What follows belongs to an exercise in optimizing a design on an open flow for a short achievable clock period and few clock cycles; a production flow would make more cautious choices.
Only simulation tests tie the RTL to the original design; equivalence was not proved.
Some runs may be left out. An edit can pass the tests and still lose a function that they never use.
No activity file was given, so power comes from the tool's default toggle rates.

`flow/run.sh`:
```
#!/bin/bash
# synth_recipe.tcl (not shown) runs the flow's synth.tcl, then flattens the netlist and writes it again
# the make line also repeats each setting of config.mk as NAME=value (left out here)
make -C /OpenROAD-flow-scripts/flow DESIGN_CONFIG=/design/flow/config.mk WORK_HOME=/design/flow/orfs CLKGATE_MAP_FILE= SYNTH_SCRIPT=/design/flow/synth_recipe.tcl finish
```
`flow/design.v`:
```
`timescale 1ns / 1ps
module   MUX4T1_32(input [1:0]s,
						 input [31:0]I0,
						 input [31:0]I1,
						 input [31:0]I2,
						 input [31:0]I3,						
						 output reg[31:0]o
						 );
		always@*				 
			case(s)
			2'b00: o <= I0;
			2'b01: o <= I1;
			2'b10: o <= I2;
			2'b11: o <= I3;
			endcase
endmodule
`timescale 1ns / 1ps
module ALU(
	input [31:0] A,
	input [31:0] B,
	input [3:0] ALU_operation,
	output reg [31:0] res,
	output zero
);
	localparam ALUC_AND = 4'h0;
	localparam ALUC_OR = 4'h1;
	localparam ALUC_ADD = 4'h2;
	localparam ALUC_XOR = 4'h3;
	localparam ALUC_NOR = 4'h4;
	localparam ALUC_SUB = 4'h5;
	localparam ALUC_SLT = 4'h6;
	localparam ALUC_SLTU = 4'h7;
	localparam ALUC_LUI = 4'h8;
	localparam ALUC_SRL = 4'h9;
	localparam ALUC_SLL = 4'hA;
	localparam ALUC_SRA = 4'hB;
	localparam ALUC_SRLV = 4'hC;
	localparam ALUC_SLLV = 4'hD;
	localparam ALUC_SRAV = 4'hE;
	wire signed [31:0] A_signed = A;
	wire signed [31:0] B_signed = B;
	always @*
		case (ALU_operation)
			ALUC_AND: res = A & B;
			ALUC_OR: res = A | B;
			ALUC_ADD: res = A + B;
			ALUC_XOR: res = A ^ B;
			ALUC_NOR: res = ~(A | B);
			ALUC_SUB: res = A - B;
			ALUC_SLT: res = A_signed < B_signed;
			ALUC_SLTU: res = A < B;
			ALUC_SRL: res = B >> A[4:0];
			ALUC_SLL: res = B << A[4:0];
			ALUC_SRA: res = B >>> A[4:0];
			ALUC_SRLV: res = B >> A;
			ALUC_SLLV: res = B << A;
			ALUC_SRAV: res = B >>> A;
			ALUC_LUI: res = { B[15:0], 16'h0 };
			default: res = 32'h0;
		endcase
	assign zero = res == 0;
endmodule
`timescale 1ns / 1ps
module RegFile(
	input clk, rst, we,
	input [4:0] a, b, w, 
	input [31:0] w_data,
	output [31:0] a_data, b_data
);
	reg [31:0] regs [1:31];  
	assign a_data = a != 0 ? ((a == w && we) ? w_data : regs[a]) : 0;
	assign b_data = b != 0 ? ((b == w && we) ? w_data : regs[b]) : 0;
	integer i;
	always @(posedge clk or posedge rst) begin
		if (rst) for (i = 1; i < 32; i = i + 1) regs[i] <= 0; 
		else if (w != 0 && we) regs[w] <= w_data;
	end
endmodule
module Control(
	input wire [5:0] op,
	input wire [4:0] rs,
	input wire [4:0] rt,
	input wire [5:0] func,
	input wire rsrtequ,
	input wire [4:0] exe_regw_addr,
	input wire [4:0] mem_regw_addr,
	input wire exe_wreg,
	input wire exe_mem2reg,
	input wire mem_wreg,
	input wire mem_mem2reg,
	output reg jal,
	output reg wreg,
	output reg branch,
	output reg mem2reg,
	output reg wmem,
	output reg [3:0] aluc,
	output reg aluimm,
	output reg shift,
	output reg sext,
	output reg jr, 
	output reg regrt,
	output reg [1:0] fwdb,
	output reg [1:0] fwda,
	output reg stall,
	output reg jump,
	output reg cancel_next
);
	reg rs_used, rt_used;
    reg branch_t, wreg_t, wmem_t;
	parameter INS_R = 6'b000000, RFUNC_SLL = 6'b000000, RFUNC_SRL = 6'b000010, RFUNC_JR = 6'b001000, RFUNC_ADD = 6'b100000, RFUNC_SUB = 6'b100010, RFUNC_AND = 6'b100100,
			RFUNC_OR = 6'b100101, RFUNC_XOR = 6'b100110, RFUNC_NOR = 6'b100111, RFUNC_SLT = 6'b101010;
	parameter  INS_J = 6'b000010, INS_JAL = 6'b000011, INS_BEQ = 6'b000100, INS_BNE = 6'b000101, INS_LUI = 6'b001111;
	parameter INS_ADDI = 6'b001000, INS_ANDI = 6'b001100, INS_ORI = 6'b001101, INS_XORI = 6'b001110, INS_LW = 6'b100011, INS_SW = 6'b101011;
    parameter RFUNC_ADDU = 6'b100001, RFUNC_SUBU = 6'b100011, RFUNC_SLTU = 6'b101011, RFUNC_SRA = 6'b000011, RFUNC_SLLV = 6'b000100, RFUNC_SRLV = 6'b000110,RFUNC_SRAV = 6'b000111;
    parameter INS_ADDIU = 6'b001001, INS_SLTI = 6'b001011, INS_SLTIU = 6'b001011;
	localparam ALUC_AND = 4'h0;
	localparam ALUC_OR = 4'h1;
	localparam ALUC_ADD = 4'h2;
	localparam ALUC_XOR = 4'h3;
	localparam ALUC_NOR = 4'h4;
	localparam ALUC_SUB = 4'h5;
	localparam ALUC_SLT = 4'h6;
	localparam ALUC_SLTU = 4'h7;
	localparam ALUC_LUI = 4'h8;
	localparam ALUC_SRL = 4'h9;
	localparam ALUC_SLL = 4'hA;
	localparam ALUC_SRA = 4'hB;
	localparam ALUC_SRLV = 4'hC;
	localparam ALUC_SLLV = 4'hD;
	localparam ALUC_SRAV = 4'hE;
	always @(*) begin
		rs_used = 0;
		rt_used = 0;
		branch_t = 0;
		jr = 0;
		jump = 0;
		jal = 0;
		wreg_t = 0;
		mem2reg = 0;
		wmem_t = 0;
		aluc = 0;
		aluimm = 0;
		shift = 0;
		sext = 0;
		regrt = 0;
		case(op)
			INS_R: begin
				case(func)
					RFUNC_SRL: begin
						aluc = ALUC_SRL;
						shift = 1'b1;
						regrt = 1'b1;
						wreg_t = 1'b1;
						rt_used = 1;
					end
					RFUNC_JR: begin
						rs_used = 1'b1;
						branch_t = 1'b1;
						jr = 1;
					end					
                    RFUNC_ADD: begin
						aluc = ALUC_ADD;
						regrt = 1'b1;
						wreg_t = 1'b1;
						rs_used = 1;
						rt_used = 1;
					end
					RFUNC_SUB,RFUNC_SUBU: begin
						regrt = 1'b1;
						wreg_t = 1'b1;
						aluc = ALUC_SUB;	
						rs_used = 1'b1;
						rt_used = 1'b1;					
					end
					RFUNC_AND,RFUNC_ADDU: begin
						aluc = ALUC_AND;
						wreg_t = 1'b1;
						regrt = 1'b1;
						rs_used = 1'b1;
						rt_used = 1'b1;
					end
                    RFUNC_NOR: begin
						aluc = ALUC_NOR;
						wreg_t = 1'b1;
						regrt = 1'b1;
						rs_used = 1'b1;
						rt_used = 1'b1;
					end
					RFUNC_OR: begin
						aluc = ALUC_OR;
						wreg_t = 1'b1;
						regrt = 1'b1;
						rs_used = 1'b1;
						rt_used = 1'b1;
					end
					RFUNC_XOR: begin
						aluc = ALUC_XOR;
						wreg_t = 1'b1;
						regrt = 1'b1;
						rs_used = 1'b1;
						rt_used = 1'b1;
					end
					RFUNC_SLT: begin
						aluc = ALUC_SLT;
						wreg_t = 1;
						regrt = 1'b1;
						rs_used = 1'b1;
						rt_used = 1'b1;
					end
					RFUNC_SLTU: begin
						aluc = ALUC_SLTU;
						wreg_t = 1;
						regrt = 1'b1;
						rs_used = 1'b1;
						rt_used = 1'b1;
					end
                    RFUNC_SLL: begin
                        aluc = ALUC_SLL;
                        wreg_t = 1;
                        regrt = 1;
                        rt_used = 1;
                        shift = 1;
                    end
                    RFUNC_SRL: begin
                        aluc = ALUC_SRL;
                        wreg_t = 1;
                        regrt = 1;
                        rt_used = 1;
                        shift = 1;
                    end
                    RFUNC_SRA: begin
                        aluc = ALUC_SRA;
                        wreg_t = 1;
                        regrt = 1;
                        rt_used = 1;
                        shift = 1;
                    end
                    RFUNC_SLLV: begin
                        aluc = ALUC_SLLV;
                        wreg_t = 1;
                        regrt = 1;
                        rs_used = 1;
                        rt_used = 1;
                    end
                    RFUNC_SRLV: begin
                        aluc = ALUC_SRLV;
                        wreg_t = 1;
                        regrt = 1;
                        rt_used = 1;
                        rs_used = 1;                   
                    end
                    RFUNC_SRAV: begin
                        aluc = ALUC_SRAV;
                        wreg_t = 1;
                        regrt = 1;
                        rt_used = 1;
                        rs_used = 1;
                    end                   
				endcase	
			end
			INS_J: begin
				jump = 1'b1;
				branch_t = 1'b1;
			end
			INS_JAL: begin
				jal = 1'b1;
				jump = 1;
				wreg_t = 1'b1;
				aluc = ALUC_ADD;
				branch_t = 1'b1;
			end
			INS_BEQ: begin
				aluc = ALUC_ADD;
				aluimm = 1'b1;
				if (rsrtequ == 1'b1) branch_t = 1'b1;
				sext = 1'b1;
				rs_used = 1'b1;
				rt_used = 1'b1;
			end
			INS_BNE: begin
				aluc = ALUC_ADD;
				aluimm = 1'b1;
				if (rsrtequ == 1'b0) branch_t = 1'b1;
				sext = 1'b1;
				rs_used = 1'b1;
				rt_used = 1'b1;
			end
			INS_ADDI,INS_ADDIU: begin
				aluc = ALUC_ADD;
				aluimm = 1'b1;
				sext = 1'b1;
				wreg_t = 1'b1;
				rs_used = 1'b1;				
			end
			INS_ANDI: begin
				aluc = ALUC_AND;
				aluimm = 1'b1;
				wreg_t = 1'b1;
				rs_used = 1'b1;			
			end
			INS_ORI: begin
				aluc = ALUC_OR;
				aluimm = 1'b1;
				wreg_t = 1'b1;	
				rs_used = 1'b1;			
			end
			INS_XORI: begin
				aluc = ALUC_XOR;
				aluimm = 1'b1;
				wreg_t = 1'b1;	
				rs_used = 1'b1;			
			end
			INS_LUI: begin
				aluc = ALUC_LUI;			
				aluimm = 1;	
				wreg_t = 1'b1;
			end
			INS_LW: begin
				aluc = ALUC_ADD;
				aluimm = 1'b1;
				sext = 1'b1;
				mem2reg = 1'b1;
				rs_used = 1'b1;
				wreg_t = 1'b1;
			end
			INS_SW: begin
				aluc = ALUC_ADD;
				aluimm = 1'b1;
				sext = 1'b1;
				wmem_t = 1'b1;
				rs_used = 1'b1;
				rt_used = 1'b1;
			end
            INS_SLTI,INS_SLTIU: begin
                aluc = ALUC_SLT;
				wreg_t = 1;
				rs_used = 1'b1;
                sext = 1;
                aluimm = 1;
            end
		endcase	      
	end
	always @(*) begin
		stall = 0;
		branch = 0;
		wreg = 0;
		wmem = 0;
		cancel_next = 0;
		if (rs_used && rs != 0) begin
			if (exe_regw_addr == rs && exe_mem2reg) begin
				stall = 1'b1;
			end
		end
		if (rt_used && rt != 0) begin
			if (exe_regw_addr == rt && exe_mem2reg) begin
				stall = 1'b1;
			end
		end
		branch = stall ? 0 : branch_t;
       		wreg = stall ? 0 : wreg_t;
       		wmem = stall ? 0 : wmem_t;
		if (branch) begin
			cancel_next = 1;
		end
	end
	always @(*) begin
		fwda = 2'b00;
		fwdb = 2'b00;
		if (rs_used && rs != 0) begin
			if (exe_regw_addr == rs && exe_wreg)
				fwda = 2'b01;
			else if (mem_regw_addr == rs && mem_wreg && !mem_mem2reg)
				fwda = 2'b10;
			else if (mem_regw_addr == rs && mem_wreg && mem_mem2reg)
				fwda = 2'b11;
		end
		if (rt_used && rt != 0) begin
			if (exe_regw_addr == rt && exe_wreg)
				fwdb = 2'b01;
			else if (mem_regw_addr == rt && mem_wreg && !mem_mem2reg)
				fwdb = 2'b10;
			else if (mem_regw_addr == rt && mem_wreg && mem_mem2reg)
				fwdb = 2'b11;
		end
	end
endmodule
`timescale 1ns / 1ps
module PCPU(
    input wire clk,
    input wire rst,
    output wire [31:0] inst_addr,
    input wire [31:0] inst_mem,
    output wire [31:0] data_addr,
    input wire [31:0] data_mem,
    output wire data_we,
    output wire [31:0] data_write
);
    wire stall, cancel_next;  
    wire [31:0] pc_new;  
    reg [31:0] pc;
    assign inst_addr = pc;
    always @(posedge clk or posedge rst) begin
        if (rst) pc <= 0;
        else pc <= stall ? pc : pc_new;
    end
    wire branch;
    wire [31:0] branch_target;
    assign pc_new = branch ? branch_target : pc + 4'h4;
    reg [31:0] ifid_ir, ifid_pc;
    always @(posedge clk or posedge rst) begin
        if (rst) begin
            ifid_pc <= 0;
            ifid_ir <= 0;
        end
        else begin
            if (stall) begin
                ifid_ir <= ifid_ir;
            end
            else if (cancel_next) begin
                ifid_pc <= pc + 4'h4;
                ifid_ir <= 0;
            end
            else begin
                ifid_pc <= pc + 4'h4;
                ifid_ir <= inst_mem;
            end
        end
    end
    wire [5:0] op = ifid_ir[31:26];
    wire [4:0] rs = ifid_ir[25:21];
    wire [4:0] rt = ifid_ir[20:16];
    wire [4:0] rd = ifid_ir[15:11];
    wire [5:0] func = ifid_ir[5:0];
    wire [15:0] imm = ifid_ir[15:0];
    wire [31:0] imm_ext = { {16{sext ? imm[15] : 1'h0}}, imm };
    wire rsrtequ;  
    wire jal, wreg, m2reg, wmem, aluimm, shift, sext, jr, reg_wb_rd, jump;
    wire [3:0] aluc;
    wire [1:0] fwda, fwdb;
    wire [4:0] exe_regw_addr, mem_regw_addr;
    wire exe_wreg, exe_mem2reg, mem_wreg, mem_mem2reg;
    Control cu(
        .op(op), .rs(rs), .rt(rt), .func(func), .rsrtequ(rsrtequ),
        .exe_regw_addr(exe_regw_addr),
        .mem_regw_addr(mem_regw_addr),
        .exe_wreg(exe_wreg),
        .exe_mem2reg(exe_mem2reg),
        .mem_wreg(mem_wreg),
        .mem_mem2reg(mem_mem2reg),
        .jal(jal),
        .wreg(wreg),
        .branch(branch),
        .mem2reg(m2reg),
        .wmem(wmem),
        .aluc(aluc),
        .aluimm(aluimm),
        .shift(shift),
        .sext(sext),
        .jr(jr), 
        .regrt(reg_wb_rd),
        .fwdb(fwdb),
        .fwda(fwda),
        .stall(stall),
        .jump(jump),
        .cancel_next(cancel_next)
    );
    wire reg_we;
	 wire [4:0] reg_w;  
    wire [31:0] reg_w_data;  
    wire [31:0] reg_a_data, reg_b_data;
    RegFile regs(
        .clk(clk), .rst(rst),
        .we(reg_we), .w(reg_w), .w_data(reg_w_data), 
        .a(rs), .b(rt), .a_data(reg_a_data), .b_data(reg_b_data)
    );
    wire [31:0] fwd_ex_alu_res, fwd_mem_alu_res, fwd_mem_data;  
    wire [31:0] a_fwd_data, b_fwd_data;
    MUX4T1_32 a_fwd_mux(.s(fwda), .I0(reg_a_data), .I1(fwd_ex_alu_res), .I2(fwd_mem_alu_res), .I3(fwd_mem_data), .o(a_fwd_data));
    MUX4T1_32 b_fwd_mux(.s(fwdb), .I0(reg_b_data), .I1(fwd_ex_alu_res), .I2(fwd_mem_alu_res), .I3(fwd_mem_data), .o(b_fwd_data));
    assign rsrtequ = a_fwd_data == b_fwd_data;
    wire [31:0] j_addr = { ifid_pc[31:28], ifid_ir[25:0], 2'h0 };
    wire [31:0] br_addr = ifid_pc + {imm, 2'h0};
    wire [31:0] jr_addr = a_fwd_data;
    assign branch_target = jr ? jr_addr : (jump ? j_addr : br_addr);
    wire [31:0] a_final = jal ? ifid_pc : a_fwd_data;
    wire [31:0] b_final = jal ? 0 : b_fwd_data;
    wire [4:0] wreg_dst_final = jal ? 5'h1F : (reg_wb_rd ? rd : rt);
    reg [31:0] idex_ir;
    reg [3:0] idex_aluc;
    reg idex_wreg, idex_m2reg, idex_wmem, idex_aluimm, idex_shift;
    reg [31:0] idex_a_data, idex_b_data;
    reg [31:0] idex_imm_ext;
    reg [4:0] idex_wreg_dst;
    always @(posedge clk or posedge rst) begin
        if (rst) begin
            idex_ir <= 0;
            idex_aluc <= 0;
            idex_wreg <= 0;
            idex_m2reg <= 0;
            idex_wmem <= 0;
            idex_aluimm <= 0;
            idex_shift <= 0;
            idex_a_data <= 0;
            idex_b_data <= 0;
            idex_imm_ext <= 0;
            idex_wreg_dst <= 0;
        end
        else begin
            idex_ir <= ifid_ir;
            idex_aluc <= aluc;
            idex_wreg <= wreg;
            idex_m2reg <= (m2reg && !stall);
            idex_wmem <= wmem;
            idex_aluimm <= aluimm;
            idex_shift <= shift;
            idex_a_data <= a_final;
            idex_b_data <= b_final;
            idex_imm_ext <= imm_ext;
            idex_wreg_dst <= wreg_dst_final;
        end
    end
    wire [4:0] shamt = idex_imm_ext[10:6];
    wire [31:0] alu_a = idex_shift ? shamt : idex_a_data;
    wire [31:0] alu_b = idex_aluimm ? idex_imm_ext : idex_b_data;
    wire [31:0] ex_alu_result;
    ALU alu(
        .A(alu_a),
        .B(alu_b),
        .ALU_operation(idex_aluc),
        .res(ex_alu_result)
    );
    assign fwd_ex_alu_res = ex_alu_result;
    assign exe_mem2reg = idex_m2reg;
    assign exe_wreg = idex_wreg;
    assign exe_regw_addr = idex_wreg_dst;
    reg [31:0] exmem_ir;
    reg exmem_wreg, exmem_m2reg, exmem_wmem;
    reg [31:0] exmem_alu_result, exmem_b_data;
    reg [4:0] exmem_wreg_dst;
    always @(posedge clk or posedge rst) begin
        if (rst) begin
            exmem_ir <= 0;
            exmem_wreg <= 0;
            exmem_m2reg <= 0;
            exmem_wmem <= 0;
            exmem_alu_result <= 0;
            exmem_b_data <= 0;
            exmem_wreg_dst <= 0;
        end
        else begin
            exmem_ir <= idex_ir;
            exmem_wreg <= idex_wreg;
            exmem_m2reg <= idex_m2reg;
            exmem_wmem <= idex_wmem;
            exmem_alu_result <= ex_alu_result;
            exmem_b_data <= idex_b_data;
            exmem_wreg_dst <= idex_wreg_dst;
        end
    end
    assign data_we = exmem_wmem;
    assign data_addr = exmem_alu_result;
    assign data_write = exmem_b_data;
    assign fwd_mem_alu_res = exmem_alu_result;
    assign fwd_mem_data = data_mem;
    assign mem_wreg = exmem_wreg;
    assign mem_mem2reg = exmem_m2reg;
    assign mem_regw_addr = exmem_wreg_dst;
    reg [31:0] memwb_ir;
    reg memwb_wreg, memwb_m2reg;
    reg [31:0] memwb_data, memwb_alu_result;
    reg [4:0] memwb_wreg_dst;
    always @(posedge clk or posedge rst) begin
        if (rst) begin
            memwb_ir <= 0;
            memwb_wreg <= 0;
            memwb_m2reg <= 0;
            memwb_data <= 0;
            memwb_alu_result <= 0;
            memwb_wreg_dst <= 0;
        end
        else begin
            memwb_ir <= exmem_ir;
            memwb_wreg <= exmem_wreg;
            memwb_m2reg <= exmem_m2reg;
            memwb_data <= data_mem;
            memwb_alu_result <= exmem_alu_result;
            memwb_wreg_dst <= exmem_wreg_dst;
        end
    end
    assign reg_we = memwb_wreg;
    assign reg_w = memwb_wreg_dst;
    assign reg_w_data = memwb_m2reg ? memwb_data : memwb_alu_result;
endmodule
```
`flow/constraint.sdc`:
```
create_clock -name core_clock -period 8.0 [get_ports {clk}]
set_input_delay 1.6000 -clock core_clock [delete_from_list [all_inputs] [get_ports {clk}]]
set_output_delay 1.6000 -clock core_clock [all_outputs]
set_load 0.01 [all_outputs]
```
`flow/config.mk`:
```
export PLATFORM = sky130hd
export DESIGN_NAME = PCPU
export DESIGN_NICKNAME = PCPU
export VERILOG_FILES = /design/flow/design.v
export SDC_FILE = /design/flow/constraint.sdc
export NUM_CORES = 4
export LEC_CHECK = 0
export CAP_MARGIN = 20
export CORE_MARGIN = 2
export CORE_UTILIZATION = 30
export PLACE_DENSITY = 0.5
export SLEW_MARGIN = 20
```
==> impl_metrics.csv, run 1 <==
group,metric,value,unit
critical_path,start_kind,"flop",
layout,drive_above_1_share,11.7,%
logic_synthesis,synth_edf_count,0,
route,drt_iter0_drc,13757,
critical_path,crit_slowest_cell,"mux2i_1",
logic_synthesis,ys_warn_count,6,
critical_path,setup.worst_path.class,"reg2reg",
global_routing,grt_pass1_wl,658,mm
worst_hold_path,holdPathStages,0,
logic_synthesis,avgSynthCellArea,8.62,um2
worst_hold_path,whs_endpoint,"exmem_wmem$_DFF_PP0_",
sta,tightest_slew,1.34,ns
critical_path,cp_max_fo,14,
power,p_per_area,303,nW/um2
clock_tree,cts_tree,"built",
clock_tree,cts-htree-levels,4,
die,die_height,505,um
clock_tree,postCtsHoldBufs,0,
run_status,status,"complete, no violations",
logic_synthesis,yosysUniqueCellTypes,105,
sta,fmax,130,MHz
logic_synthesis,synth_cells,8745,
critical_path,reg2reg_setup_slack,0.33,ns
global_routing,grt_use_total,36.8,%
route,drc,0,
layout,mostFrequentLayoutCells,"1319 x dfrtp_1, 995 x nand2_1, 853 x nor2_1",
layout,final_nets,8964,
critical_path,crit_required,8.72,ns
clock_tree,clk_latency,0.90,ns
sta,final_hold_viol_count,0,
sta,period_share,95.9,%
global_routing,gr-max-usage-layer,"met2",
die,core_area,251000,um2
power,p_leak,38.4,nW
critical_path,cp_cell_sequence,"buf_4, mux2i_1, ha_1, nor4_1, nand2_1, nor4_2, nor4b_1, buf_4, o41a_1, or3_1, a32oi_1, a21o_1, xor2_1, o2111a_1, and3_1, a31oi_2, o21a_2, nor2_1, buf_12, o211ai_1",
clock_tree,clk_path_buf_depth,3,
global_routing,antenna_found_initial,44,
critical_path,critPathMaxStageDelay,0.67,ns
clock_tree,cts_root_buffer,"clkbuf_16",
power,ir_drop,0.275,mV
logic_synthesis,ys_ff_latch,1326,
Testbench counts for the RTL of run 1, summed over its fixed seeds: cycles 59,544.
==> run 1: metal layers <==
layer,vias up,routed length (um)
li1,32274,-
met1,40040,179000
met2,6743,203000
met3,2063,59600
met4,34,44600
met5,-,251
==> run 1: sequential cells by signal, indices dropped and copies added, names as in the netlist, 4 cells and up <==
| name | flops |
|---|---|
| memwb_wreg_dst | 5 |
| exmem_b_data | 32 |
| exmem_alu_result | 32 |
| ifid_pc | 32 |
| ifid_ir | 32 |
| regs.regs | 992 |
| exmem_wreg_dst | 5 |
| idex_imm_ext | 17 |
| memwb_data | 32 |
| pc | 32 |
| idex_aluc | 4 |
| idex_b_data | 32 |
| memwb_alu_result | 32 |
| idex_a_data | 32 |
| idex_wreg_dst | 5 |
==> run 1: timing repair <==
action / CTS / global route
endpoints found under the setup margin: 0 / 10
setup buffers: 0 / 0
gates resized for setup: 0 / 2
==> run 1: worst max-delay path, delay by kind of cell (launching register included) <==
| family | cells | cell delay [ns] |
|---|---|---|
| multiplexers | 1 | 0.67 |
| buffers and inverters | 3 | 0.75 |
| XOR/XNOR | 1 | 0.21 |
| flip-flops | 1 | 0.65 |
| AO/OA/AOI/OAI | 7 | 2.16 |
| AND/OR/NAND/NOR | 7 | 2.62 |
| adder cells (fa/ha/maj) | 1 | 0.45 |
==> run 1: cells in the mapped netlist, types with 27 or more instances <==
cell type | instances | share of area (%)
a22oi_1 | 650 | 6.5
o211ai_1 | 70 | 0.70
mux2_2 | 28 | 0.42
and2_1 | 38 | 0.32
or2_2 | 27 | 0.22
nor3_1 | 99 | 0.66
a211oi_1 | 60 | 0.60
xnor2_1 | 66 | 0.77
mux2i_1 | 160 | 2.1
nand3_1 | 255 | 1.7
inv_1 | 145 | 0.72
nor2b_1 | 51 | 0.42
o22ai_1 | 73 | 0.61
a222oi_1 | 31 | 0.41
and3_1 | 230 | 1.9
xor2_1 | 36 | 0.42
or4_1 | 35 | 0.35
nand4_1 | 152 | 1.3
o221ai_1 | 48 | 0.56
a21o_1 | 30 | 0.30
a32oi_1 | 38 | 0.44
nand2_1 | 1005 | 5.0
a21oi_1 | 758 | 5.0
clkbuf_1 | 642 | 3.2
o21ai_0 | 676 | 4.5
a2111oi_0 | 51 | 0.59
a22o_1 | 66 | 0.77
nor4_1 | 70 | 0.58
ha_1 | 117 | 1.9
a221oi_1 | 85 | 0.99
nor2_1 | 936 | 4.7
buf_1 | 57 | 0.28
buf_2 | 43 | 0.29
dfrtp_1 | 1326 | 44
nand2b_1 | 50 | 0.41
a221o_1 | 33 | 0.44
a31oi_1 | 54 | 0.45
==> run 1: worst max-delay path by stage <==
stage / startpoint / slack, ns / depth (start not counted) / end
after detailed placement: idex_aluimm$_DFF_PP0_ / 0.25 / 19 / pc[13]$_DFFE_PP0N_
after global routing: idex_aluimm$_DFF_PP0_ / 0.21 / 20 / pc[8]$_DFFE_PP0N_
after floorplan: rst / -11.94 / 1 / exmem_alu_result[0]$_DFF_PP0_
after CTS: idex_aluimm$_DFF_PP0_ / 0.27 / 19 / pc[13]$_DFFE_PP0N_
final: idex_aluimm$_DFF_PP0_ / 0.33 / 20 / pc[8]$_DFFE_PP0N_
after global placement: ifid_ir[20]$_DFFE_PP0N_ / 0.05 / 16 / pc[13]$_DFFE_PP0N_
==> run 1: cells by family after synthesis <==
logic type	synth area share, %
adder cells (fa/ha/maj)	2.02
multiplexers	3.11
AO/OA/AOI/OAI	25.8
AND/OR/NAND/NOR	19.1
XOR/XNOR	1.19
flip-flops	44.0
buffers and inverters	4.77
==> run 1: layout make-up <==
| cell class | instances | area, um2 |
|---|---|---|
| Inverter | 156 | 592 |
| Sequential cell | 1326 | 33200 |
| Timing Repair Buffer | 633 | 5710 |
| Fill cell | 25606 | 162000 |
| Multi-Input combinational cell | 6505 | 39900 |
| Antenna cell | 31 | 77.6 |
| Tap cell | 3348 | 4190 |
| Clock buffer | 225 | 4540 |
| Clock inverter | 60 | 963 |
==> run 1: power breakdown <==
part	total [mW]	switching (mW)	internal [mW]
sequential	9.93	1.81	8.13
combinational	9.30	6.29	3.01
clock	7.80	3.32	4.48
==> run 1: stage by stage <==
step	instance area [um2]	utilization, %	cells
finish	89200	35.6	12284
floorplan	75400	-	8745
global route	89100	35.5	12256
global placement	83100	33.1	11948
detailed placement	83300	33.2	11957
CTS	88800	35.4	12242
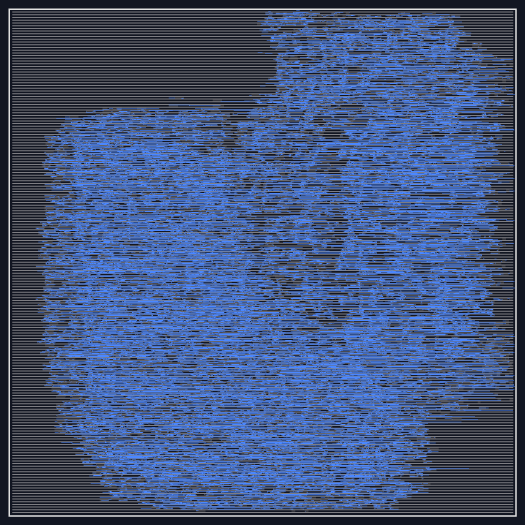
Run 1: metal 1
(1 px per um) Supply wires on this layer in gray.
longest straight run: 137 um
wire length on this layer: 179 mm
main direction: horizontal
nets with wire on the layer: 8448
share of all routed wire: 37%
vias: 81154
met1 Usage GRT: 45.1%

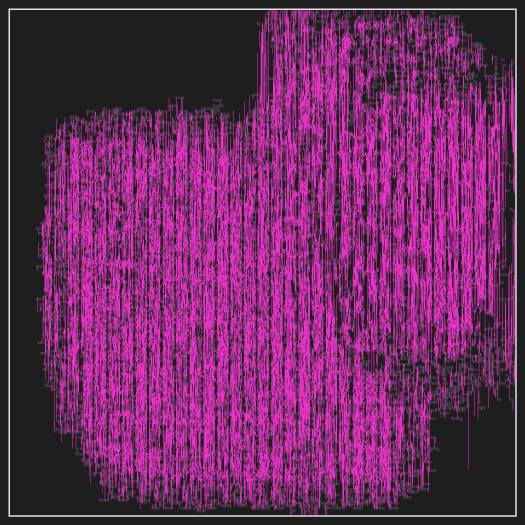
Run 1: signal wires on met2
(1 px per um)
main direction: vertical
share of all routed wire: 42%
longest straight run: 184 um
wire length on this layer: 203 mm
nets with wire on the layer: 7073
met2 Use GR: 53.6%
drt total wl: 486 mm

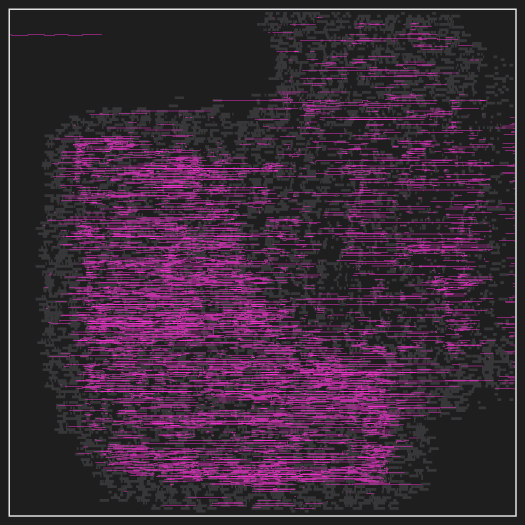
Run 1: met3 routing
(1 px per um)
nets with wire on the layer: 1610
longest straight run: 177 um
main direction: horizontal
met3 usage: 12.7%

## Run 2: files that changed since run 1, shown whole
==> flow/design.v <==
`timescale 1ns / 1ps
module   MUX4T1_32(input [1:0]s,
						 input [31:0]I0,
						 input [31:0]I1,
						 input [31:0]I2,
						 input [31:0]I3,						
						 output reg[31:0]o
						 );
		always@*				 
			case(s)
			2'b00: o <= I0;
			2'b01: o <= I1;
			2'b10: o <= I2;
			2'b11: o <= I3;
			endcase
endmodule
module ALU(
	input  wire [31:0] A,
	input  wire [31:0] B,
	input  wire [10:0] sel,
	output wire [31:0] sum,
	output wire [31:0] diff,
	output wire        slt,
	output wire        sltu,
	output wire [31:0] misc
);
	assign sum  = A + B;
	assign diff = A - B;
	wire signed [31:0] A_signed = A;
	wire signed [31:0] B_signed = B;
	assign slt  = A_signed < B_signed;
	assign sltu = A < B;
	wire big = |A[31:5];
	wire [31:0] shl = big ? 32'h0 : (B << A[4:0]);
	wire [31:0] shr = big ? 32'h0 : (B >> A[4:0]);
	assign misc = ({32{sel[2]}} & (A & B)) |
	              ({32{sel[3]}} & (A | B)) |
	              ({32{sel[4]}} & (A ^ B)) |
	              ({32{sel[5]}} & ~(A | B)) |
	              ({32{sel[8]}} & shl) |
	              ({32{sel[9]}} & shr);
endmodule
module RegFile(
	input  wire        clk, rst, we,
	input  wire [31:0] a_oh, b_oh,
	input  wire [4:0]  w,
	input  wire [31:0] w_data,
	output reg  [31:0] a_data, b_data
);
	reg [31:0] regs [1:31];
	reg [31:1] valid;
	integer i;
	always @(*) begin
		a_data = 32'h0;
		b_data = 32'h0;
		for (i = 1; i < 32; i = i + 1) begin
			a_data = a_data | ({32{a_oh[i] & valid[i]}} & regs[i]);
			b_data = b_data | ({32{b_oh[i] & valid[i]}} & regs[i]);
		end
	end
	always @(posedge clk or posedge rst) begin
		if (rst) valid <= 31'h0;
		else if (we && w != 5'd0) valid[w] <= 1'b1;
	end
	always @(posedge clk) begin
		for (i = 1; i < 32; i = i + 1)
			if (we && w == i) regs[i] <= w_data;
	end
endmodule
module Control(
	input  wire [31:0] ir,
	output wire        uses_rs,     
	output wire        uses_rt,     
	output wire        is_sw,       
	output wire        wreg,        
	output wire [4:0]  dst,
	output wire        is_lw,
	output wire        is_beq,
	output wire        is_bne,
	output wire        is_jr,
	output wire        is_j,        
	output wire        is_jal,
	output wire        shamt_op,    
	output wire        imm_op,      
	output wire [1:0]  imm_kind,    
	output wire [10:0] alu_sel      
);
	wire [5:0] op = ir[31:26];
	wire [5:0] fn = ir[5:0];
	wire r = op == 6'h00;
	wire f_sll  = r & fn == 6'h00;
	wire f_srl  = r & (fn == 6'h02 | fn == 6'h03);
	wire f_sllv = r & fn == 6'h04;
	wire f_srlv = r & (fn == 6'h06 | fn == 6'h07);
	wire f_jr   = r & fn == 6'h08;
	wire f_add  = r & fn == 6'h20;
	wire f_and  = r & (fn == 6'h21 | fn == 6'h24);
	wire f_sub  = r & (fn == 6'h22 | fn == 6'h23);
	wire f_or   = r & fn == 6'h25;
	wire f_xor  = r & fn == 6'h26;
	wire f_nor  = r & fn == 6'h27;
	wire f_slt  = r & fn == 6'h2A;
	wire f_sltu = r & fn == 6'h2B;
	wire r_alu  = f_sll | f_srl | f_sllv | f_srlv | f_add | f_and | f_sub | f_or | f_xor | f_nor | f_slt | f_sltu;
	wire o_j    = op == 6'h02;
	wire o_jal  = op == 6'h03;
	wire o_beq  = op == 6'h04;
	wire o_bne  = op == 6'h05;
	wire o_addi = op == 6'h08 | op == 6'h09;
	wire o_slti = op == 6'h0B;
	wire o_andi = op == 6'h0C;
	wire o_ori  = op == 6'h0D;
	wire o_xori = op == 6'h0E;
	wire o_lui  = op == 6'h0F;
	wire o_lw   = op == 6'h23;
	wire o_sw   = op == 6'h2B;
	wire i_alu  = o_addi | o_slti | o_andi | o_ori | o_xori | o_lui | o_lw;
	wire [4:0] d = o_jal ? 5'd31 : (r ? ir[15:11] : ir[20:16]);
	assign dst = d;
	assign wreg = (r_alu | i_alu | o_jal) & (d != 5'd0);
	assign uses_rs = (r_alu & ~f_sll & ~f_srl) | f_jr | o_beq | o_bne | o_addi | o_slti |
	                 o_andi | o_ori | o_xori | o_lw | o_sw;
	assign uses_rt = r_alu | o_beq | o_bne;
	assign is_sw = o_sw;
	assign is_lw = o_lw;
	assign is_beq = o_beq;
	assign is_bne = o_bne;
	assign is_jr = f_jr;
	assign is_j = o_j | o_jal;
	assign is_jal = o_jal;
	assign shamt_op = f_sll | f_srl;
	assign imm_op = i_alu | o_sw | o_jal;
	assign imm_kind = o_jal ? 2'd3 : o_lui ? 2'd2 : (o_andi | o_ori | o_xori) ? 2'd1 : 2'd0;
	assign alu_sel[0]  = f_add | o_addi | o_lw | o_sw;
	assign alu_sel[1]  = f_sub;
	assign alu_sel[2]  = f_and | o_andi;
	assign alu_sel[3]  = f_or | o_ori | o_lui | o_jal;
	assign alu_sel[4]  = f_xor | o_xori;
	assign alu_sel[5]  = f_nor;
	assign alu_sel[6]  = f_slt | o_slti;
	assign alu_sel[7]  = f_sltu;
	assign alu_sel[8]  = f_sll | f_sllv;
	assign alu_sel[9]  = f_srl | f_srlv;
	assign alu_sel[10] = 1'b0;
endmodule
`timescale 1ns / 1ps
module PCPU(
    input wire clk,
    input wire rst,
    output wire [31:0] inst_addr,
    input wire [31:0] inst_mem,
    output wire [31:0] data_addr,
    input wire [31:0] data_mem,
    output wire data_we,
    output wire [31:0] data_write
);
    localparam IB = 5;               
    localparam NB = 1 << IB;
    localparam TW = 10 - IB;         
    localparam K_REL = 2'd0, K_ABS = 2'd1, K_RET = 2'd2;
    reg [11:0] f_lo;
    reg [19:0] f_hb, f_ha;
    wire [19:0] f_hi = f_hb + f_ha;
    wire [31:0] f_pc = {f_hi, f_lo};
    assign inst_addr = {f_hb, f_lo};
    reg [NB-1:0] b_v;
    reg [TW-1:0] b_tag [0:NB-1];
    reg [9:0]    b_lo  [0:NB-1];
    reg [7:0]    b_hi  [0:NB-1];
    reg [1:0]    b_kind[0:NB-1];
    reg [1:0]    b_ctr [0:NB-1];
    reg [NB-1:0] b_pt;               
    reg [31:0]   ras;
    reg  [NB-1:0] f_oh;
    wire [TW-1:0] f_tag = f_lo[11:IB+2];
    reg          s_v;
    reg [TW-1:0] s_tag;
    reg [9:0]    s_lo;
    reg [7:0]    s_hi;
    reg [1:0]    s_kind, s_ctr;
    integer k;
    always @(*) begin
        s_v = 1'b0; s_tag = 0; s_lo = 10'h0; s_hi = 8'h0; s_kind = 2'd0; s_ctr = 2'd0;
        for (k = 0; k < NB; k = k + 1) begin
            s_v    = s_v    | (f_oh[k] & b_v[k]);
            s_tag  = s_tag  | ({TW{f_oh[k]}} & b_tag[k]);
            s_lo   = s_lo   | ({10{f_oh[k]}} & b_lo[k]);
            s_hi   = s_hi   | ({8{f_oh[k]}} & b_hi[k]);
            s_kind = s_kind | ({2{f_oh[k]}} & b_kind[k]);
            s_ctr  = s_ctr  | ({2{f_oh[k]}} & b_ctr[k]);
        end
    end
    reg [NB-1:0] f_mt;
    always @(*) for (k = 0; k < NB; k = k + 1) f_mt[k] = b_tag[k] == f_tag;
    wire f_hit = |(f_oh & f_mt & b_v);
    wire [1:0] f_ctr = s_ctr;
    wire f_pt = |(f_oh & f_mt & b_pt);
    wire [1:0] f_kind = s_kind;
    function [NB-1:0] onehot(input [11:0] a);
        onehot = {{(NB-1){1'b0}}, 1'b1} << a[IB+1:2];
    endfunction
    wire [12:0] f_lo4 = {1'b0, f_lo} + 13'd4;
    wire [19:0] f_hi4 = f_hb + f_ha + {19'd0, f_lo4[12]};
    reg [11:0] p_lo;
    reg [19:0] p_hb, p_ha;
    always @(*) begin
        if (f_pt && f_kind == K_RET) begin
            p_lo = ras[11:0]; p_hb = ras[31:12]; p_ha = 20'd0;
        end else if (f_pt && f_kind == K_ABS) begin
            p_lo = {s_lo, 2'b00}; p_hb = {f_hi[19:16], 8'h00, s_hi}; p_ha = 20'd0;
        end else if (f_pt) begin
            p_lo = {s_lo, f_lo[1:0]}; p_hb = f_hi; p_ha = {12'h0, s_hi};
        end else begin
            p_lo = f_lo4[11:0]; p_hb = f_hi; p_ha = {19'd0, f_lo4[12]};
        end
    end
    wire [NB-1:0] p_oh = !f_pt ? {f_oh[NB-2:0], f_oh[NB-1]} :
                         (f_kind == K_RET) ? onehot(ras[11:0]) : onehot({s_lo, 2'b00});
    reg        d_v, d_pt, d_hit;
    reg [1:0]  d_ctr;
    reg [31:0] d_ir, d_pc, d_pc4;
    wire [4:0] rs = d_ir[25:21];
    wire [4:0] rt = d_ir[20:16];
    wire [15:0] imm = d_ir[15:0];
    wire c_uses_rs, c_uses_rt, c_sw, c_wreg, c_lw, c_beq, c_bne, c_jr, c_j, c_jal, c_shamt, c_immop;
    wire [4:0] c_dst;
    wire [1:0] c_immk;
    wire [10:0] c_sel;
    Control cu(
        .ir(d_ir), .uses_rs(c_uses_rs), .uses_rt(c_uses_rt), .is_sw(c_sw), .wreg(c_wreg),
        .dst(c_dst), .is_lw(c_lw), .is_beq(c_beq), .is_bne(c_bne), .is_jr(c_jr), .is_j(c_j),
        .is_jal(c_jal), .shamt_op(c_shamt), .imm_op(c_immop), .imm_kind(c_immk), .alu_sel(c_sel)
    );
    reg        e_v, e_wreg, e_lw, e_sw, e_beq, e_bne, e_jr, e_j, e_jal;
    reg        e_hit, e_ret;
    reg [4:0]  e_dst, e_rt;
    reg [1:0]  e_ctr;
    reg [10:0] e_sel;
    reg [31:0] e_a, e_b, e_sd, e_pc, e_pc4, e_tgtt, e_tgtn, e_pn;
    reg        e_okt, e_okn;
    reg        m_wreg, m_lw, m_sw;
    reg [4:0]  m_dst;
    reg [31:0] m_sd;
    reg [31:0] r_add, r_sub, r_misc;
    reg        r_slt, r_sltu;
    reg [3:0]  r_t;                  
    wire [31:0] m_res = r_t[0] ? r_sub : r_t[1] ? {31'h0, r_slt} :
                        r_t[2] ? {31'h0, r_sltu} : r_t[3] ? r_misc : r_add;
    reg [5:0]  e_fa, e_fb, e_fsd;    
    reg [4:0]  e_ty;                 
    reg        w_wreg;
    reg [4:0]  w_dst;
    reg [31:0] w_val;
    wire ex_mp;
    wire [31:0] ex_tgt;
    reg mp_r;
    reg [31:0] tgt_r;
    wire [31:0] rf_a, rf_b;
    reg [31:0] q_rs_oh, q_rt_oh;
    reg q_fe_rs, q_fe_rt, q_fm_rs, q_fm_rt, q_fw_rs, q_fw_rt;
    RegFile regs(
        .clk(clk), .rst(rst), .we(w_wreg), .w(w_dst), .w_data(w_val),
        .a_oh(q_rs_oh), .b_oh(q_rt_oh), .a_data(rf_a), .b_data(rf_b)
    );
    wire [31:0] m_val = m_lw ? data_mem : m_res;
    wire fe_rs = e_wreg && q_fe_rs;
    wire fe_rt = e_wreg && q_fe_rt;
    wire fm_rs = m_wreg && q_fm_rs;
    wire fm_rt = m_wreg && q_fm_rt;
    wire fw_rs = w_wreg && q_fw_rs;
    wire fw_rt = w_wreg && q_fw_rt;
    wire [31:0] rs_early = fm_rs ? m_val : (fw_rs ? w_val : rf_a);
    wire [31:0] rt_early = fm_rt ? m_val : (fw_rt ? w_val : rf_b);
    wire stall = d_v && e_lw && ((c_uses_rs && q_fe_rs) || (c_uses_rt && q_fe_rt));
    reg [31:0] immv;
    always @(*) begin
        case (c_immk)
            2'd0: immv = {{16{imm[15]}}, imm};
            2'd1: immv = {16'h0, imm};
            2'd2: immv = {imm, 16'h0};
            default: immv = 32'h0;
        endcase
    end
    wire a_is_rs = !c_shamt && !c_jal && c_immk != 2'd2;
    wire [31:0] opa_early = c_shamt ? {27'h0, d_ir[10:6]} :
                            c_jal ? d_pc4 :
                            (c_immk == 2'd2 && c_immop) ? 32'h0 : rs_early;
    wire [31:0] opb_early = c_immop ? immv : rt_early;
    wire pa = fe_rs && a_is_rs;
    wire pb = fe_rt && !c_immop;
    wire psd = fe_rt;
    wire [5:0] e_src = {e_lw, e_ty & {5{!e_lw}}};
    wire [31:0] opa = pa ? 32'h0 : opa_early;
    wire [31:0] opb = pb ? 32'h0 : opb_early;
    wire [31:0] sdv = psd ? 32'h0 : rt_early;
    wire [31:0] id_jtgt = {d_pc4[31:28], d_ir[25:0], 2'b00};
    wire [31:0] id_btgt = d_pc4 + {14'h0, imm, 2'b00};
    wire id_rd = d_v && c_j && !d_pt;
    wire [31:0] id_pn = id_rd ? id_jtgt : f_pc;
    wire [31:0] id_tgtt = c_j ? id_jtgt : id_btgt;
    wire [31:0] id_tgtn = c_j ? id_jtgt : d_pc4;
    wire id_okj = id_rd || f_pc == id_jtgt;
    wire id_okt = c_j ? id_okj : f_pc == id_btgt;
    wire id_okn = c_j ? id_okj : f_pc == d_pc4;
    function [31:0] fwd(input [31:0] early, input [5:0] f);
        fwd = early | ({32{f[0]}} & r_add) | ({32{f[1]}} & r_sub) |
              {31'h0, f[2] & r_slt} | {31'h0, f[3] & r_sltu} | ({32{f[4]}} & r_misc);
    endfunction
    wire [31:0] xb_a  = fwd(e_a, e_fa);
    wire [31:0] xb_sd = fwd(e_sd, e_fsd);
    wire [31:0] x_a   = xb_a;
    wire [31:0] x_b   = fwd(e_b, e_fb);
    wire [31:0] x_sd  = xb_sd | ({32{e_fsd[5]}} & data_mem);
    wire [31:0] ex_sum, ex_diff, ex_misc;
    wire ex_slt, ex_sltu;
    ALU alu(.A(x_a), .B(x_b), .sel(e_sel), .sum(ex_sum), .diff(ex_diff), .slt(ex_slt),
            .sltu(ex_sltu), .misc(ex_misc));
    wire eq = xb_a == xb_sd;
    wire taken = (e_beq && eq) || (e_bne && !eq);
    wire m_a   = e_pn == xb_a;
    wire mp_eq = e_beq ? !e_okt : !e_okn;
    wire mp_ne = e_bne ? !e_okt : !e_okn;
    assign ex_mp = e_v && !mp_r && (e_jr ? !m_a : (eq ? mp_eq : mp_ne));
    assign ex_tgt = e_jr ? xb_a : taken ? e_tgtt : e_tgtn;
    reg          u_full, u_cnt;
    reg [IB-1:0] u_idx;
    reg [TW-1:0] u_tag;
    reg [31:0]   u_tgt;
    reg [19:0]   u_pchi;
    reg [1:0]    u_kind, u_ctr;
    wire [19:0]  u_dhi = u_tgt[31:12] - u_pchi;
    wire [7:0]   u_hi = (u_kind == K_REL) ? u_dhi[7:0] : u_tgt[19:12];
    integer i;
    always @(posedge clk or posedge rst) begin
        if (rst) begin
            f_lo <= 12'h0; f_hb <= 20'h0; f_ha <= 20'h0; f_oh <= {{(NB-1){1'b0}}, 1'b1};
            d_v <= 1'b0; d_pt <= 1'b0; d_hit <= 1'b0; d_ctr <= 2'd0;
            e_v <= 1'b0; e_wreg <= 1'b0; e_lw <= 1'b0; e_sw <= 1'b0; e_beq <= 1'b0; e_bne <= 1'b0;
            e_jr <= 1'b0; e_j <= 1'b0; e_jal <= 1'b0;
            m_wreg <= 1'b0; m_lw <= 1'b0; m_sw <= 1'b0; m_dst <= 5'd0;
            w_wreg <= 1'b0; w_dst <= 5'd0;
            u_full <= 1'b0; u_cnt <= 1'b0; mp_r <= 1'b0;
            ras <= 32'h0;
            for (i = 0; i < NB; i = i + 1) b_v[i] <= 1'b0;
            b_pt <= {NB{1'b0}};
        end else begin
            if (mp_r) begin
                f_lo <= tgt_r[11:0]; f_hb <= tgt_r[31:12]; f_ha <= 20'h0; f_oh <= onehot(tgt_r[11:0]);
            end else if (id_rd) begin
                f_lo <= id_jtgt[11:0]; f_hb <= id_jtgt[31:12]; f_ha <= 20'h0; f_oh <= onehot(id_jtgt[11:0]);
            end else if (!stall) begin
                f_lo <= p_lo; f_hb <= p_hb; f_ha <= p_ha; f_oh <= p_oh;
            end
            if (mp_r || id_rd) begin
                d_v <= 1'b0; d_pt <= 1'b0; d_hit <= 1'b0;
            end else if (!stall) begin
                d_v <= 1'b1; d_pt <= f_pt; d_hit <= f_hit; d_ctr <= f_ctr;
            end
            if (mp_r || stall || !d_v) begin
                e_v <= 1'b0; e_wreg <= 1'b0; e_lw <= 1'b0; e_sw <= 1'b0; e_beq <= 1'b0; e_bne <= 1'b0;
                e_jr <= 1'b0; e_j <= 1'b0; e_jal <= 1'b0;
            end else begin
                e_v <= 1'b1; e_wreg <= c_wreg; e_lw <= c_lw && c_wreg; e_sw <= c_sw;
                e_beq <= c_beq; e_bne <= c_bne; e_jr <= c_jr; e_j <= c_j; e_jal <= c_jal;
            end
            m_wreg <= e_wreg && !mp_r; m_lw <= e_lw && !mp_r; m_sw <= e_sw && !mp_r; m_dst <= e_dst;
            mp_r <= ex_mp;
            w_wreg <= m_wreg; w_dst <= m_dst;
            u_full <= e_v && !mp_r && (taken || e_jr || e_j);
            u_cnt <= e_v && !mp_r && (e_beq || e_bne) && !taken && e_hit;
            if (u_full || u_cnt) begin
                b_v[u_idx] <= 1'b1;
                b_ctr[u_idx] <= u_ctr;
                b_pt[u_idx] <= u_ctr[1];
            end
            if (e_v && e_jal && !mp_r) ras <= e_pc4;
        end
    end
    always @(posedge clk) begin
        if (stall) begin
            q_fe_rs <= 1'b0; q_fe_rt <= 1'b0;
            q_fm_rs <= q_fe_rs; q_fm_rt <= q_fe_rt;
            q_fw_rs <= q_fm_rs; q_fw_rt <= q_fm_rt;
        end else begin
            q_rs_oh <= 32'h1 << inst_mem[25:21];
            q_rt_oh <= 32'h1 << inst_mem[20:16];
            q_fe_rs <= inst_mem[25:21] == c_dst;
            q_fe_rt <= inst_mem[20:16] == c_dst;
            q_fm_rs <= inst_mem[25:21] == e_dst;
            q_fm_rt <= inst_mem[20:16] == e_dst;
            q_fw_rs <= inst_mem[25:21] == m_dst;
            q_fw_rt <= inst_mem[20:16] == m_dst;
            d_ir <= inst_mem; d_pc <= f_pc; d_pc4 <= {f_hi4, f_lo4[11:0]};
        end
        begin
            e_a <= opa; e_b <= opb; e_sd <= sdv; e_sel <= c_sel; e_rt <= rt;
            e_pc <= d_pc; e_pc4 <= d_pc4; e_tgtt <= id_tgtt; e_tgtn <= id_tgtn;
            e_okt <= id_okt; e_okn <= id_okn;
            e_pn <= id_pn; e_hit <= d_hit; e_ctr <= d_ctr; e_dst <= c_dst; e_ret <= rs == 5'd31; 
            e_fa <= e_src & {6{pa}}; e_fb <= e_src & {6{pb}}; e_fsd <= e_src & {6{psd}};
            e_ty <= {c_sel[2] | c_sel[3] | c_sel[4] | c_sel[5] | c_sel[8] | c_sel[9], c_sel[7], c_sel[6], c_sel[1], c_sel[0]};
        end
        r_add <= ex_sum; r_sub <= ex_diff; r_slt <= ex_slt; r_sltu <= ex_sltu; r_misc <= ex_misc;
        r_t <= e_ty[4:1];
        m_sd <= x_sd;
        w_val <= m_val;
        u_idx <= e_pc[IB+1:2];
        u_tag <= e_pc[11:IB+2];
        u_tgt <= ex_tgt;
        tgt_r <= ex_tgt;
        u_pchi <= e_pc[31:12];
        u_kind <= e_jr ? (e_ret ? K_RET : K_ABS) : e_j ? K_ABS : K_REL;
        u_ctr <= (e_beq || e_bne) ? (taken ? (e_hit ? (e_ctr == 2'd3 ? 2'd3 : e_ctr + 2'd1) : 2'd3)
                                           : (e_ctr == 2'd0 ? 2'd0 : e_ctr - 2'd1))
                                  : 2'd3;
        if (u_full) begin
            b_tag[u_idx] <= u_tag; b_lo[u_idx] <= u_tgt[11:2]; b_hi[u_idx] <= u_hi; b_kind[u_idx] <= u_kind;
        end
    end
    assign data_we = m_sw;
    assign data_addr = r_add;
    assign data_write = m_sd;
endmodule
==> flow/config.mk <==
export PLATFORM = sky130hd
export DESIGN_NAME = PCPU
export DESIGN_NICKNAME = PCPU
export VERILOG_FILES = /design/flow/design.v
export SDC_FILE = /design/flow/constraint.sdc
export NUM_CORES = 4
export LEC_CHECK = 0
export ABC_CLOCK_PERIOD_IN_PS = 2500
export CAP_MARGIN = 20
export CORE_MARGIN = 2
export CORE_UTILIZATION = 35
export PLACE_DENSITY = 0.55
export SETUP_SLACK_MARGIN = 5
export SLEW_MARGIN = 20
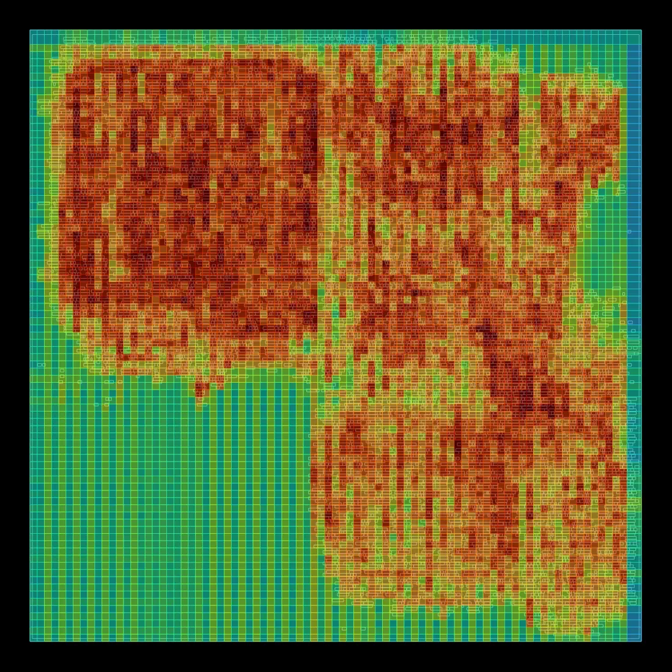
Run 2: routing congestion map
post-DR wirelength/cell: 40.1 um
fin util: 45.0%

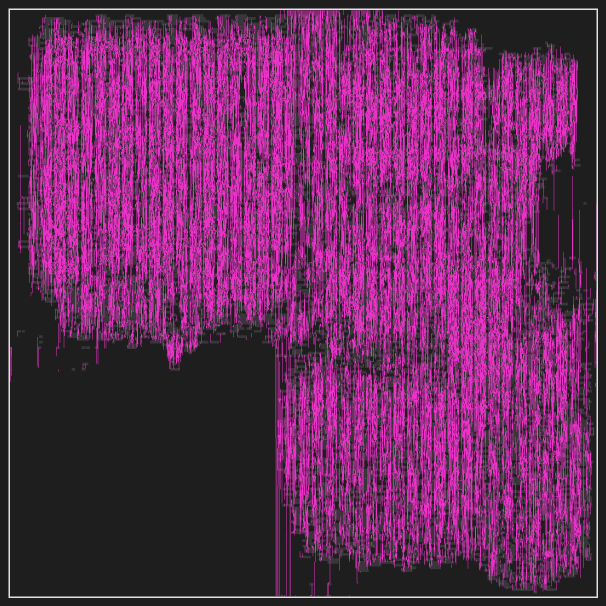
Run 2: signal wires on met2
(1 px per um)
nets with wire on the layer: 8873
main direction: vertical
share of all routed wire: 42%
drt total wl: 595 mm
vias: 99308
met2 Use GR: 48.3%

==> impl_metrics.csv, run 2 <==
group,metric,value,unit
layout,fin_area,152000,um2
layout,num-fill-cells,29737,
critical_path,reg2reg_setup_slack,4.15,ns
sta,period_share,48.1,%
logic_synthesis,yosysTopAreaCell,"edfxtp_1",
logic_synthesis,yosysMostFrequentCell,"edfxtp_1",
layout,reg_top3,"regs.regs (992), b_lo (320), b_hi (256)",
layout,final_nets,10263,
power,combPwrFrac,31.5,%
power,p_leak,54.9,nW
die,core_area,337000,um2
worst_hold_path,holdPathStages,0,
layout,mostFrequentLayoutCells,"2000 x edfxtp_1, 573 x buf_4, 549 x a22o_1",
power,clkPwrFrac,29.1,%
power,p_sw,17.2,mW
clock_tree,cts-htree-levels,5,
sta,fmax,260,MHz
logic_synthesis,ys_warn_count,4,
power,switching_share,35.5,%
critical_path,setup.worst_path.class,"reg2reg",
layout,largest_register_ffs,992,
critical_path,start_kind,"flop",
clock_tree,clk_latency,0.98,ns
logic_synthesis,synth_cells,9309,
clock_tree,clk_path_buf_depth,4,
critical_path,crit_required,8.79,ns
sta,final_hold_viol_count,0,
logic_synthesis,yosysTopAreaCellShare,50.6,%
clock_tree,postCtsHoldBufs,0,
global_routing,antenna_found_initial,40,
global_routing,grt_use_total,32.7,%
power,ir_drop,0.378,mV
global_routing,grt_pass1_wl,780,mm
clock_tree,cts_tree,"built",
logic_synthesis,ys_ff_latch,2729,
power,seqPwrFrac,39.4,%
run_status,status,"complete, no violations",
layout,drive_above_1_share,26.4,%
layout,regMostFlops,"regs.regs",
die,die_height,586,um
logic_synthesis,synth_edf_count,2000,
sta,tightest_slew,1.20,ns
logic_synthesis,yosysUniqueCellTypes,98,
logic_synthesis,syn_area,119000,um2
sta,setup_viol,0,
power,p_int,31.3,mW
route,drt_iter0_drc,18442,
worst_hold_path,whs_endpoint,"u_pchi[1]$_DFF_P_",
clock_tree,cts_root_buffer,"clkbuf_16",
logic_synthesis,ys_top_cells_by_area,"edfxtp_1 51%, dfxtp_1 8.4%, dfrtp_1 4.8%",
sta,fin_worst_skew,0.113,ns
logic_synthesis,synthTopCellsByCount,"2000 x edfxtp_1, 607 x nor2_1, 604 x clkbuf_1, 586 x nand2_1, 550 x a22o_1",
Testbench counts for the RTL of run 2, summed over its fixed seeds: cycles 56,428.
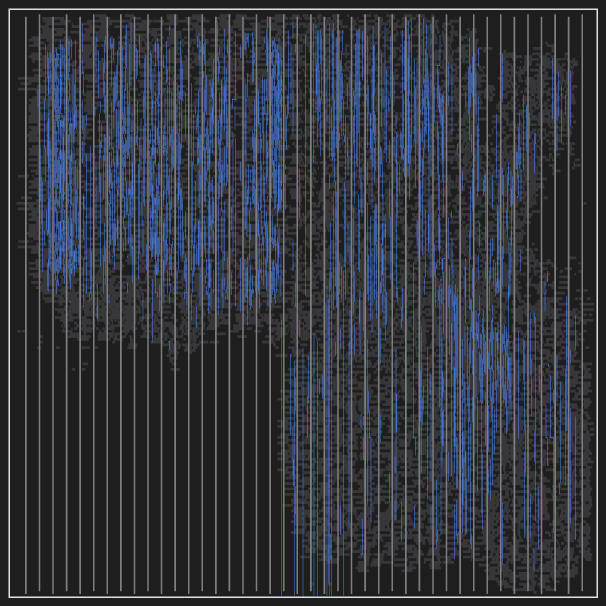
Run 2: metal 4
(1 px per um) Supply wires on this layer in gray.
share of all routed wire: 8.1%
longest straight run: 324 um

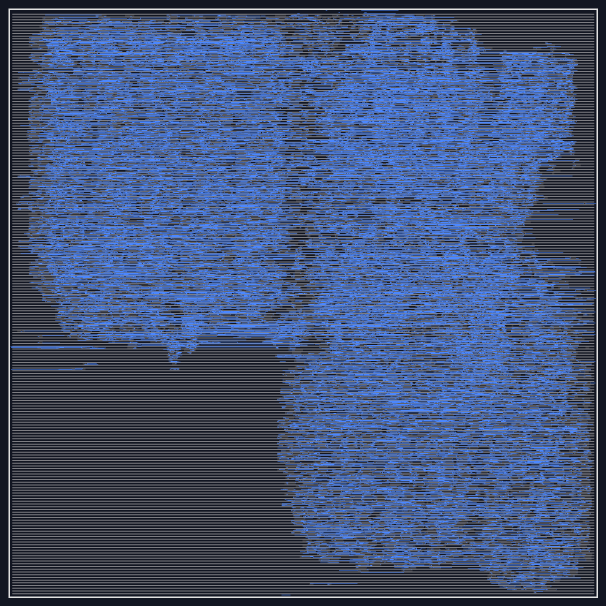
Run 2: metal 1
(1 px per um) Supply wires on this layer in gray.
share of all routed wire: 35%
wire length on this layer: 210 mm
met1 Usage GRT: 40.7%

## run 2: cell types whose count changed in the layout (fill, tap and decap cells not counted), moves of 430 or more
cell      delta
o21ai_0    -572
edfxtp_1  +2000
dfrtp_1   -1143
a221oi_1   +430
a22o_1     +483
a21oi_1    -554
nand2_1    -467
## run 2: layer usage
layer  global-route usage (%)  up-vias  routed length [um]
met5                    0.364        -                 576
met4                     20.2       37               48000
met3                     11.7     2518               86600
met2                     48.3     9237              250000
met1                     40.7    49574              210000
li1                         -    37942                   -
## run 2: cell families after synthesis
family / Yosys count / synth area share, %
flops: 2729 / 63.8
compound gates: 2621 / 16.8
simple gates: 2126 / 8.57
buf+inv: 897 / 2.91
xor+xnor: 477 / 3.54
mux: 306 / 2.66
fa+ha+maj: 153 / 1.64
## run 2: final cells by class
cell class | instances | area (um2) | area share, %
repair inverters | 16 | 302 | 0.199
multi-input cells | 5698 | 46500 | 30.6
repair buffers | 1117 | 12500 | 8.23
inverters | 180 | 758 | 0.500
well taps | 4515 | 5650 | 3.72
clock buffers | 425 | 8490 | 5.60
clock inverters | 127 | 1330 | 0.879
diodes | 37 | 92.6 | 0.0610
flip-flops and latches | 2729 | 76100 | 50.2
## run 2: per-stage QoR
stage               cells  total power, mW
floorplan            9309             24.4
global placement    13537             29.7
detailed placement  13540             29.8
CTS                 14589             46.7
global route        14809             49.5
finish              14844             48.6
## run 2: how the worst max path moves through the flow
| stage | start | to | slack (ns) | cells past startpoint |
|---|---|---|---|---|
| 6_report | e_fb[1]$_DFF_P_ | r_slt$_DFF_P_ | 4.15 | 9 |
| 5_1_grt | e_fb[1]$_DFF_P_ | r_sub[31]$_DFF_P_ | 4.10 | 14 |
| 4_1_cts | e_fb[1]$_DFF_P_ | r_sub[29]$_DFF_P_ | 4.22 | 14 |
| 3_5_place_dp | e_fa[4]$_DFF_P_ | r_slt$_DFF_P_ | 3.03 | 14 |
| 3_3_place_gp | e_fa[4]$_DFF_P_ | r_slt$_DFF_P_ | 3.02 | 14 |
| 2_1_floorplan | rst | b_pt[0]$_DFFE_PP0N_ | 3.39 | 1 |
## run 2: power groups by stage
stage | registers, mW | logic, mW | clock network (mW)
5_1_grt | 19.2 | 15.7 | 14.6
2_1_floorplan | 18.6 | 5.83 | 0
3_3_place_gp | 19.5 | 10.2 | 0
3_5_place_dp | 19.5 | 10.3 | 0
6_report | 19.1 | 15.3 | 14.1
4_1_cts | 19.0 | 13.6 | 14.1
## run 2: what timing repair did
| action | CTS | global route |
|---|---|---|
| resized for setup | 1758 | 610 |
| endpoints found under the setup margin | 716 | 613 |
| buffers inserted | 427 | 200 |
| cloned | 70 | 18 |
| pin swaps | 303 | 322 |
## run 2: worst max-delay path, cell delays in order (launching register included)
cell and delay, ns:
dfxtp_4 0.39, bufbuf_16 0.29, buf_4 0.16, a211oi_4 0.64, inv_1 0.35, ha_1 0.68, inv_1 0.21, a21oi_2 0.35
o21bai_1 0.19, o31ai_4 0.42
--- run 3 (changed files replaced; the others as in run 2) ---
==> flow/design.v <==
`timescale 1ns / 1ps
module   MUX4T1_32(input [1:0]s,
						 input [31:0]I0,
						 input [31:0]I1,
						 input [31:0]I2,
						 input [31:0]I3,						
						 output reg[31:0]o
						 );
		always@*				 
			case(s)
			2'b00: o <= I0;
			2'b01: o <= I1;
			2'b10: o <= I2;
			2'b11: o <= I3;
			endcase
endmodule
module ALU(
	input  wire [31:0] A,
	input  wire [31:0] B,
	input  wire [10:0] sel,
	output wire [31:0] sum,
	output wire [31:0] diff,
	output wire        slt,
	output wire        sltu,
	output wire [31:0] misc
);
	assign sum  = A + B;
	assign diff = A - B;
	wire signed [31:0] A_signed = A;
	wire signed [31:0] B_signed = B;
	assign slt  = A_signed < B_signed;
	assign sltu = A < B;
	wire big = |A[31:5];
	wire [31:0] shl = big ? 32'h0 : (B << A[4:0]);
	wire [31:0] shr = big ? 32'h0 : (B >> A[4:0]);
	assign misc = ({32{sel[2]}} & (A & B)) |
	              ({32{sel[3]}} & (A | B)) |
	              ({32{sel[4]}} & (A ^ B)) |
	              ({32{sel[5]}} & ~(A | B)) |
	              ({32{sel[8]}} & shl) |
	              ({32{sel[9]}} & shr);
endmodule
module RegFile(
	input  wire        clk, rst, we,
	input  wire [31:0] a_oh, b_oh,
	input  wire [4:0]  w,
	input  wire [31:0] w_data,
	output reg  [31:0] a_data, b_data
);
	reg [31:0] regs [1:31];
	reg [31:1] valid;
	integer i;
	always @(*) begin
		a_data = 32'h0;
		b_data = 32'h0;
		for (i = 1; i < 32; i = i + 1) begin
			a_data = a_data | ({32{a_oh[i] & valid[i]}} & regs[i]);
			b_data = b_data | ({32{b_oh[i] & valid[i]}} & regs[i]);
		end
	end
	always @(posedge clk or posedge rst) begin
		if (rst) valid <= 31'h0;
		else if (we && w != 5'd0) valid[w] <= 1'b1;
	end
	always @(posedge clk) begin
		for (i = 1; i < 32; i = i + 1)
			if (we && w == i) regs[i] <= w_data;
	end
endmodule
module Control(
	input  wire [31:0] ir,
	output wire        uses_rs,     
	output wire        uses_rt,     
	output wire        is_sw,       
	output wire        wreg,        
	output wire [4:0]  dst,
	output wire        is_lw,
	output wire        is_beq,
	output wire        is_bne,
	output wire        is_jr,
	output wire        is_j,        
	output wire        is_jal,
	output wire        shamt_op,    
	output wire        imm_op,      
	output wire [1:0]  imm_kind,    
	output wire [10:0] alu_sel      
);
	wire [5:0] op = ir[31:26];
	wire [5:0] fn = ir[5:0];
	wire r = op == 6'h00;
	wire f_sll  = r & fn == 6'h00;
	wire f_srl  = r & (fn == 6'h02 | fn == 6'h03);
	wire f_sllv = r & fn == 6'h04;
	wire f_srlv = r & (fn == 6'h06 | fn == 6'h07);
	wire f_jr   = r & fn == 6'h08;
	wire f_add  = r & fn == 6'h20;
	wire f_and  = r & (fn == 6'h21 | fn == 6'h24);
	wire f_sub  = r & (fn == 6'h22 | fn == 6'h23);
	wire f_or   = r & fn == 6'h25;
	wire f_xor  = r & fn == 6'h26;
	wire f_nor  = r & fn == 6'h27;
	wire f_slt  = r & fn == 6'h2A;
	wire f_sltu = r & fn == 6'h2B;
	wire r_alu  = f_sll | f_srl | f_sllv | f_srlv | f_add | f_and | f_sub | f_or | f_xor | f_nor | f_slt | f_sltu;
	wire o_j    = op == 6'h02;
	wire o_jal  = op == 6'h03;
	wire o_beq  = op == 6'h04;
	wire o_bne  = op == 6'h05;
	wire o_addi = op == 6'h08 | op == 6'h09;
	wire o_slti = op == 6'h0B;
	wire o_andi = op == 6'h0C;
	wire o_ori  = op == 6'h0D;
	wire o_xori = op == 6'h0E;
	wire o_lui  = op == 6'h0F;
	wire o_lw   = op == 6'h23;
	wire o_sw   = op == 6'h2B;
	wire i_alu  = o_addi | o_slti | o_andi | o_ori | o_xori | o_lui | o_lw;
	wire [4:0] d = o_jal ? 5'd31 : (r ? ir[15:11] : ir[20:16]);
	assign dst = d;
	assign wreg = (r_alu | i_alu | o_jal) & (d != 5'd0);
	assign uses_rs = (r_alu & ~f_sll & ~f_srl) | f_jr | o_beq | o_bne | o_addi | o_slti |
	                 o_andi | o_ori | o_xori | o_lw | o_sw;
	assign uses_rt = r_alu | o_beq | o_bne;
	assign is_sw = o_sw;
	assign is_lw = o_lw;
	assign is_beq = o_beq;
	assign is_bne = o_bne;
	assign is_jr = f_jr;
	assign is_j = o_j | o_jal;
	assign is_jal = o_jal;
	assign shamt_op = f_sll | f_srl;
	assign imm_op = i_alu | o_sw | o_jal;
	assign imm_kind = o_jal ? 2'd3 : o_lui ? 2'd2 : (o_andi | o_ori | o_xori) ? 2'd1 : 2'd0;
	assign alu_sel[0]  = f_add | o_addi | o_lw | o_sw;
	assign alu_sel[1]  = f_sub;
	assign alu_sel[2]  = f_and | o_andi;
	assign alu_sel[3]  = f_or | o_ori | o_lui | o_jal;
	assign alu_sel[4]  = f_xor | o_xori;
	assign alu_sel[5]  = f_nor;
	assign alu_sel[6]  = f_slt | o_slti;
	assign alu_sel[7]  = f_sltu;
	assign alu_sel[8]  = f_sll | f_sllv;
	assign alu_sel[9]  = f_srl | f_srlv;
	assign alu_sel[10] = 1'b0;
endmodule
`timescale 1ns / 1ps
module PCPU(
    input wire clk,
    input wire rst,
    output wire [31:0] inst_addr,
    input wire [31:0] inst_mem,
    output wire [31:0] data_addr,
    input wire [31:0] data_mem,
    output wire data_we,
    output wire [31:0] data_write
);
    localparam IB = 4;               
    localparam NB = 1 << IB;
    localparam TW = 10 - IB;         
    localparam K_REL = 2'd0, K_ABS = 2'd1, K_RET = 2'd2;
    reg [11:0] f_lo;
    reg [19:0] f_hb, f_ha;
    wire [19:0] f_hi = f_hb + f_ha;
    wire [31:0] f_pc = {f_hi, f_lo};
    assign inst_addr = {f_hb, f_lo};
    reg [NB-1:0] b_v;
    reg [TW-1:0] b_tag [0:NB-1];
    reg [9:0]    b_lo  [0:NB-1];
    reg [7:0]    b_hi  [0:NB-1];
    reg [1:0]    b_kind[0:NB-1];
    reg [1:0]    b_ctr [0:NB-1];
    reg [NB-1:0] b_pt;               
    reg [31:0]   ras;
    reg  [NB-1:0] f_oh;
    wire [TW-1:0] f_tag = f_lo[11:IB+2];
    reg          s_v;
    reg [TW-1:0] s_tag;
    reg [9:0]    s_lo;
    reg [7:0]    s_hi;
    reg [1:0]    s_kind, s_ctr;
    integer k;
    always @(*) begin
        s_v = 1'b0; s_tag = 0; s_lo = 10'h0; s_hi = 8'h0; s_kind = 2'd0; s_ctr = 2'd0;
        for (k = 0; k < NB; k = k + 1) begin
            s_v    = s_v    | (f_oh[k] & b_v[k]);
            s_tag  = s_tag  | ({TW{f_oh[k]}} & b_tag[k]);
            s_lo   = s_lo   | ({10{f_oh[k]}} & b_lo[k]);
            s_hi   = s_hi   | ({8{f_oh[k]}} & b_hi[k]);
            s_kind = s_kind | ({2{f_oh[k]}} & b_kind[k]);
            s_ctr  = s_ctr  | ({2{f_oh[k]}} & b_ctr[k]);
        end
    end
    reg [NB-1:0] f_mt;
    always @(*) for (k = 0; k < NB; k = k + 1) f_mt[k] = b_tag[k] == f_tag;
    wire f_hit = |(f_oh & f_mt & b_v);
    wire [1:0] f_ctr = s_ctr;
    wire f_pt = |(f_oh & f_mt & b_pt);
    wire [1:0] f_kind = s_kind;
    function [NB-1:0] onehot(input [11:0] a);
        onehot = {{(NB-1){1'b0}}, 1'b1} << a[IB+1:2];
    endfunction
    wire [12:0] f_lo4 = {1'b0, f_lo} + 13'd4;
    wire [20:0] f_hi1 = {f_hb, 1'b1} + {f_ha, 1'b1};    
    wire [19:0] f_hi4 = f_lo4[12] ? f_hi1[20:1] : f_hi;
    wire [5:0]  i_op = inst_mem[31:26];
    wire        i_j  = i_op == 6'h02 || i_op == 6'h03;
    wire        i_jr = i_op == 6'h00 && inst_mem[5:0] == 6'h08;
    wire        i_bb = (i_op == 6'h04 || i_op == 6'h05) && inst_mem[15] && !f_hit;
    wire [12:0] i_blo = f_lo4 + {1'b0, inst_mem[9:0], 2'b00};
    wire [6:0]  i_bha = {1'b0, inst_mem[15:10]} + {6'h0, i_blo[12]};
    wire        i_pt = i_j || i_jr || i_bb;
    reg [11:0] p_lo;
    reg [19:0] p_hb, p_ha;
    always @(*) begin
        if (f_pt && f_kind == K_RET) begin
            p_lo = ras[11:0]; p_hb = ras[31:12]; p_ha = 20'd0;
        end else if (f_pt && f_kind == K_ABS) begin
            p_lo = {s_lo, 2'b00}; p_hb = {f_hi[19:16], 8'h00, s_hi}; p_ha = 20'd0;
        end else if (f_pt) begin
            p_lo = {s_lo, f_lo[1:0]}; p_hb = f_hi; p_ha = {12'h0, s_hi};
        end else if (i_j) begin
            p_lo = {inst_mem[9:0], 2'b00}; p_hb = {f_hi4[19:16], inst_mem[25:10]}; p_ha = 20'd0;
        end else if (i_jr) begin
            p_lo = ras[11:0]; p_hb = ras[31:12]; p_ha = 20'd0;
        end else if (i_bb) begin
            p_lo = i_blo[11:0]; p_hb = f_hi; p_ha = {13'h0, i_bha};
        end else begin
            p_lo = f_lo4[11:0]; p_hb = f_hi; p_ha = {19'd0, f_lo4[12]};
        end
    end
    wire [NB-1:0] p_oh = f_pt ? ((f_kind == K_RET) ? onehot(ras[11:0]) : onehot({s_lo, 2'b00})) :
                         i_j ? onehot({inst_mem[9:0], 2'b00}) :
                         i_jr ? onehot(ras[11:0]) :
                         i_bb ? onehot(i_blo[11:0]) : {f_oh[NB-2:0], f_oh[NB-1]};
    reg        d_v, d_pt, d_hit;
    reg [1:0]  d_ctr;
    reg [31:0] d_ir, d_pc, d_pc4;
    wire [4:0] rs = d_ir[25:21];
    wire [4:0] rt = d_ir[20:16];
    wire [15:0] imm = d_ir[15:0];
    wire c_uses_rs, c_uses_rt, c_sw, c_wreg, c_lw, c_beq, c_bne, c_jr, c_j, c_jal, c_shamt, c_immop;
    wire [4:0] c_dst;
    wire [1:0] c_immk;
    wire [10:0] c_sel;
    Control cu(
        .ir(d_ir), .uses_rs(c_uses_rs), .uses_rt(c_uses_rt), .is_sw(c_sw), .wreg(c_wreg),
        .dst(c_dst), .is_lw(c_lw), .is_beq(c_beq), .is_bne(c_bne), .is_jr(c_jr), .is_j(c_j),
        .is_jal(c_jal), .shamt_op(c_shamt), .imm_op(c_immop), .imm_kind(c_immk), .alu_sel(c_sel)
    );
    reg        e_v, e_wreg, e_lw, e_sw, e_beq, e_bne, e_jr, e_j, e_jal;
    reg        e_hit, e_ret;
    reg [4:0]  e_dst, e_rt;
    reg [1:0]  e_ctr;
    reg [10:0] e_sel;
    reg [31:0] e_a, e_b, e_sd, e_pc, e_pc4, e_tgtt, e_tgtn, e_pn;
    reg        e_okt, e_okn;
    reg        e_elw;
    reg [31:0] e_addr;               
    reg [31:0] m_addr;               
    reg        m_wreg, m_lw, m_sw;
    reg [4:0]  m_dst;
    reg [31:0] m_sd;
    reg [31:0] r_add, r_sub, r_misc;
    reg        r_slt, r_sltu;
    reg [4:0]  r_t;                  
    wire [31:0] m_res = ({32{r_t[0]}} & r_add) | ({32{r_t[1]}} & r_sub) |
                        {31'h0, r_t[2] & r_slt} | {31'h0, r_t[3] & r_sltu} |
                        ({32{r_t[4]}} & r_misc);
    reg [5:0]  e_fa, e_fb, e_fsd;    
    reg [4:0]  e_ty;                 
    reg        w_wreg;
    reg [4:0]  w_dst;
    reg [31:0] w_val;
    wire ex_mp;
    reg mp_r;
    wire [31:0] rf_a, rf_b;
    reg q_fe_rs, q_fe_rt, q_fm_rs, q_fm_rt, q_fw_rs, q_fw_rt;
    RegFile regs(
        .clk(clk), .rst(rst), .we(w_wreg), .w(w_dst), .w_data(w_val),
        .a_oh(32'h1 << inst_mem[25:21]), .b_oh(32'h1 << inst_mem[20:16]), .a_data(rf_a), .b_data(rf_b)
    );
    wire [31:0] i_ra = (w_wreg && w_dst == inst_mem[25:21]) ? w_val : rf_a;
    wire [31:0] i_rb = (w_wreg && w_dst == inst_mem[20:16]) ? w_val : rf_b;
    reg  [31:0] d_ra, d_rb;
    wire [31:0] m_val = m_lw ? data_mem : m_res;
    wire fe_rs = e_wreg && q_fe_rs;
    wire fe_rt = e_wreg && q_fe_rt;
    wire fm_rs = m_wreg && q_fm_rs;
    wire fm_rt = m_wreg && q_fm_rt;
    wire fw_rs = w_wreg && q_fw_rs;
    wire fw_rt = w_wreg && q_fw_rt;
    wire [31:0] rs_early = fm_rs ? m_val : (fw_rs ? w_val : d_ra);
    wire [31:0] rt_early = fm_rt ? m_val : (fw_rt ? w_val : d_rb);
    wire stall = d_v && e_lw && ((c_uses_rs && q_fe_rs) || (c_uses_rt && q_fe_rt));
    reg [31:0] immv;
    always @(*) begin
        case (c_immk)
            2'd0: immv = {{16{imm[15]}}, imm};
            2'd1: immv = {16'h0, imm};
            2'd2: immv = {imm, 16'h0};
            default: immv = 32'h0;
        endcase
    end
    wire a_is_rs = !c_shamt && !c_jal && c_immk != 2'd2;
    wire [31:0] opa_early = c_shamt ? {27'h0, d_ir[10:6]} :
                            c_jal ? d_pc4 :
                            (c_immk == 2'd2 && c_immop) ? 32'h0 : rs_early;
    wire [31:0] opb_early = c_immop ? immv : rt_early;
    wire pa = fe_rs && a_is_rs;
    wire pb = fe_rt && !c_immop;
    wire psd = fe_rt;
    wire [5:0] e_src = {e_lw, e_ty};
    wire id_elw = c_lw && c_wreg && !fe_rs && !e_lw && !e_sw && !(fm_rs && m_lw);
    wire [31:0] id_base = fm_rs ? m_res : (fw_rs ? w_val : d_ra);
    wire [31:0] id_addr = id_base + {{16{imm[15]}}, imm};
    wire [31:0] opa = pa ? 32'h0 : opa_early;
    wire [31:0] opb = pb ? 32'h0 : opb_early;
    wire [31:0] sdv = psd ? 32'h0 : rt_early;
    wire [31:0] id_jtgt = {d_pc4[31:28], d_ir[25:0], 2'b00};
    wire [31:0] id_btgt = d_pc4 + {14'h0, imm, 2'b00};
    wire [31:0] id_pn = f_pc;
    wire [31:0] id_tgtt = c_j ? id_jtgt : id_btgt;
    wire [31:0] id_tgtn = c_j ? id_jtgt : d_pc4;
    wire id_okj = f_pc == id_jtgt;
    wire id_okt = c_j ? id_okj : f_pc == id_btgt;
    wire id_okn = c_j ? id_okj : f_pc == d_pc4;
    function [31:0] fwd(input [31:0] early, input [5:0] f);
        fwd = early | ({32{f[0]}} & r_add) | ({32{f[1]}} & r_sub) |
              {31'h0, f[2] & r_slt} | {31'h0, f[3] & r_sltu} | ({32{f[4]}} & r_misc);
    endfunction
    wire [31:0] xb_a  = fwd(e_a, e_fa);
    wire [31:0] xb_sd = fwd(e_sd, e_fsd);
    wire [31:0] x_a   = xb_a;
    wire [31:0] x_b   = fwd(e_b, e_fb);
    wire [31:0] x_sd  = xb_sd | ({32{e_fsd[5]}} & data_mem);
    wire [31:0] ex_sum, ex_diff, ex_misc;
    wire ex_slt, ex_sltu;
    ALU alu(.A(x_a), .B(x_b), .sel(e_sel), .sum(ex_sum), .diff(ex_diff), .slt(ex_slt),
            .sltu(ex_sltu), .misc(ex_misc));
    wire eq = xb_a == xb_sd;
    wire taken = (e_beq && eq) || (e_bne && !eq);
    wire m_a   = e_pn == xb_a;
    wire mp_eq = e_beq ? !e_okt : !e_okn;
    wire mp_ne = e_bne ? !e_okt : !e_okn;
    assign ex_mp = e_v && !mp_r && (e_jr ? !m_a : (eq ? mp_eq : mp_ne));
    reg [IB-1:0] u_idx;
    reg [TW-1:0] u_tag;
    reg          g_v, g_taken, g_jr, g_j, g_br, g_hit;
    reg [1:0]    g_ctr;
    reg [31:0]   g_a, g_tt, g_tn;
    wire [31:0]  u_tgt = g_jr ? g_a : g_taken ? g_tt : g_tn;
    wire         u_full = g_v && (g_taken || g_jr || g_j);
    wire         u_cnt = g_v && g_br && !g_taken && g_hit;
    wire [1:0]   u_ctr = g_br ? (g_taken ? (g_hit ? (g_ctr == 2'd3 ? 2'd3 : g_ctr + 2'd1) : 2'd3)
                                         : (g_ctr == 2'd0 ? 2'd0 : g_ctr - 2'd1))
                              : 2'd3;
    reg [19:0]   u_pchi;
    reg [1:0]    u_kind;
    wire [19:0]  u_dhi = u_tgt[31:12] - u_pchi;
    wire [7:0]   u_hi = (u_kind == K_REL) ? u_dhi[7:0] : u_tgt[19:12];
    integer i;
    always @(posedge clk or posedge rst) begin
        if (rst) begin
            f_lo <= 12'h0; f_hb <= 20'h0; f_ha <= 20'h0; f_oh <= {{(NB-1){1'b0}}, 1'b1};
            d_v <= 1'b0; d_pt <= 1'b0; d_hit <= 1'b0; d_ctr <= 2'd0;
            e_v <= 1'b0; e_wreg <= 1'b0; e_lw <= 1'b0; e_elw <= 1'b0; e_sw <= 1'b0; e_beq <= 1'b0; e_bne <= 1'b0;
            e_jr <= 1'b0; e_j <= 1'b0; e_jal <= 1'b0;
            m_wreg <= 1'b0; m_lw <= 1'b0; m_sw <= 1'b0; m_dst <= 5'd0;
            w_wreg <= 1'b0; w_dst <= 5'd0;
            g_v <= 1'b0; mp_r <= 1'b0;
            ras <= 32'h0;
            for (i = 0; i < NB; i = i + 1) b_v[i] <= 1'b0;
            b_pt <= {NB{1'b0}};
        end else begin
            if (mp_r) begin
                f_lo <= u_tgt[11:0]; f_hb <= u_tgt[31:12]; f_ha <= 20'h0; f_oh <= onehot(u_tgt[11:0]);
            end else if (!stall) begin
                f_lo <= p_lo; f_hb <= p_hb; f_ha <= p_ha; f_oh <= p_oh;
            end
            if (mp_r) begin
                d_v <= 1'b0; d_pt <= 1'b0; d_hit <= 1'b0;
            end else if (!stall) begin
                d_v <= 1'b1; d_pt <= f_pt || i_pt; d_hit <= f_hit; d_ctr <= f_ctr;
            end
            if (mp_r || stall || !d_v) begin
                e_v <= 1'b0; e_wreg <= 1'b0; e_lw <= 1'b0; e_elw <= 1'b0; e_sw <= 1'b0; e_beq <= 1'b0; e_bne <= 1'b0;
                e_jr <= 1'b0; e_j <= 1'b0; e_jal <= 1'b0;
            end else begin
                e_v <= 1'b1; e_wreg <= c_wreg; e_lw <= c_lw && c_wreg && !id_elw; e_elw <= id_elw; e_sw <= c_sw;
                e_beq <= c_beq; e_bne <= c_bne; e_jr <= c_jr; e_j <= c_j; e_jal <= c_jal;
            end
            m_wreg <= e_wreg && !mp_r; m_lw <= e_lw && !mp_r; m_sw <= e_sw && !mp_r; m_dst <= e_dst;
            mp_r <= ex_mp;
            w_wreg <= m_wreg; w_dst <= m_dst;
            g_v <= e_v && !mp_r;
            if (u_full || u_cnt) begin
                b_v[u_idx] <= 1'b1;
                b_ctr[u_idx] <= u_ctr;
                b_pt[u_idx] <= u_ctr[1];
            end
            if (e_v && e_jal && !mp_r) ras <= e_pc4;
        end
    end
    always @(posedge clk) begin
        if (stall) begin
            q_fe_rs <= 1'b0; q_fe_rt <= 1'b0;
            q_fm_rs <= q_fe_rs; q_fm_rt <= q_fe_rt;
            q_fw_rs <= q_fm_rs; q_fw_rt <= q_fm_rt;
            if (fw_rs) d_ra <= w_val;
            if (fw_rt) d_rb <= w_val;
        end else begin
            d_ra <= i_ra;
            d_rb <= i_rb;
            q_fe_rs <= inst_mem[25:21] == c_dst;
            q_fe_rt <= inst_mem[20:16] == c_dst;
            q_fm_rs <= inst_mem[25:21] == e_dst;
            q_fm_rt <= inst_mem[20:16] == e_dst;
            q_fw_rs <= inst_mem[25:21] == m_dst;
            q_fw_rt <= inst_mem[20:16] == m_dst;
            d_ir <= inst_mem; d_pc <= f_pc; d_pc4 <= {f_hi4, f_lo4[11:0]};
        end
        begin
            e_a <= opa; e_b <= opb; e_sd <= sdv; e_sel <= c_sel; e_rt <= rt;
            e_pc <= d_pc; e_pc4 <= d_pc4; e_tgtt <= id_tgtt; e_tgtn <= id_tgtn;
            e_okt <= id_okt; e_okn <= id_okn;
            e_pn <= id_pn; e_hit <= d_hit; e_ctr <= d_ctr; e_dst <= c_dst; e_ret <= rs == 5'd31; 
            e_fa <= e_src & {6{pa}}; e_fb <= e_src & {6{pb}}; e_fsd <= e_src & {6{psd}};
            e_ty <= {id_elw | c_sel[2] | c_sel[3] | c_sel[4] | c_sel[5] | c_sel[8] | c_sel[9], c_sel[7], c_sel[6], c_sel[1],
                     c_sel[0] && !c_lw};
            e_addr <= id_addr & {32{id_elw && d_v && !stall && !mp_r}};
        end
        r_add <= ex_sum; r_sub <= ex_diff; r_slt <= ex_slt; r_sltu <= ex_sltu;
        r_misc <= e_elw ? data_mem : ex_misc;
        r_t <= e_ty;
        m_addr <= (x_a + e_b) & {32{e_lw || e_sw}};
        m_sd <= x_sd;
        w_val <= m_val;
        u_idx <= e_pc[IB+1:2];
        u_tag <= e_pc[11:IB+2];
        g_taken <= taken; g_jr <= e_jr; g_j <= e_j; g_br <= e_beq || e_bne; g_hit <= e_hit; g_ctr <= e_ctr;
        g_a <= xb_a; g_tt <= e_tgtt; g_tn <= e_tgtn;
        u_pchi <= e_pc[31:12];
        u_kind <= e_jr ? (e_ret ? K_RET : K_ABS) : e_j ? K_ABS : K_REL;
        if (u_full) begin
            b_tag[u_idx] <= u_tag; b_lo[u_idx] <= u_tgt[11:2]; b_hi[u_idx] <= u_hi; b_kind[u_idx] <= u_kind;
        end
    end
    assign data_we = m_sw;
    assign data_addr = e_addr | m_addr;
    assign data_write = m_sd;
endmodule
==> flow/config.mk <==
export PLATFORM = sky130hd
export DESIGN_NAME = PCPU
export DESIGN_NICKNAME = PCPU
export VERILOG_FILES = /design/flow/design.v
export SDC_FILE = /design/flow/constraint.sdc
export NUM_CORES = 4
export LEC_CHECK = 0
export ABC_CLOCK_PERIOD_IN_PS = 2500
export CAP_MARGIN = 20
export CORE_MARGIN = 2
export CORE_UTILIZATION = 35
export PLACE_DENSITY = 0.55
export SETUP_SLACK_MARGIN = 5
export SLEW_MARGIN = 20
export SYNTH_HIERARCHICAL = 1
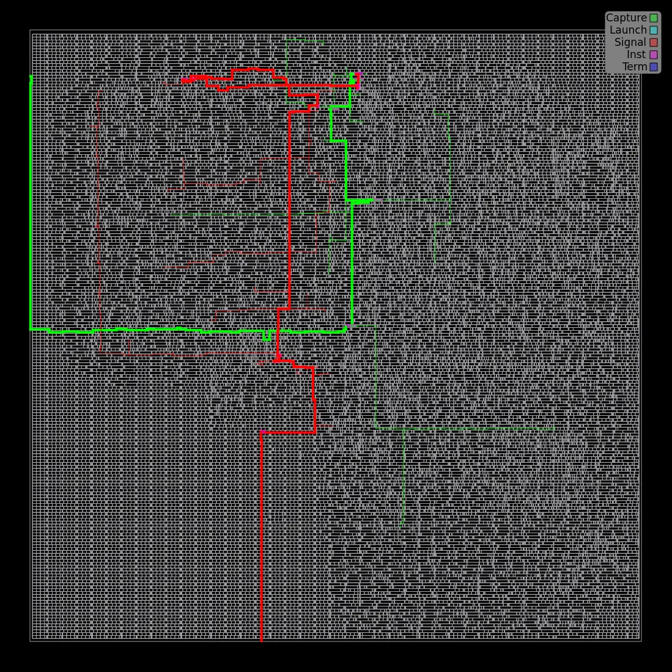
Run 3: worst path highlighted
Tmin final: 3.80 ns
Final WS setup: 4.20 ns
fin util: 44.3%

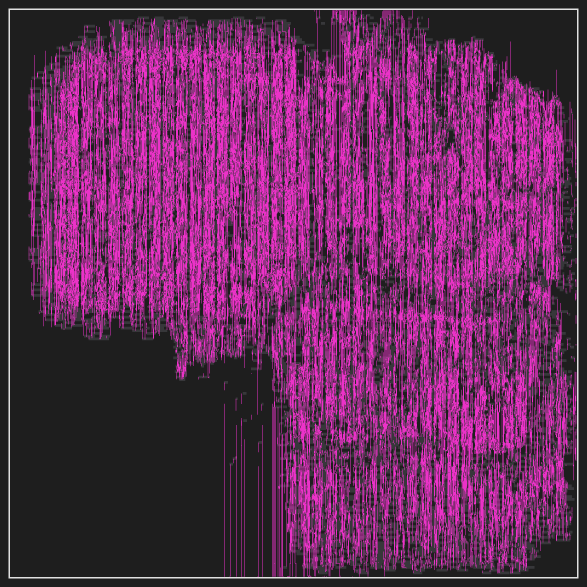
Run 3: signal wires on met2
(1 px per um)
wire length on this layer: 226 mm
nets with wire on the layer: 8888
share of all routed wire: 42%
longest straight run: 173 um
vias: 95630
met2 Use GR: 47.0%
drt total wl: 540 mm

==> impl_metrics.csv, run 3 <==
group,metric,value,unit
placed_design,hpwl,314,mm
critical_path,reg2reg_depth,13,
logic_synthesis,syn_area,111000,um2
global_routing,grt_pass1_vias,89808,
global_routing,grt_start_max_net_pins,85,
critical_path,cp_max_fo,18,
sta,fmax,263,MHz
sta,maxSlewHeadroom,18.1,%
sta,final_hold_viol_count,0,
run_status,status,"complete, no violations",
layout,final_common_cell,"edfxtp_1",
global_routing,grt_pass1_wl,728,mm
worst_hold_path,holdPathStages,0,
route,met2_length,226,mm
route,wl_met1,201,mm
route,drt_iter0_drc,17258,
layout,drive_above_1_share,27.8,%
logic_synthesis,syn_nets,9718,
route,via_per_inst,6.64,
route,met3_length,73.8,mm
global_routing,antenna_found_initial,37,
logic_synthesis,avgSynthCellArea,11.8,um2
die,die_w,567,um
worst_hold_path,hold_path.class,"reg2reg",
critical_path,reg2reg_setup_slack,4.21,ns
layout,reg_top3,"regs.regs (992), b_lo (160), b_hi (128)",
sta,period_share,47.5,%
layout,final_nets,10321,
clock_tree,cts_root_buffer,"clkbuf_16",
logic_synthesis,ys_warn_count,10,
sta,slew_violations,0,
global_routing,grt_use_total,31.9,%
layout,num-fill-cells,28530,
die,die_height,567,um
sta,rsz0062_at_grt,"true",
route,drtAntennaViolNets,0,
die,core_area,315000,um2
die,num_rows,206,
route,wl_per_cell,37.5,um
critical_path,start_kind,"input port",
clock_tree,cts_tree,"built",
clock_tree,clk_pin_slew,0.06,ns
global_routing,grt_overflow,0,
critical_path,setup.worst_path.class,"in2reg",
placed_design,gp_congestion,0.970,
layout,regMostFlops,"regs.regs",
sta,tightest_slew,1.23,ns
clock_tree,clk_path_buf_depth,4,
layout,area_growth,25.9,%
power,p_per_area,288,nW/um2
power,ir_drop,0.354,mV
sta,tns,0,ns
power,p_leak,52.0,nW
logic_synthesis,synth_cells,9420,
route,drc,0,
critical_path,arrival,4.63,ns
layout,largest_register_ffs,992,
run,maxCapViolCount,0,
sta,setup_viol,0,
die,dieArea,321000,um2
route,route.top_layer_used,"met5",
clock_tree,cts_sinks,2399,
sta,fin_worst_skew,0.0930,ns
die,ioPinCount,163,
clock_tree,postCtsHoldBufs,0,
clock_tree,clk_latency,0.94,ns
route,dr.pass1.iters,13,
critical_path,crit_required,8.83,ns
placed_design,port_buffers,162,
die,initial_core_util,35.2,%
clock_tree,cts_inserted_buffers,267,
layout,mostFrequentLayoutCells,"1522 x edfxtp_1, 658 x a22oi_1, 643 x dfxtp_1",
critical_path,critPathCaptureType,"flop",
clock_tree,cts-htree-levels,5,
Testbench counts for the RTL of run 3, summed over its fixed seeds: cycles 53,102.
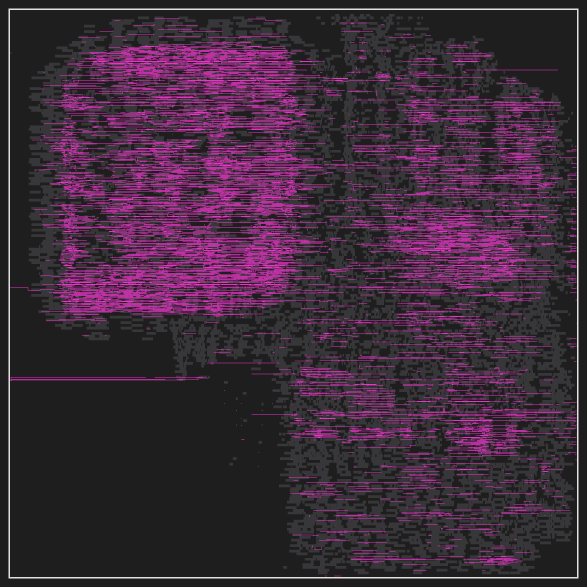
Run 3: met3 routing
(1 px per um)
nets with wire on the layer: 1815
wire length on this layer: 73.8 mm
met3 usage: 10.8%

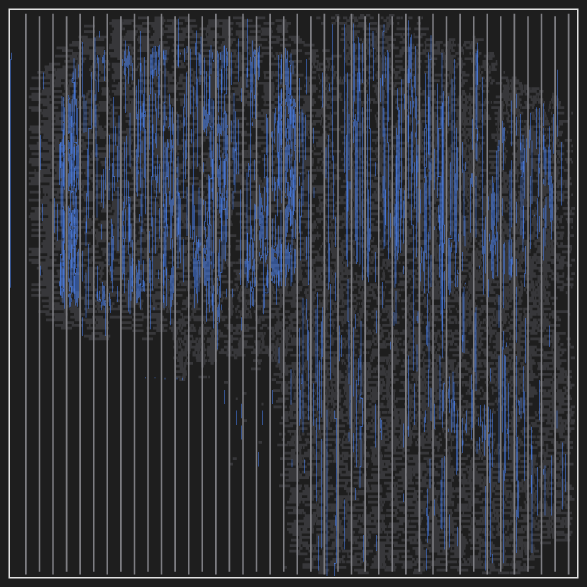
Run 3: metal 4
(1 px per um) Supply wires on this layer in gray.
main direction: vertical
nets with wire on the layer: 533
share of all routed wire: 7.2%
longest straight run: 278 um

-- run 3: metrics by stage --
step | total power [mW] | cells | instance area (um2) | hold slack, ns | setup slack (ns)
finish | 40.3 | 14409 | 140000 | 0.303 | 4.20
detailed placement | 25.1 | 13289 | 119000 | 0.312 | 2.63
floorplan | 21.4 | 9420 | 114000 | 0.310 | 3.98
global route | 41.3 | 14397 | 140000 | 0.308 | 4.13
global placement | 25.0 | 13286 | 119000 | 0.310 | 2.63
CTS | 39.1 | 14212 | 135000 | 0.307 | 4.28
-- run 3: final cells by class --
type | instances | area (um2) | area share (%)
sequential | 2399 | 64300 | 46.1
clock buffer | 366 | 7400 | 5.30
tap | 4160 | 5200 | 3.73
timing repair inverter | 4 | 63.8 | 0.0457
timing repair buffer | 1015 | 10500 | 7.49
antenna | 14 | 35.0 | 0.0251
multi-input combinational | 6082 | 49800 | 35.7
clock inverter | 115 | 1300 | 0.934
inverter | 254 | 1030 | 0.741
-- run 3: power by group --
group	switching [mW]	leakage, nW	internal, mW
Sequential	1.18	22.8	14.8
Combinational	7.14	25.0	4.54
Clock	5.37	4.23	7.19
Total	13.7	52.0	26.6
-- run 3: worst paths after layout --
| path | end | startpoint |
|---|---|---|
| worst max-delay path | d_ra[26]$_DFF_P_ | inst_mem[24] |
| worst min-delay path | u_tag[1]$_DFF_P_ | e_pc[7]$_DFF_P_ |
| worst max register to register | e_addr[30]$_DFF_P_ | r_t[0]$_DFF_P_ |
| worst min register to register | u_tag[1]$_DFF_P_ | e_pc[7]$_DFF_P_ |
| max in group asynchronous | f_hb[9]$_DFFE_PP0P_ | rst |
| min in group asynchronous | b_pt[5]$_DFFE_PP0N_ | rst |
-- run 3: timing repair --
action,in CTS,in global routing
pin swaps,336,363
setup buffers,405,178
endpoints found under the setup margin,815,584
gates resized for setup,1469,602
cloned,37,4
-- run 3: worst max-delay path: stages --
cell             delay, ns
clkdlybuf4s15_2       0.38
nand3b_1              0.32
nor2_1                0.14
and2_4                0.60
buf_4                 0.59
a22oi_1               0.17
nand4_1               0.16
or4_1                 0.36
o22ai_2               0.14
nor2_2                0.12
-- run 3: routing by layer --
layer / vias to the layer above / track usage [%]
li1: 37636 / -
met2: 8092 / 47.0
met5: - / 0.283
met3: 2232 / 10.8
met4: 26 / 17.2
met1: 47644 / 41.1

[port drivers added, routing unchanged]
How much do the figures lean on ideal ports? The routed layouts below were timed once more, with nothing changed but the port constraints. Step 1: set_driving_cell puts a clkbuf_16 on clk and a buf_2 on each other input, an assumption about the parent block. Step 2 adds t to the input delays and takes it off the output delays; t is the mean of the earliest and latest rising clock arrival at the registers after step 1. Input paths then give back, and output paths get back, about the clock's delay inside the block. a / b / c = ideal / step 1 / step 2; a / b = the first two.
| run | t (ns) | slack for setup (ns) | hold WS [ns] |
|---|---|---|---|
| run 1 | 0.964 | 0.329 / 0.329 / 0.329 | 0.372 / 0.372 / 0.372 |
| run 2 | 1.047 | 4.152 / 4.152 / 4.080 | 0.323 / 0.323 / 0.323 |
| run 3 | 1.001 | 4.198 / 4.162 / 3.161 | 0.303 / 0.303 / 0.303 |
After both steps setup and hold are still met in every run listed. For run 3, which loses most, drivers alone change the setup slack by -0.036 ns; drivers and shift together by -1.037 ns. Setup slack includes reset recovery checks.
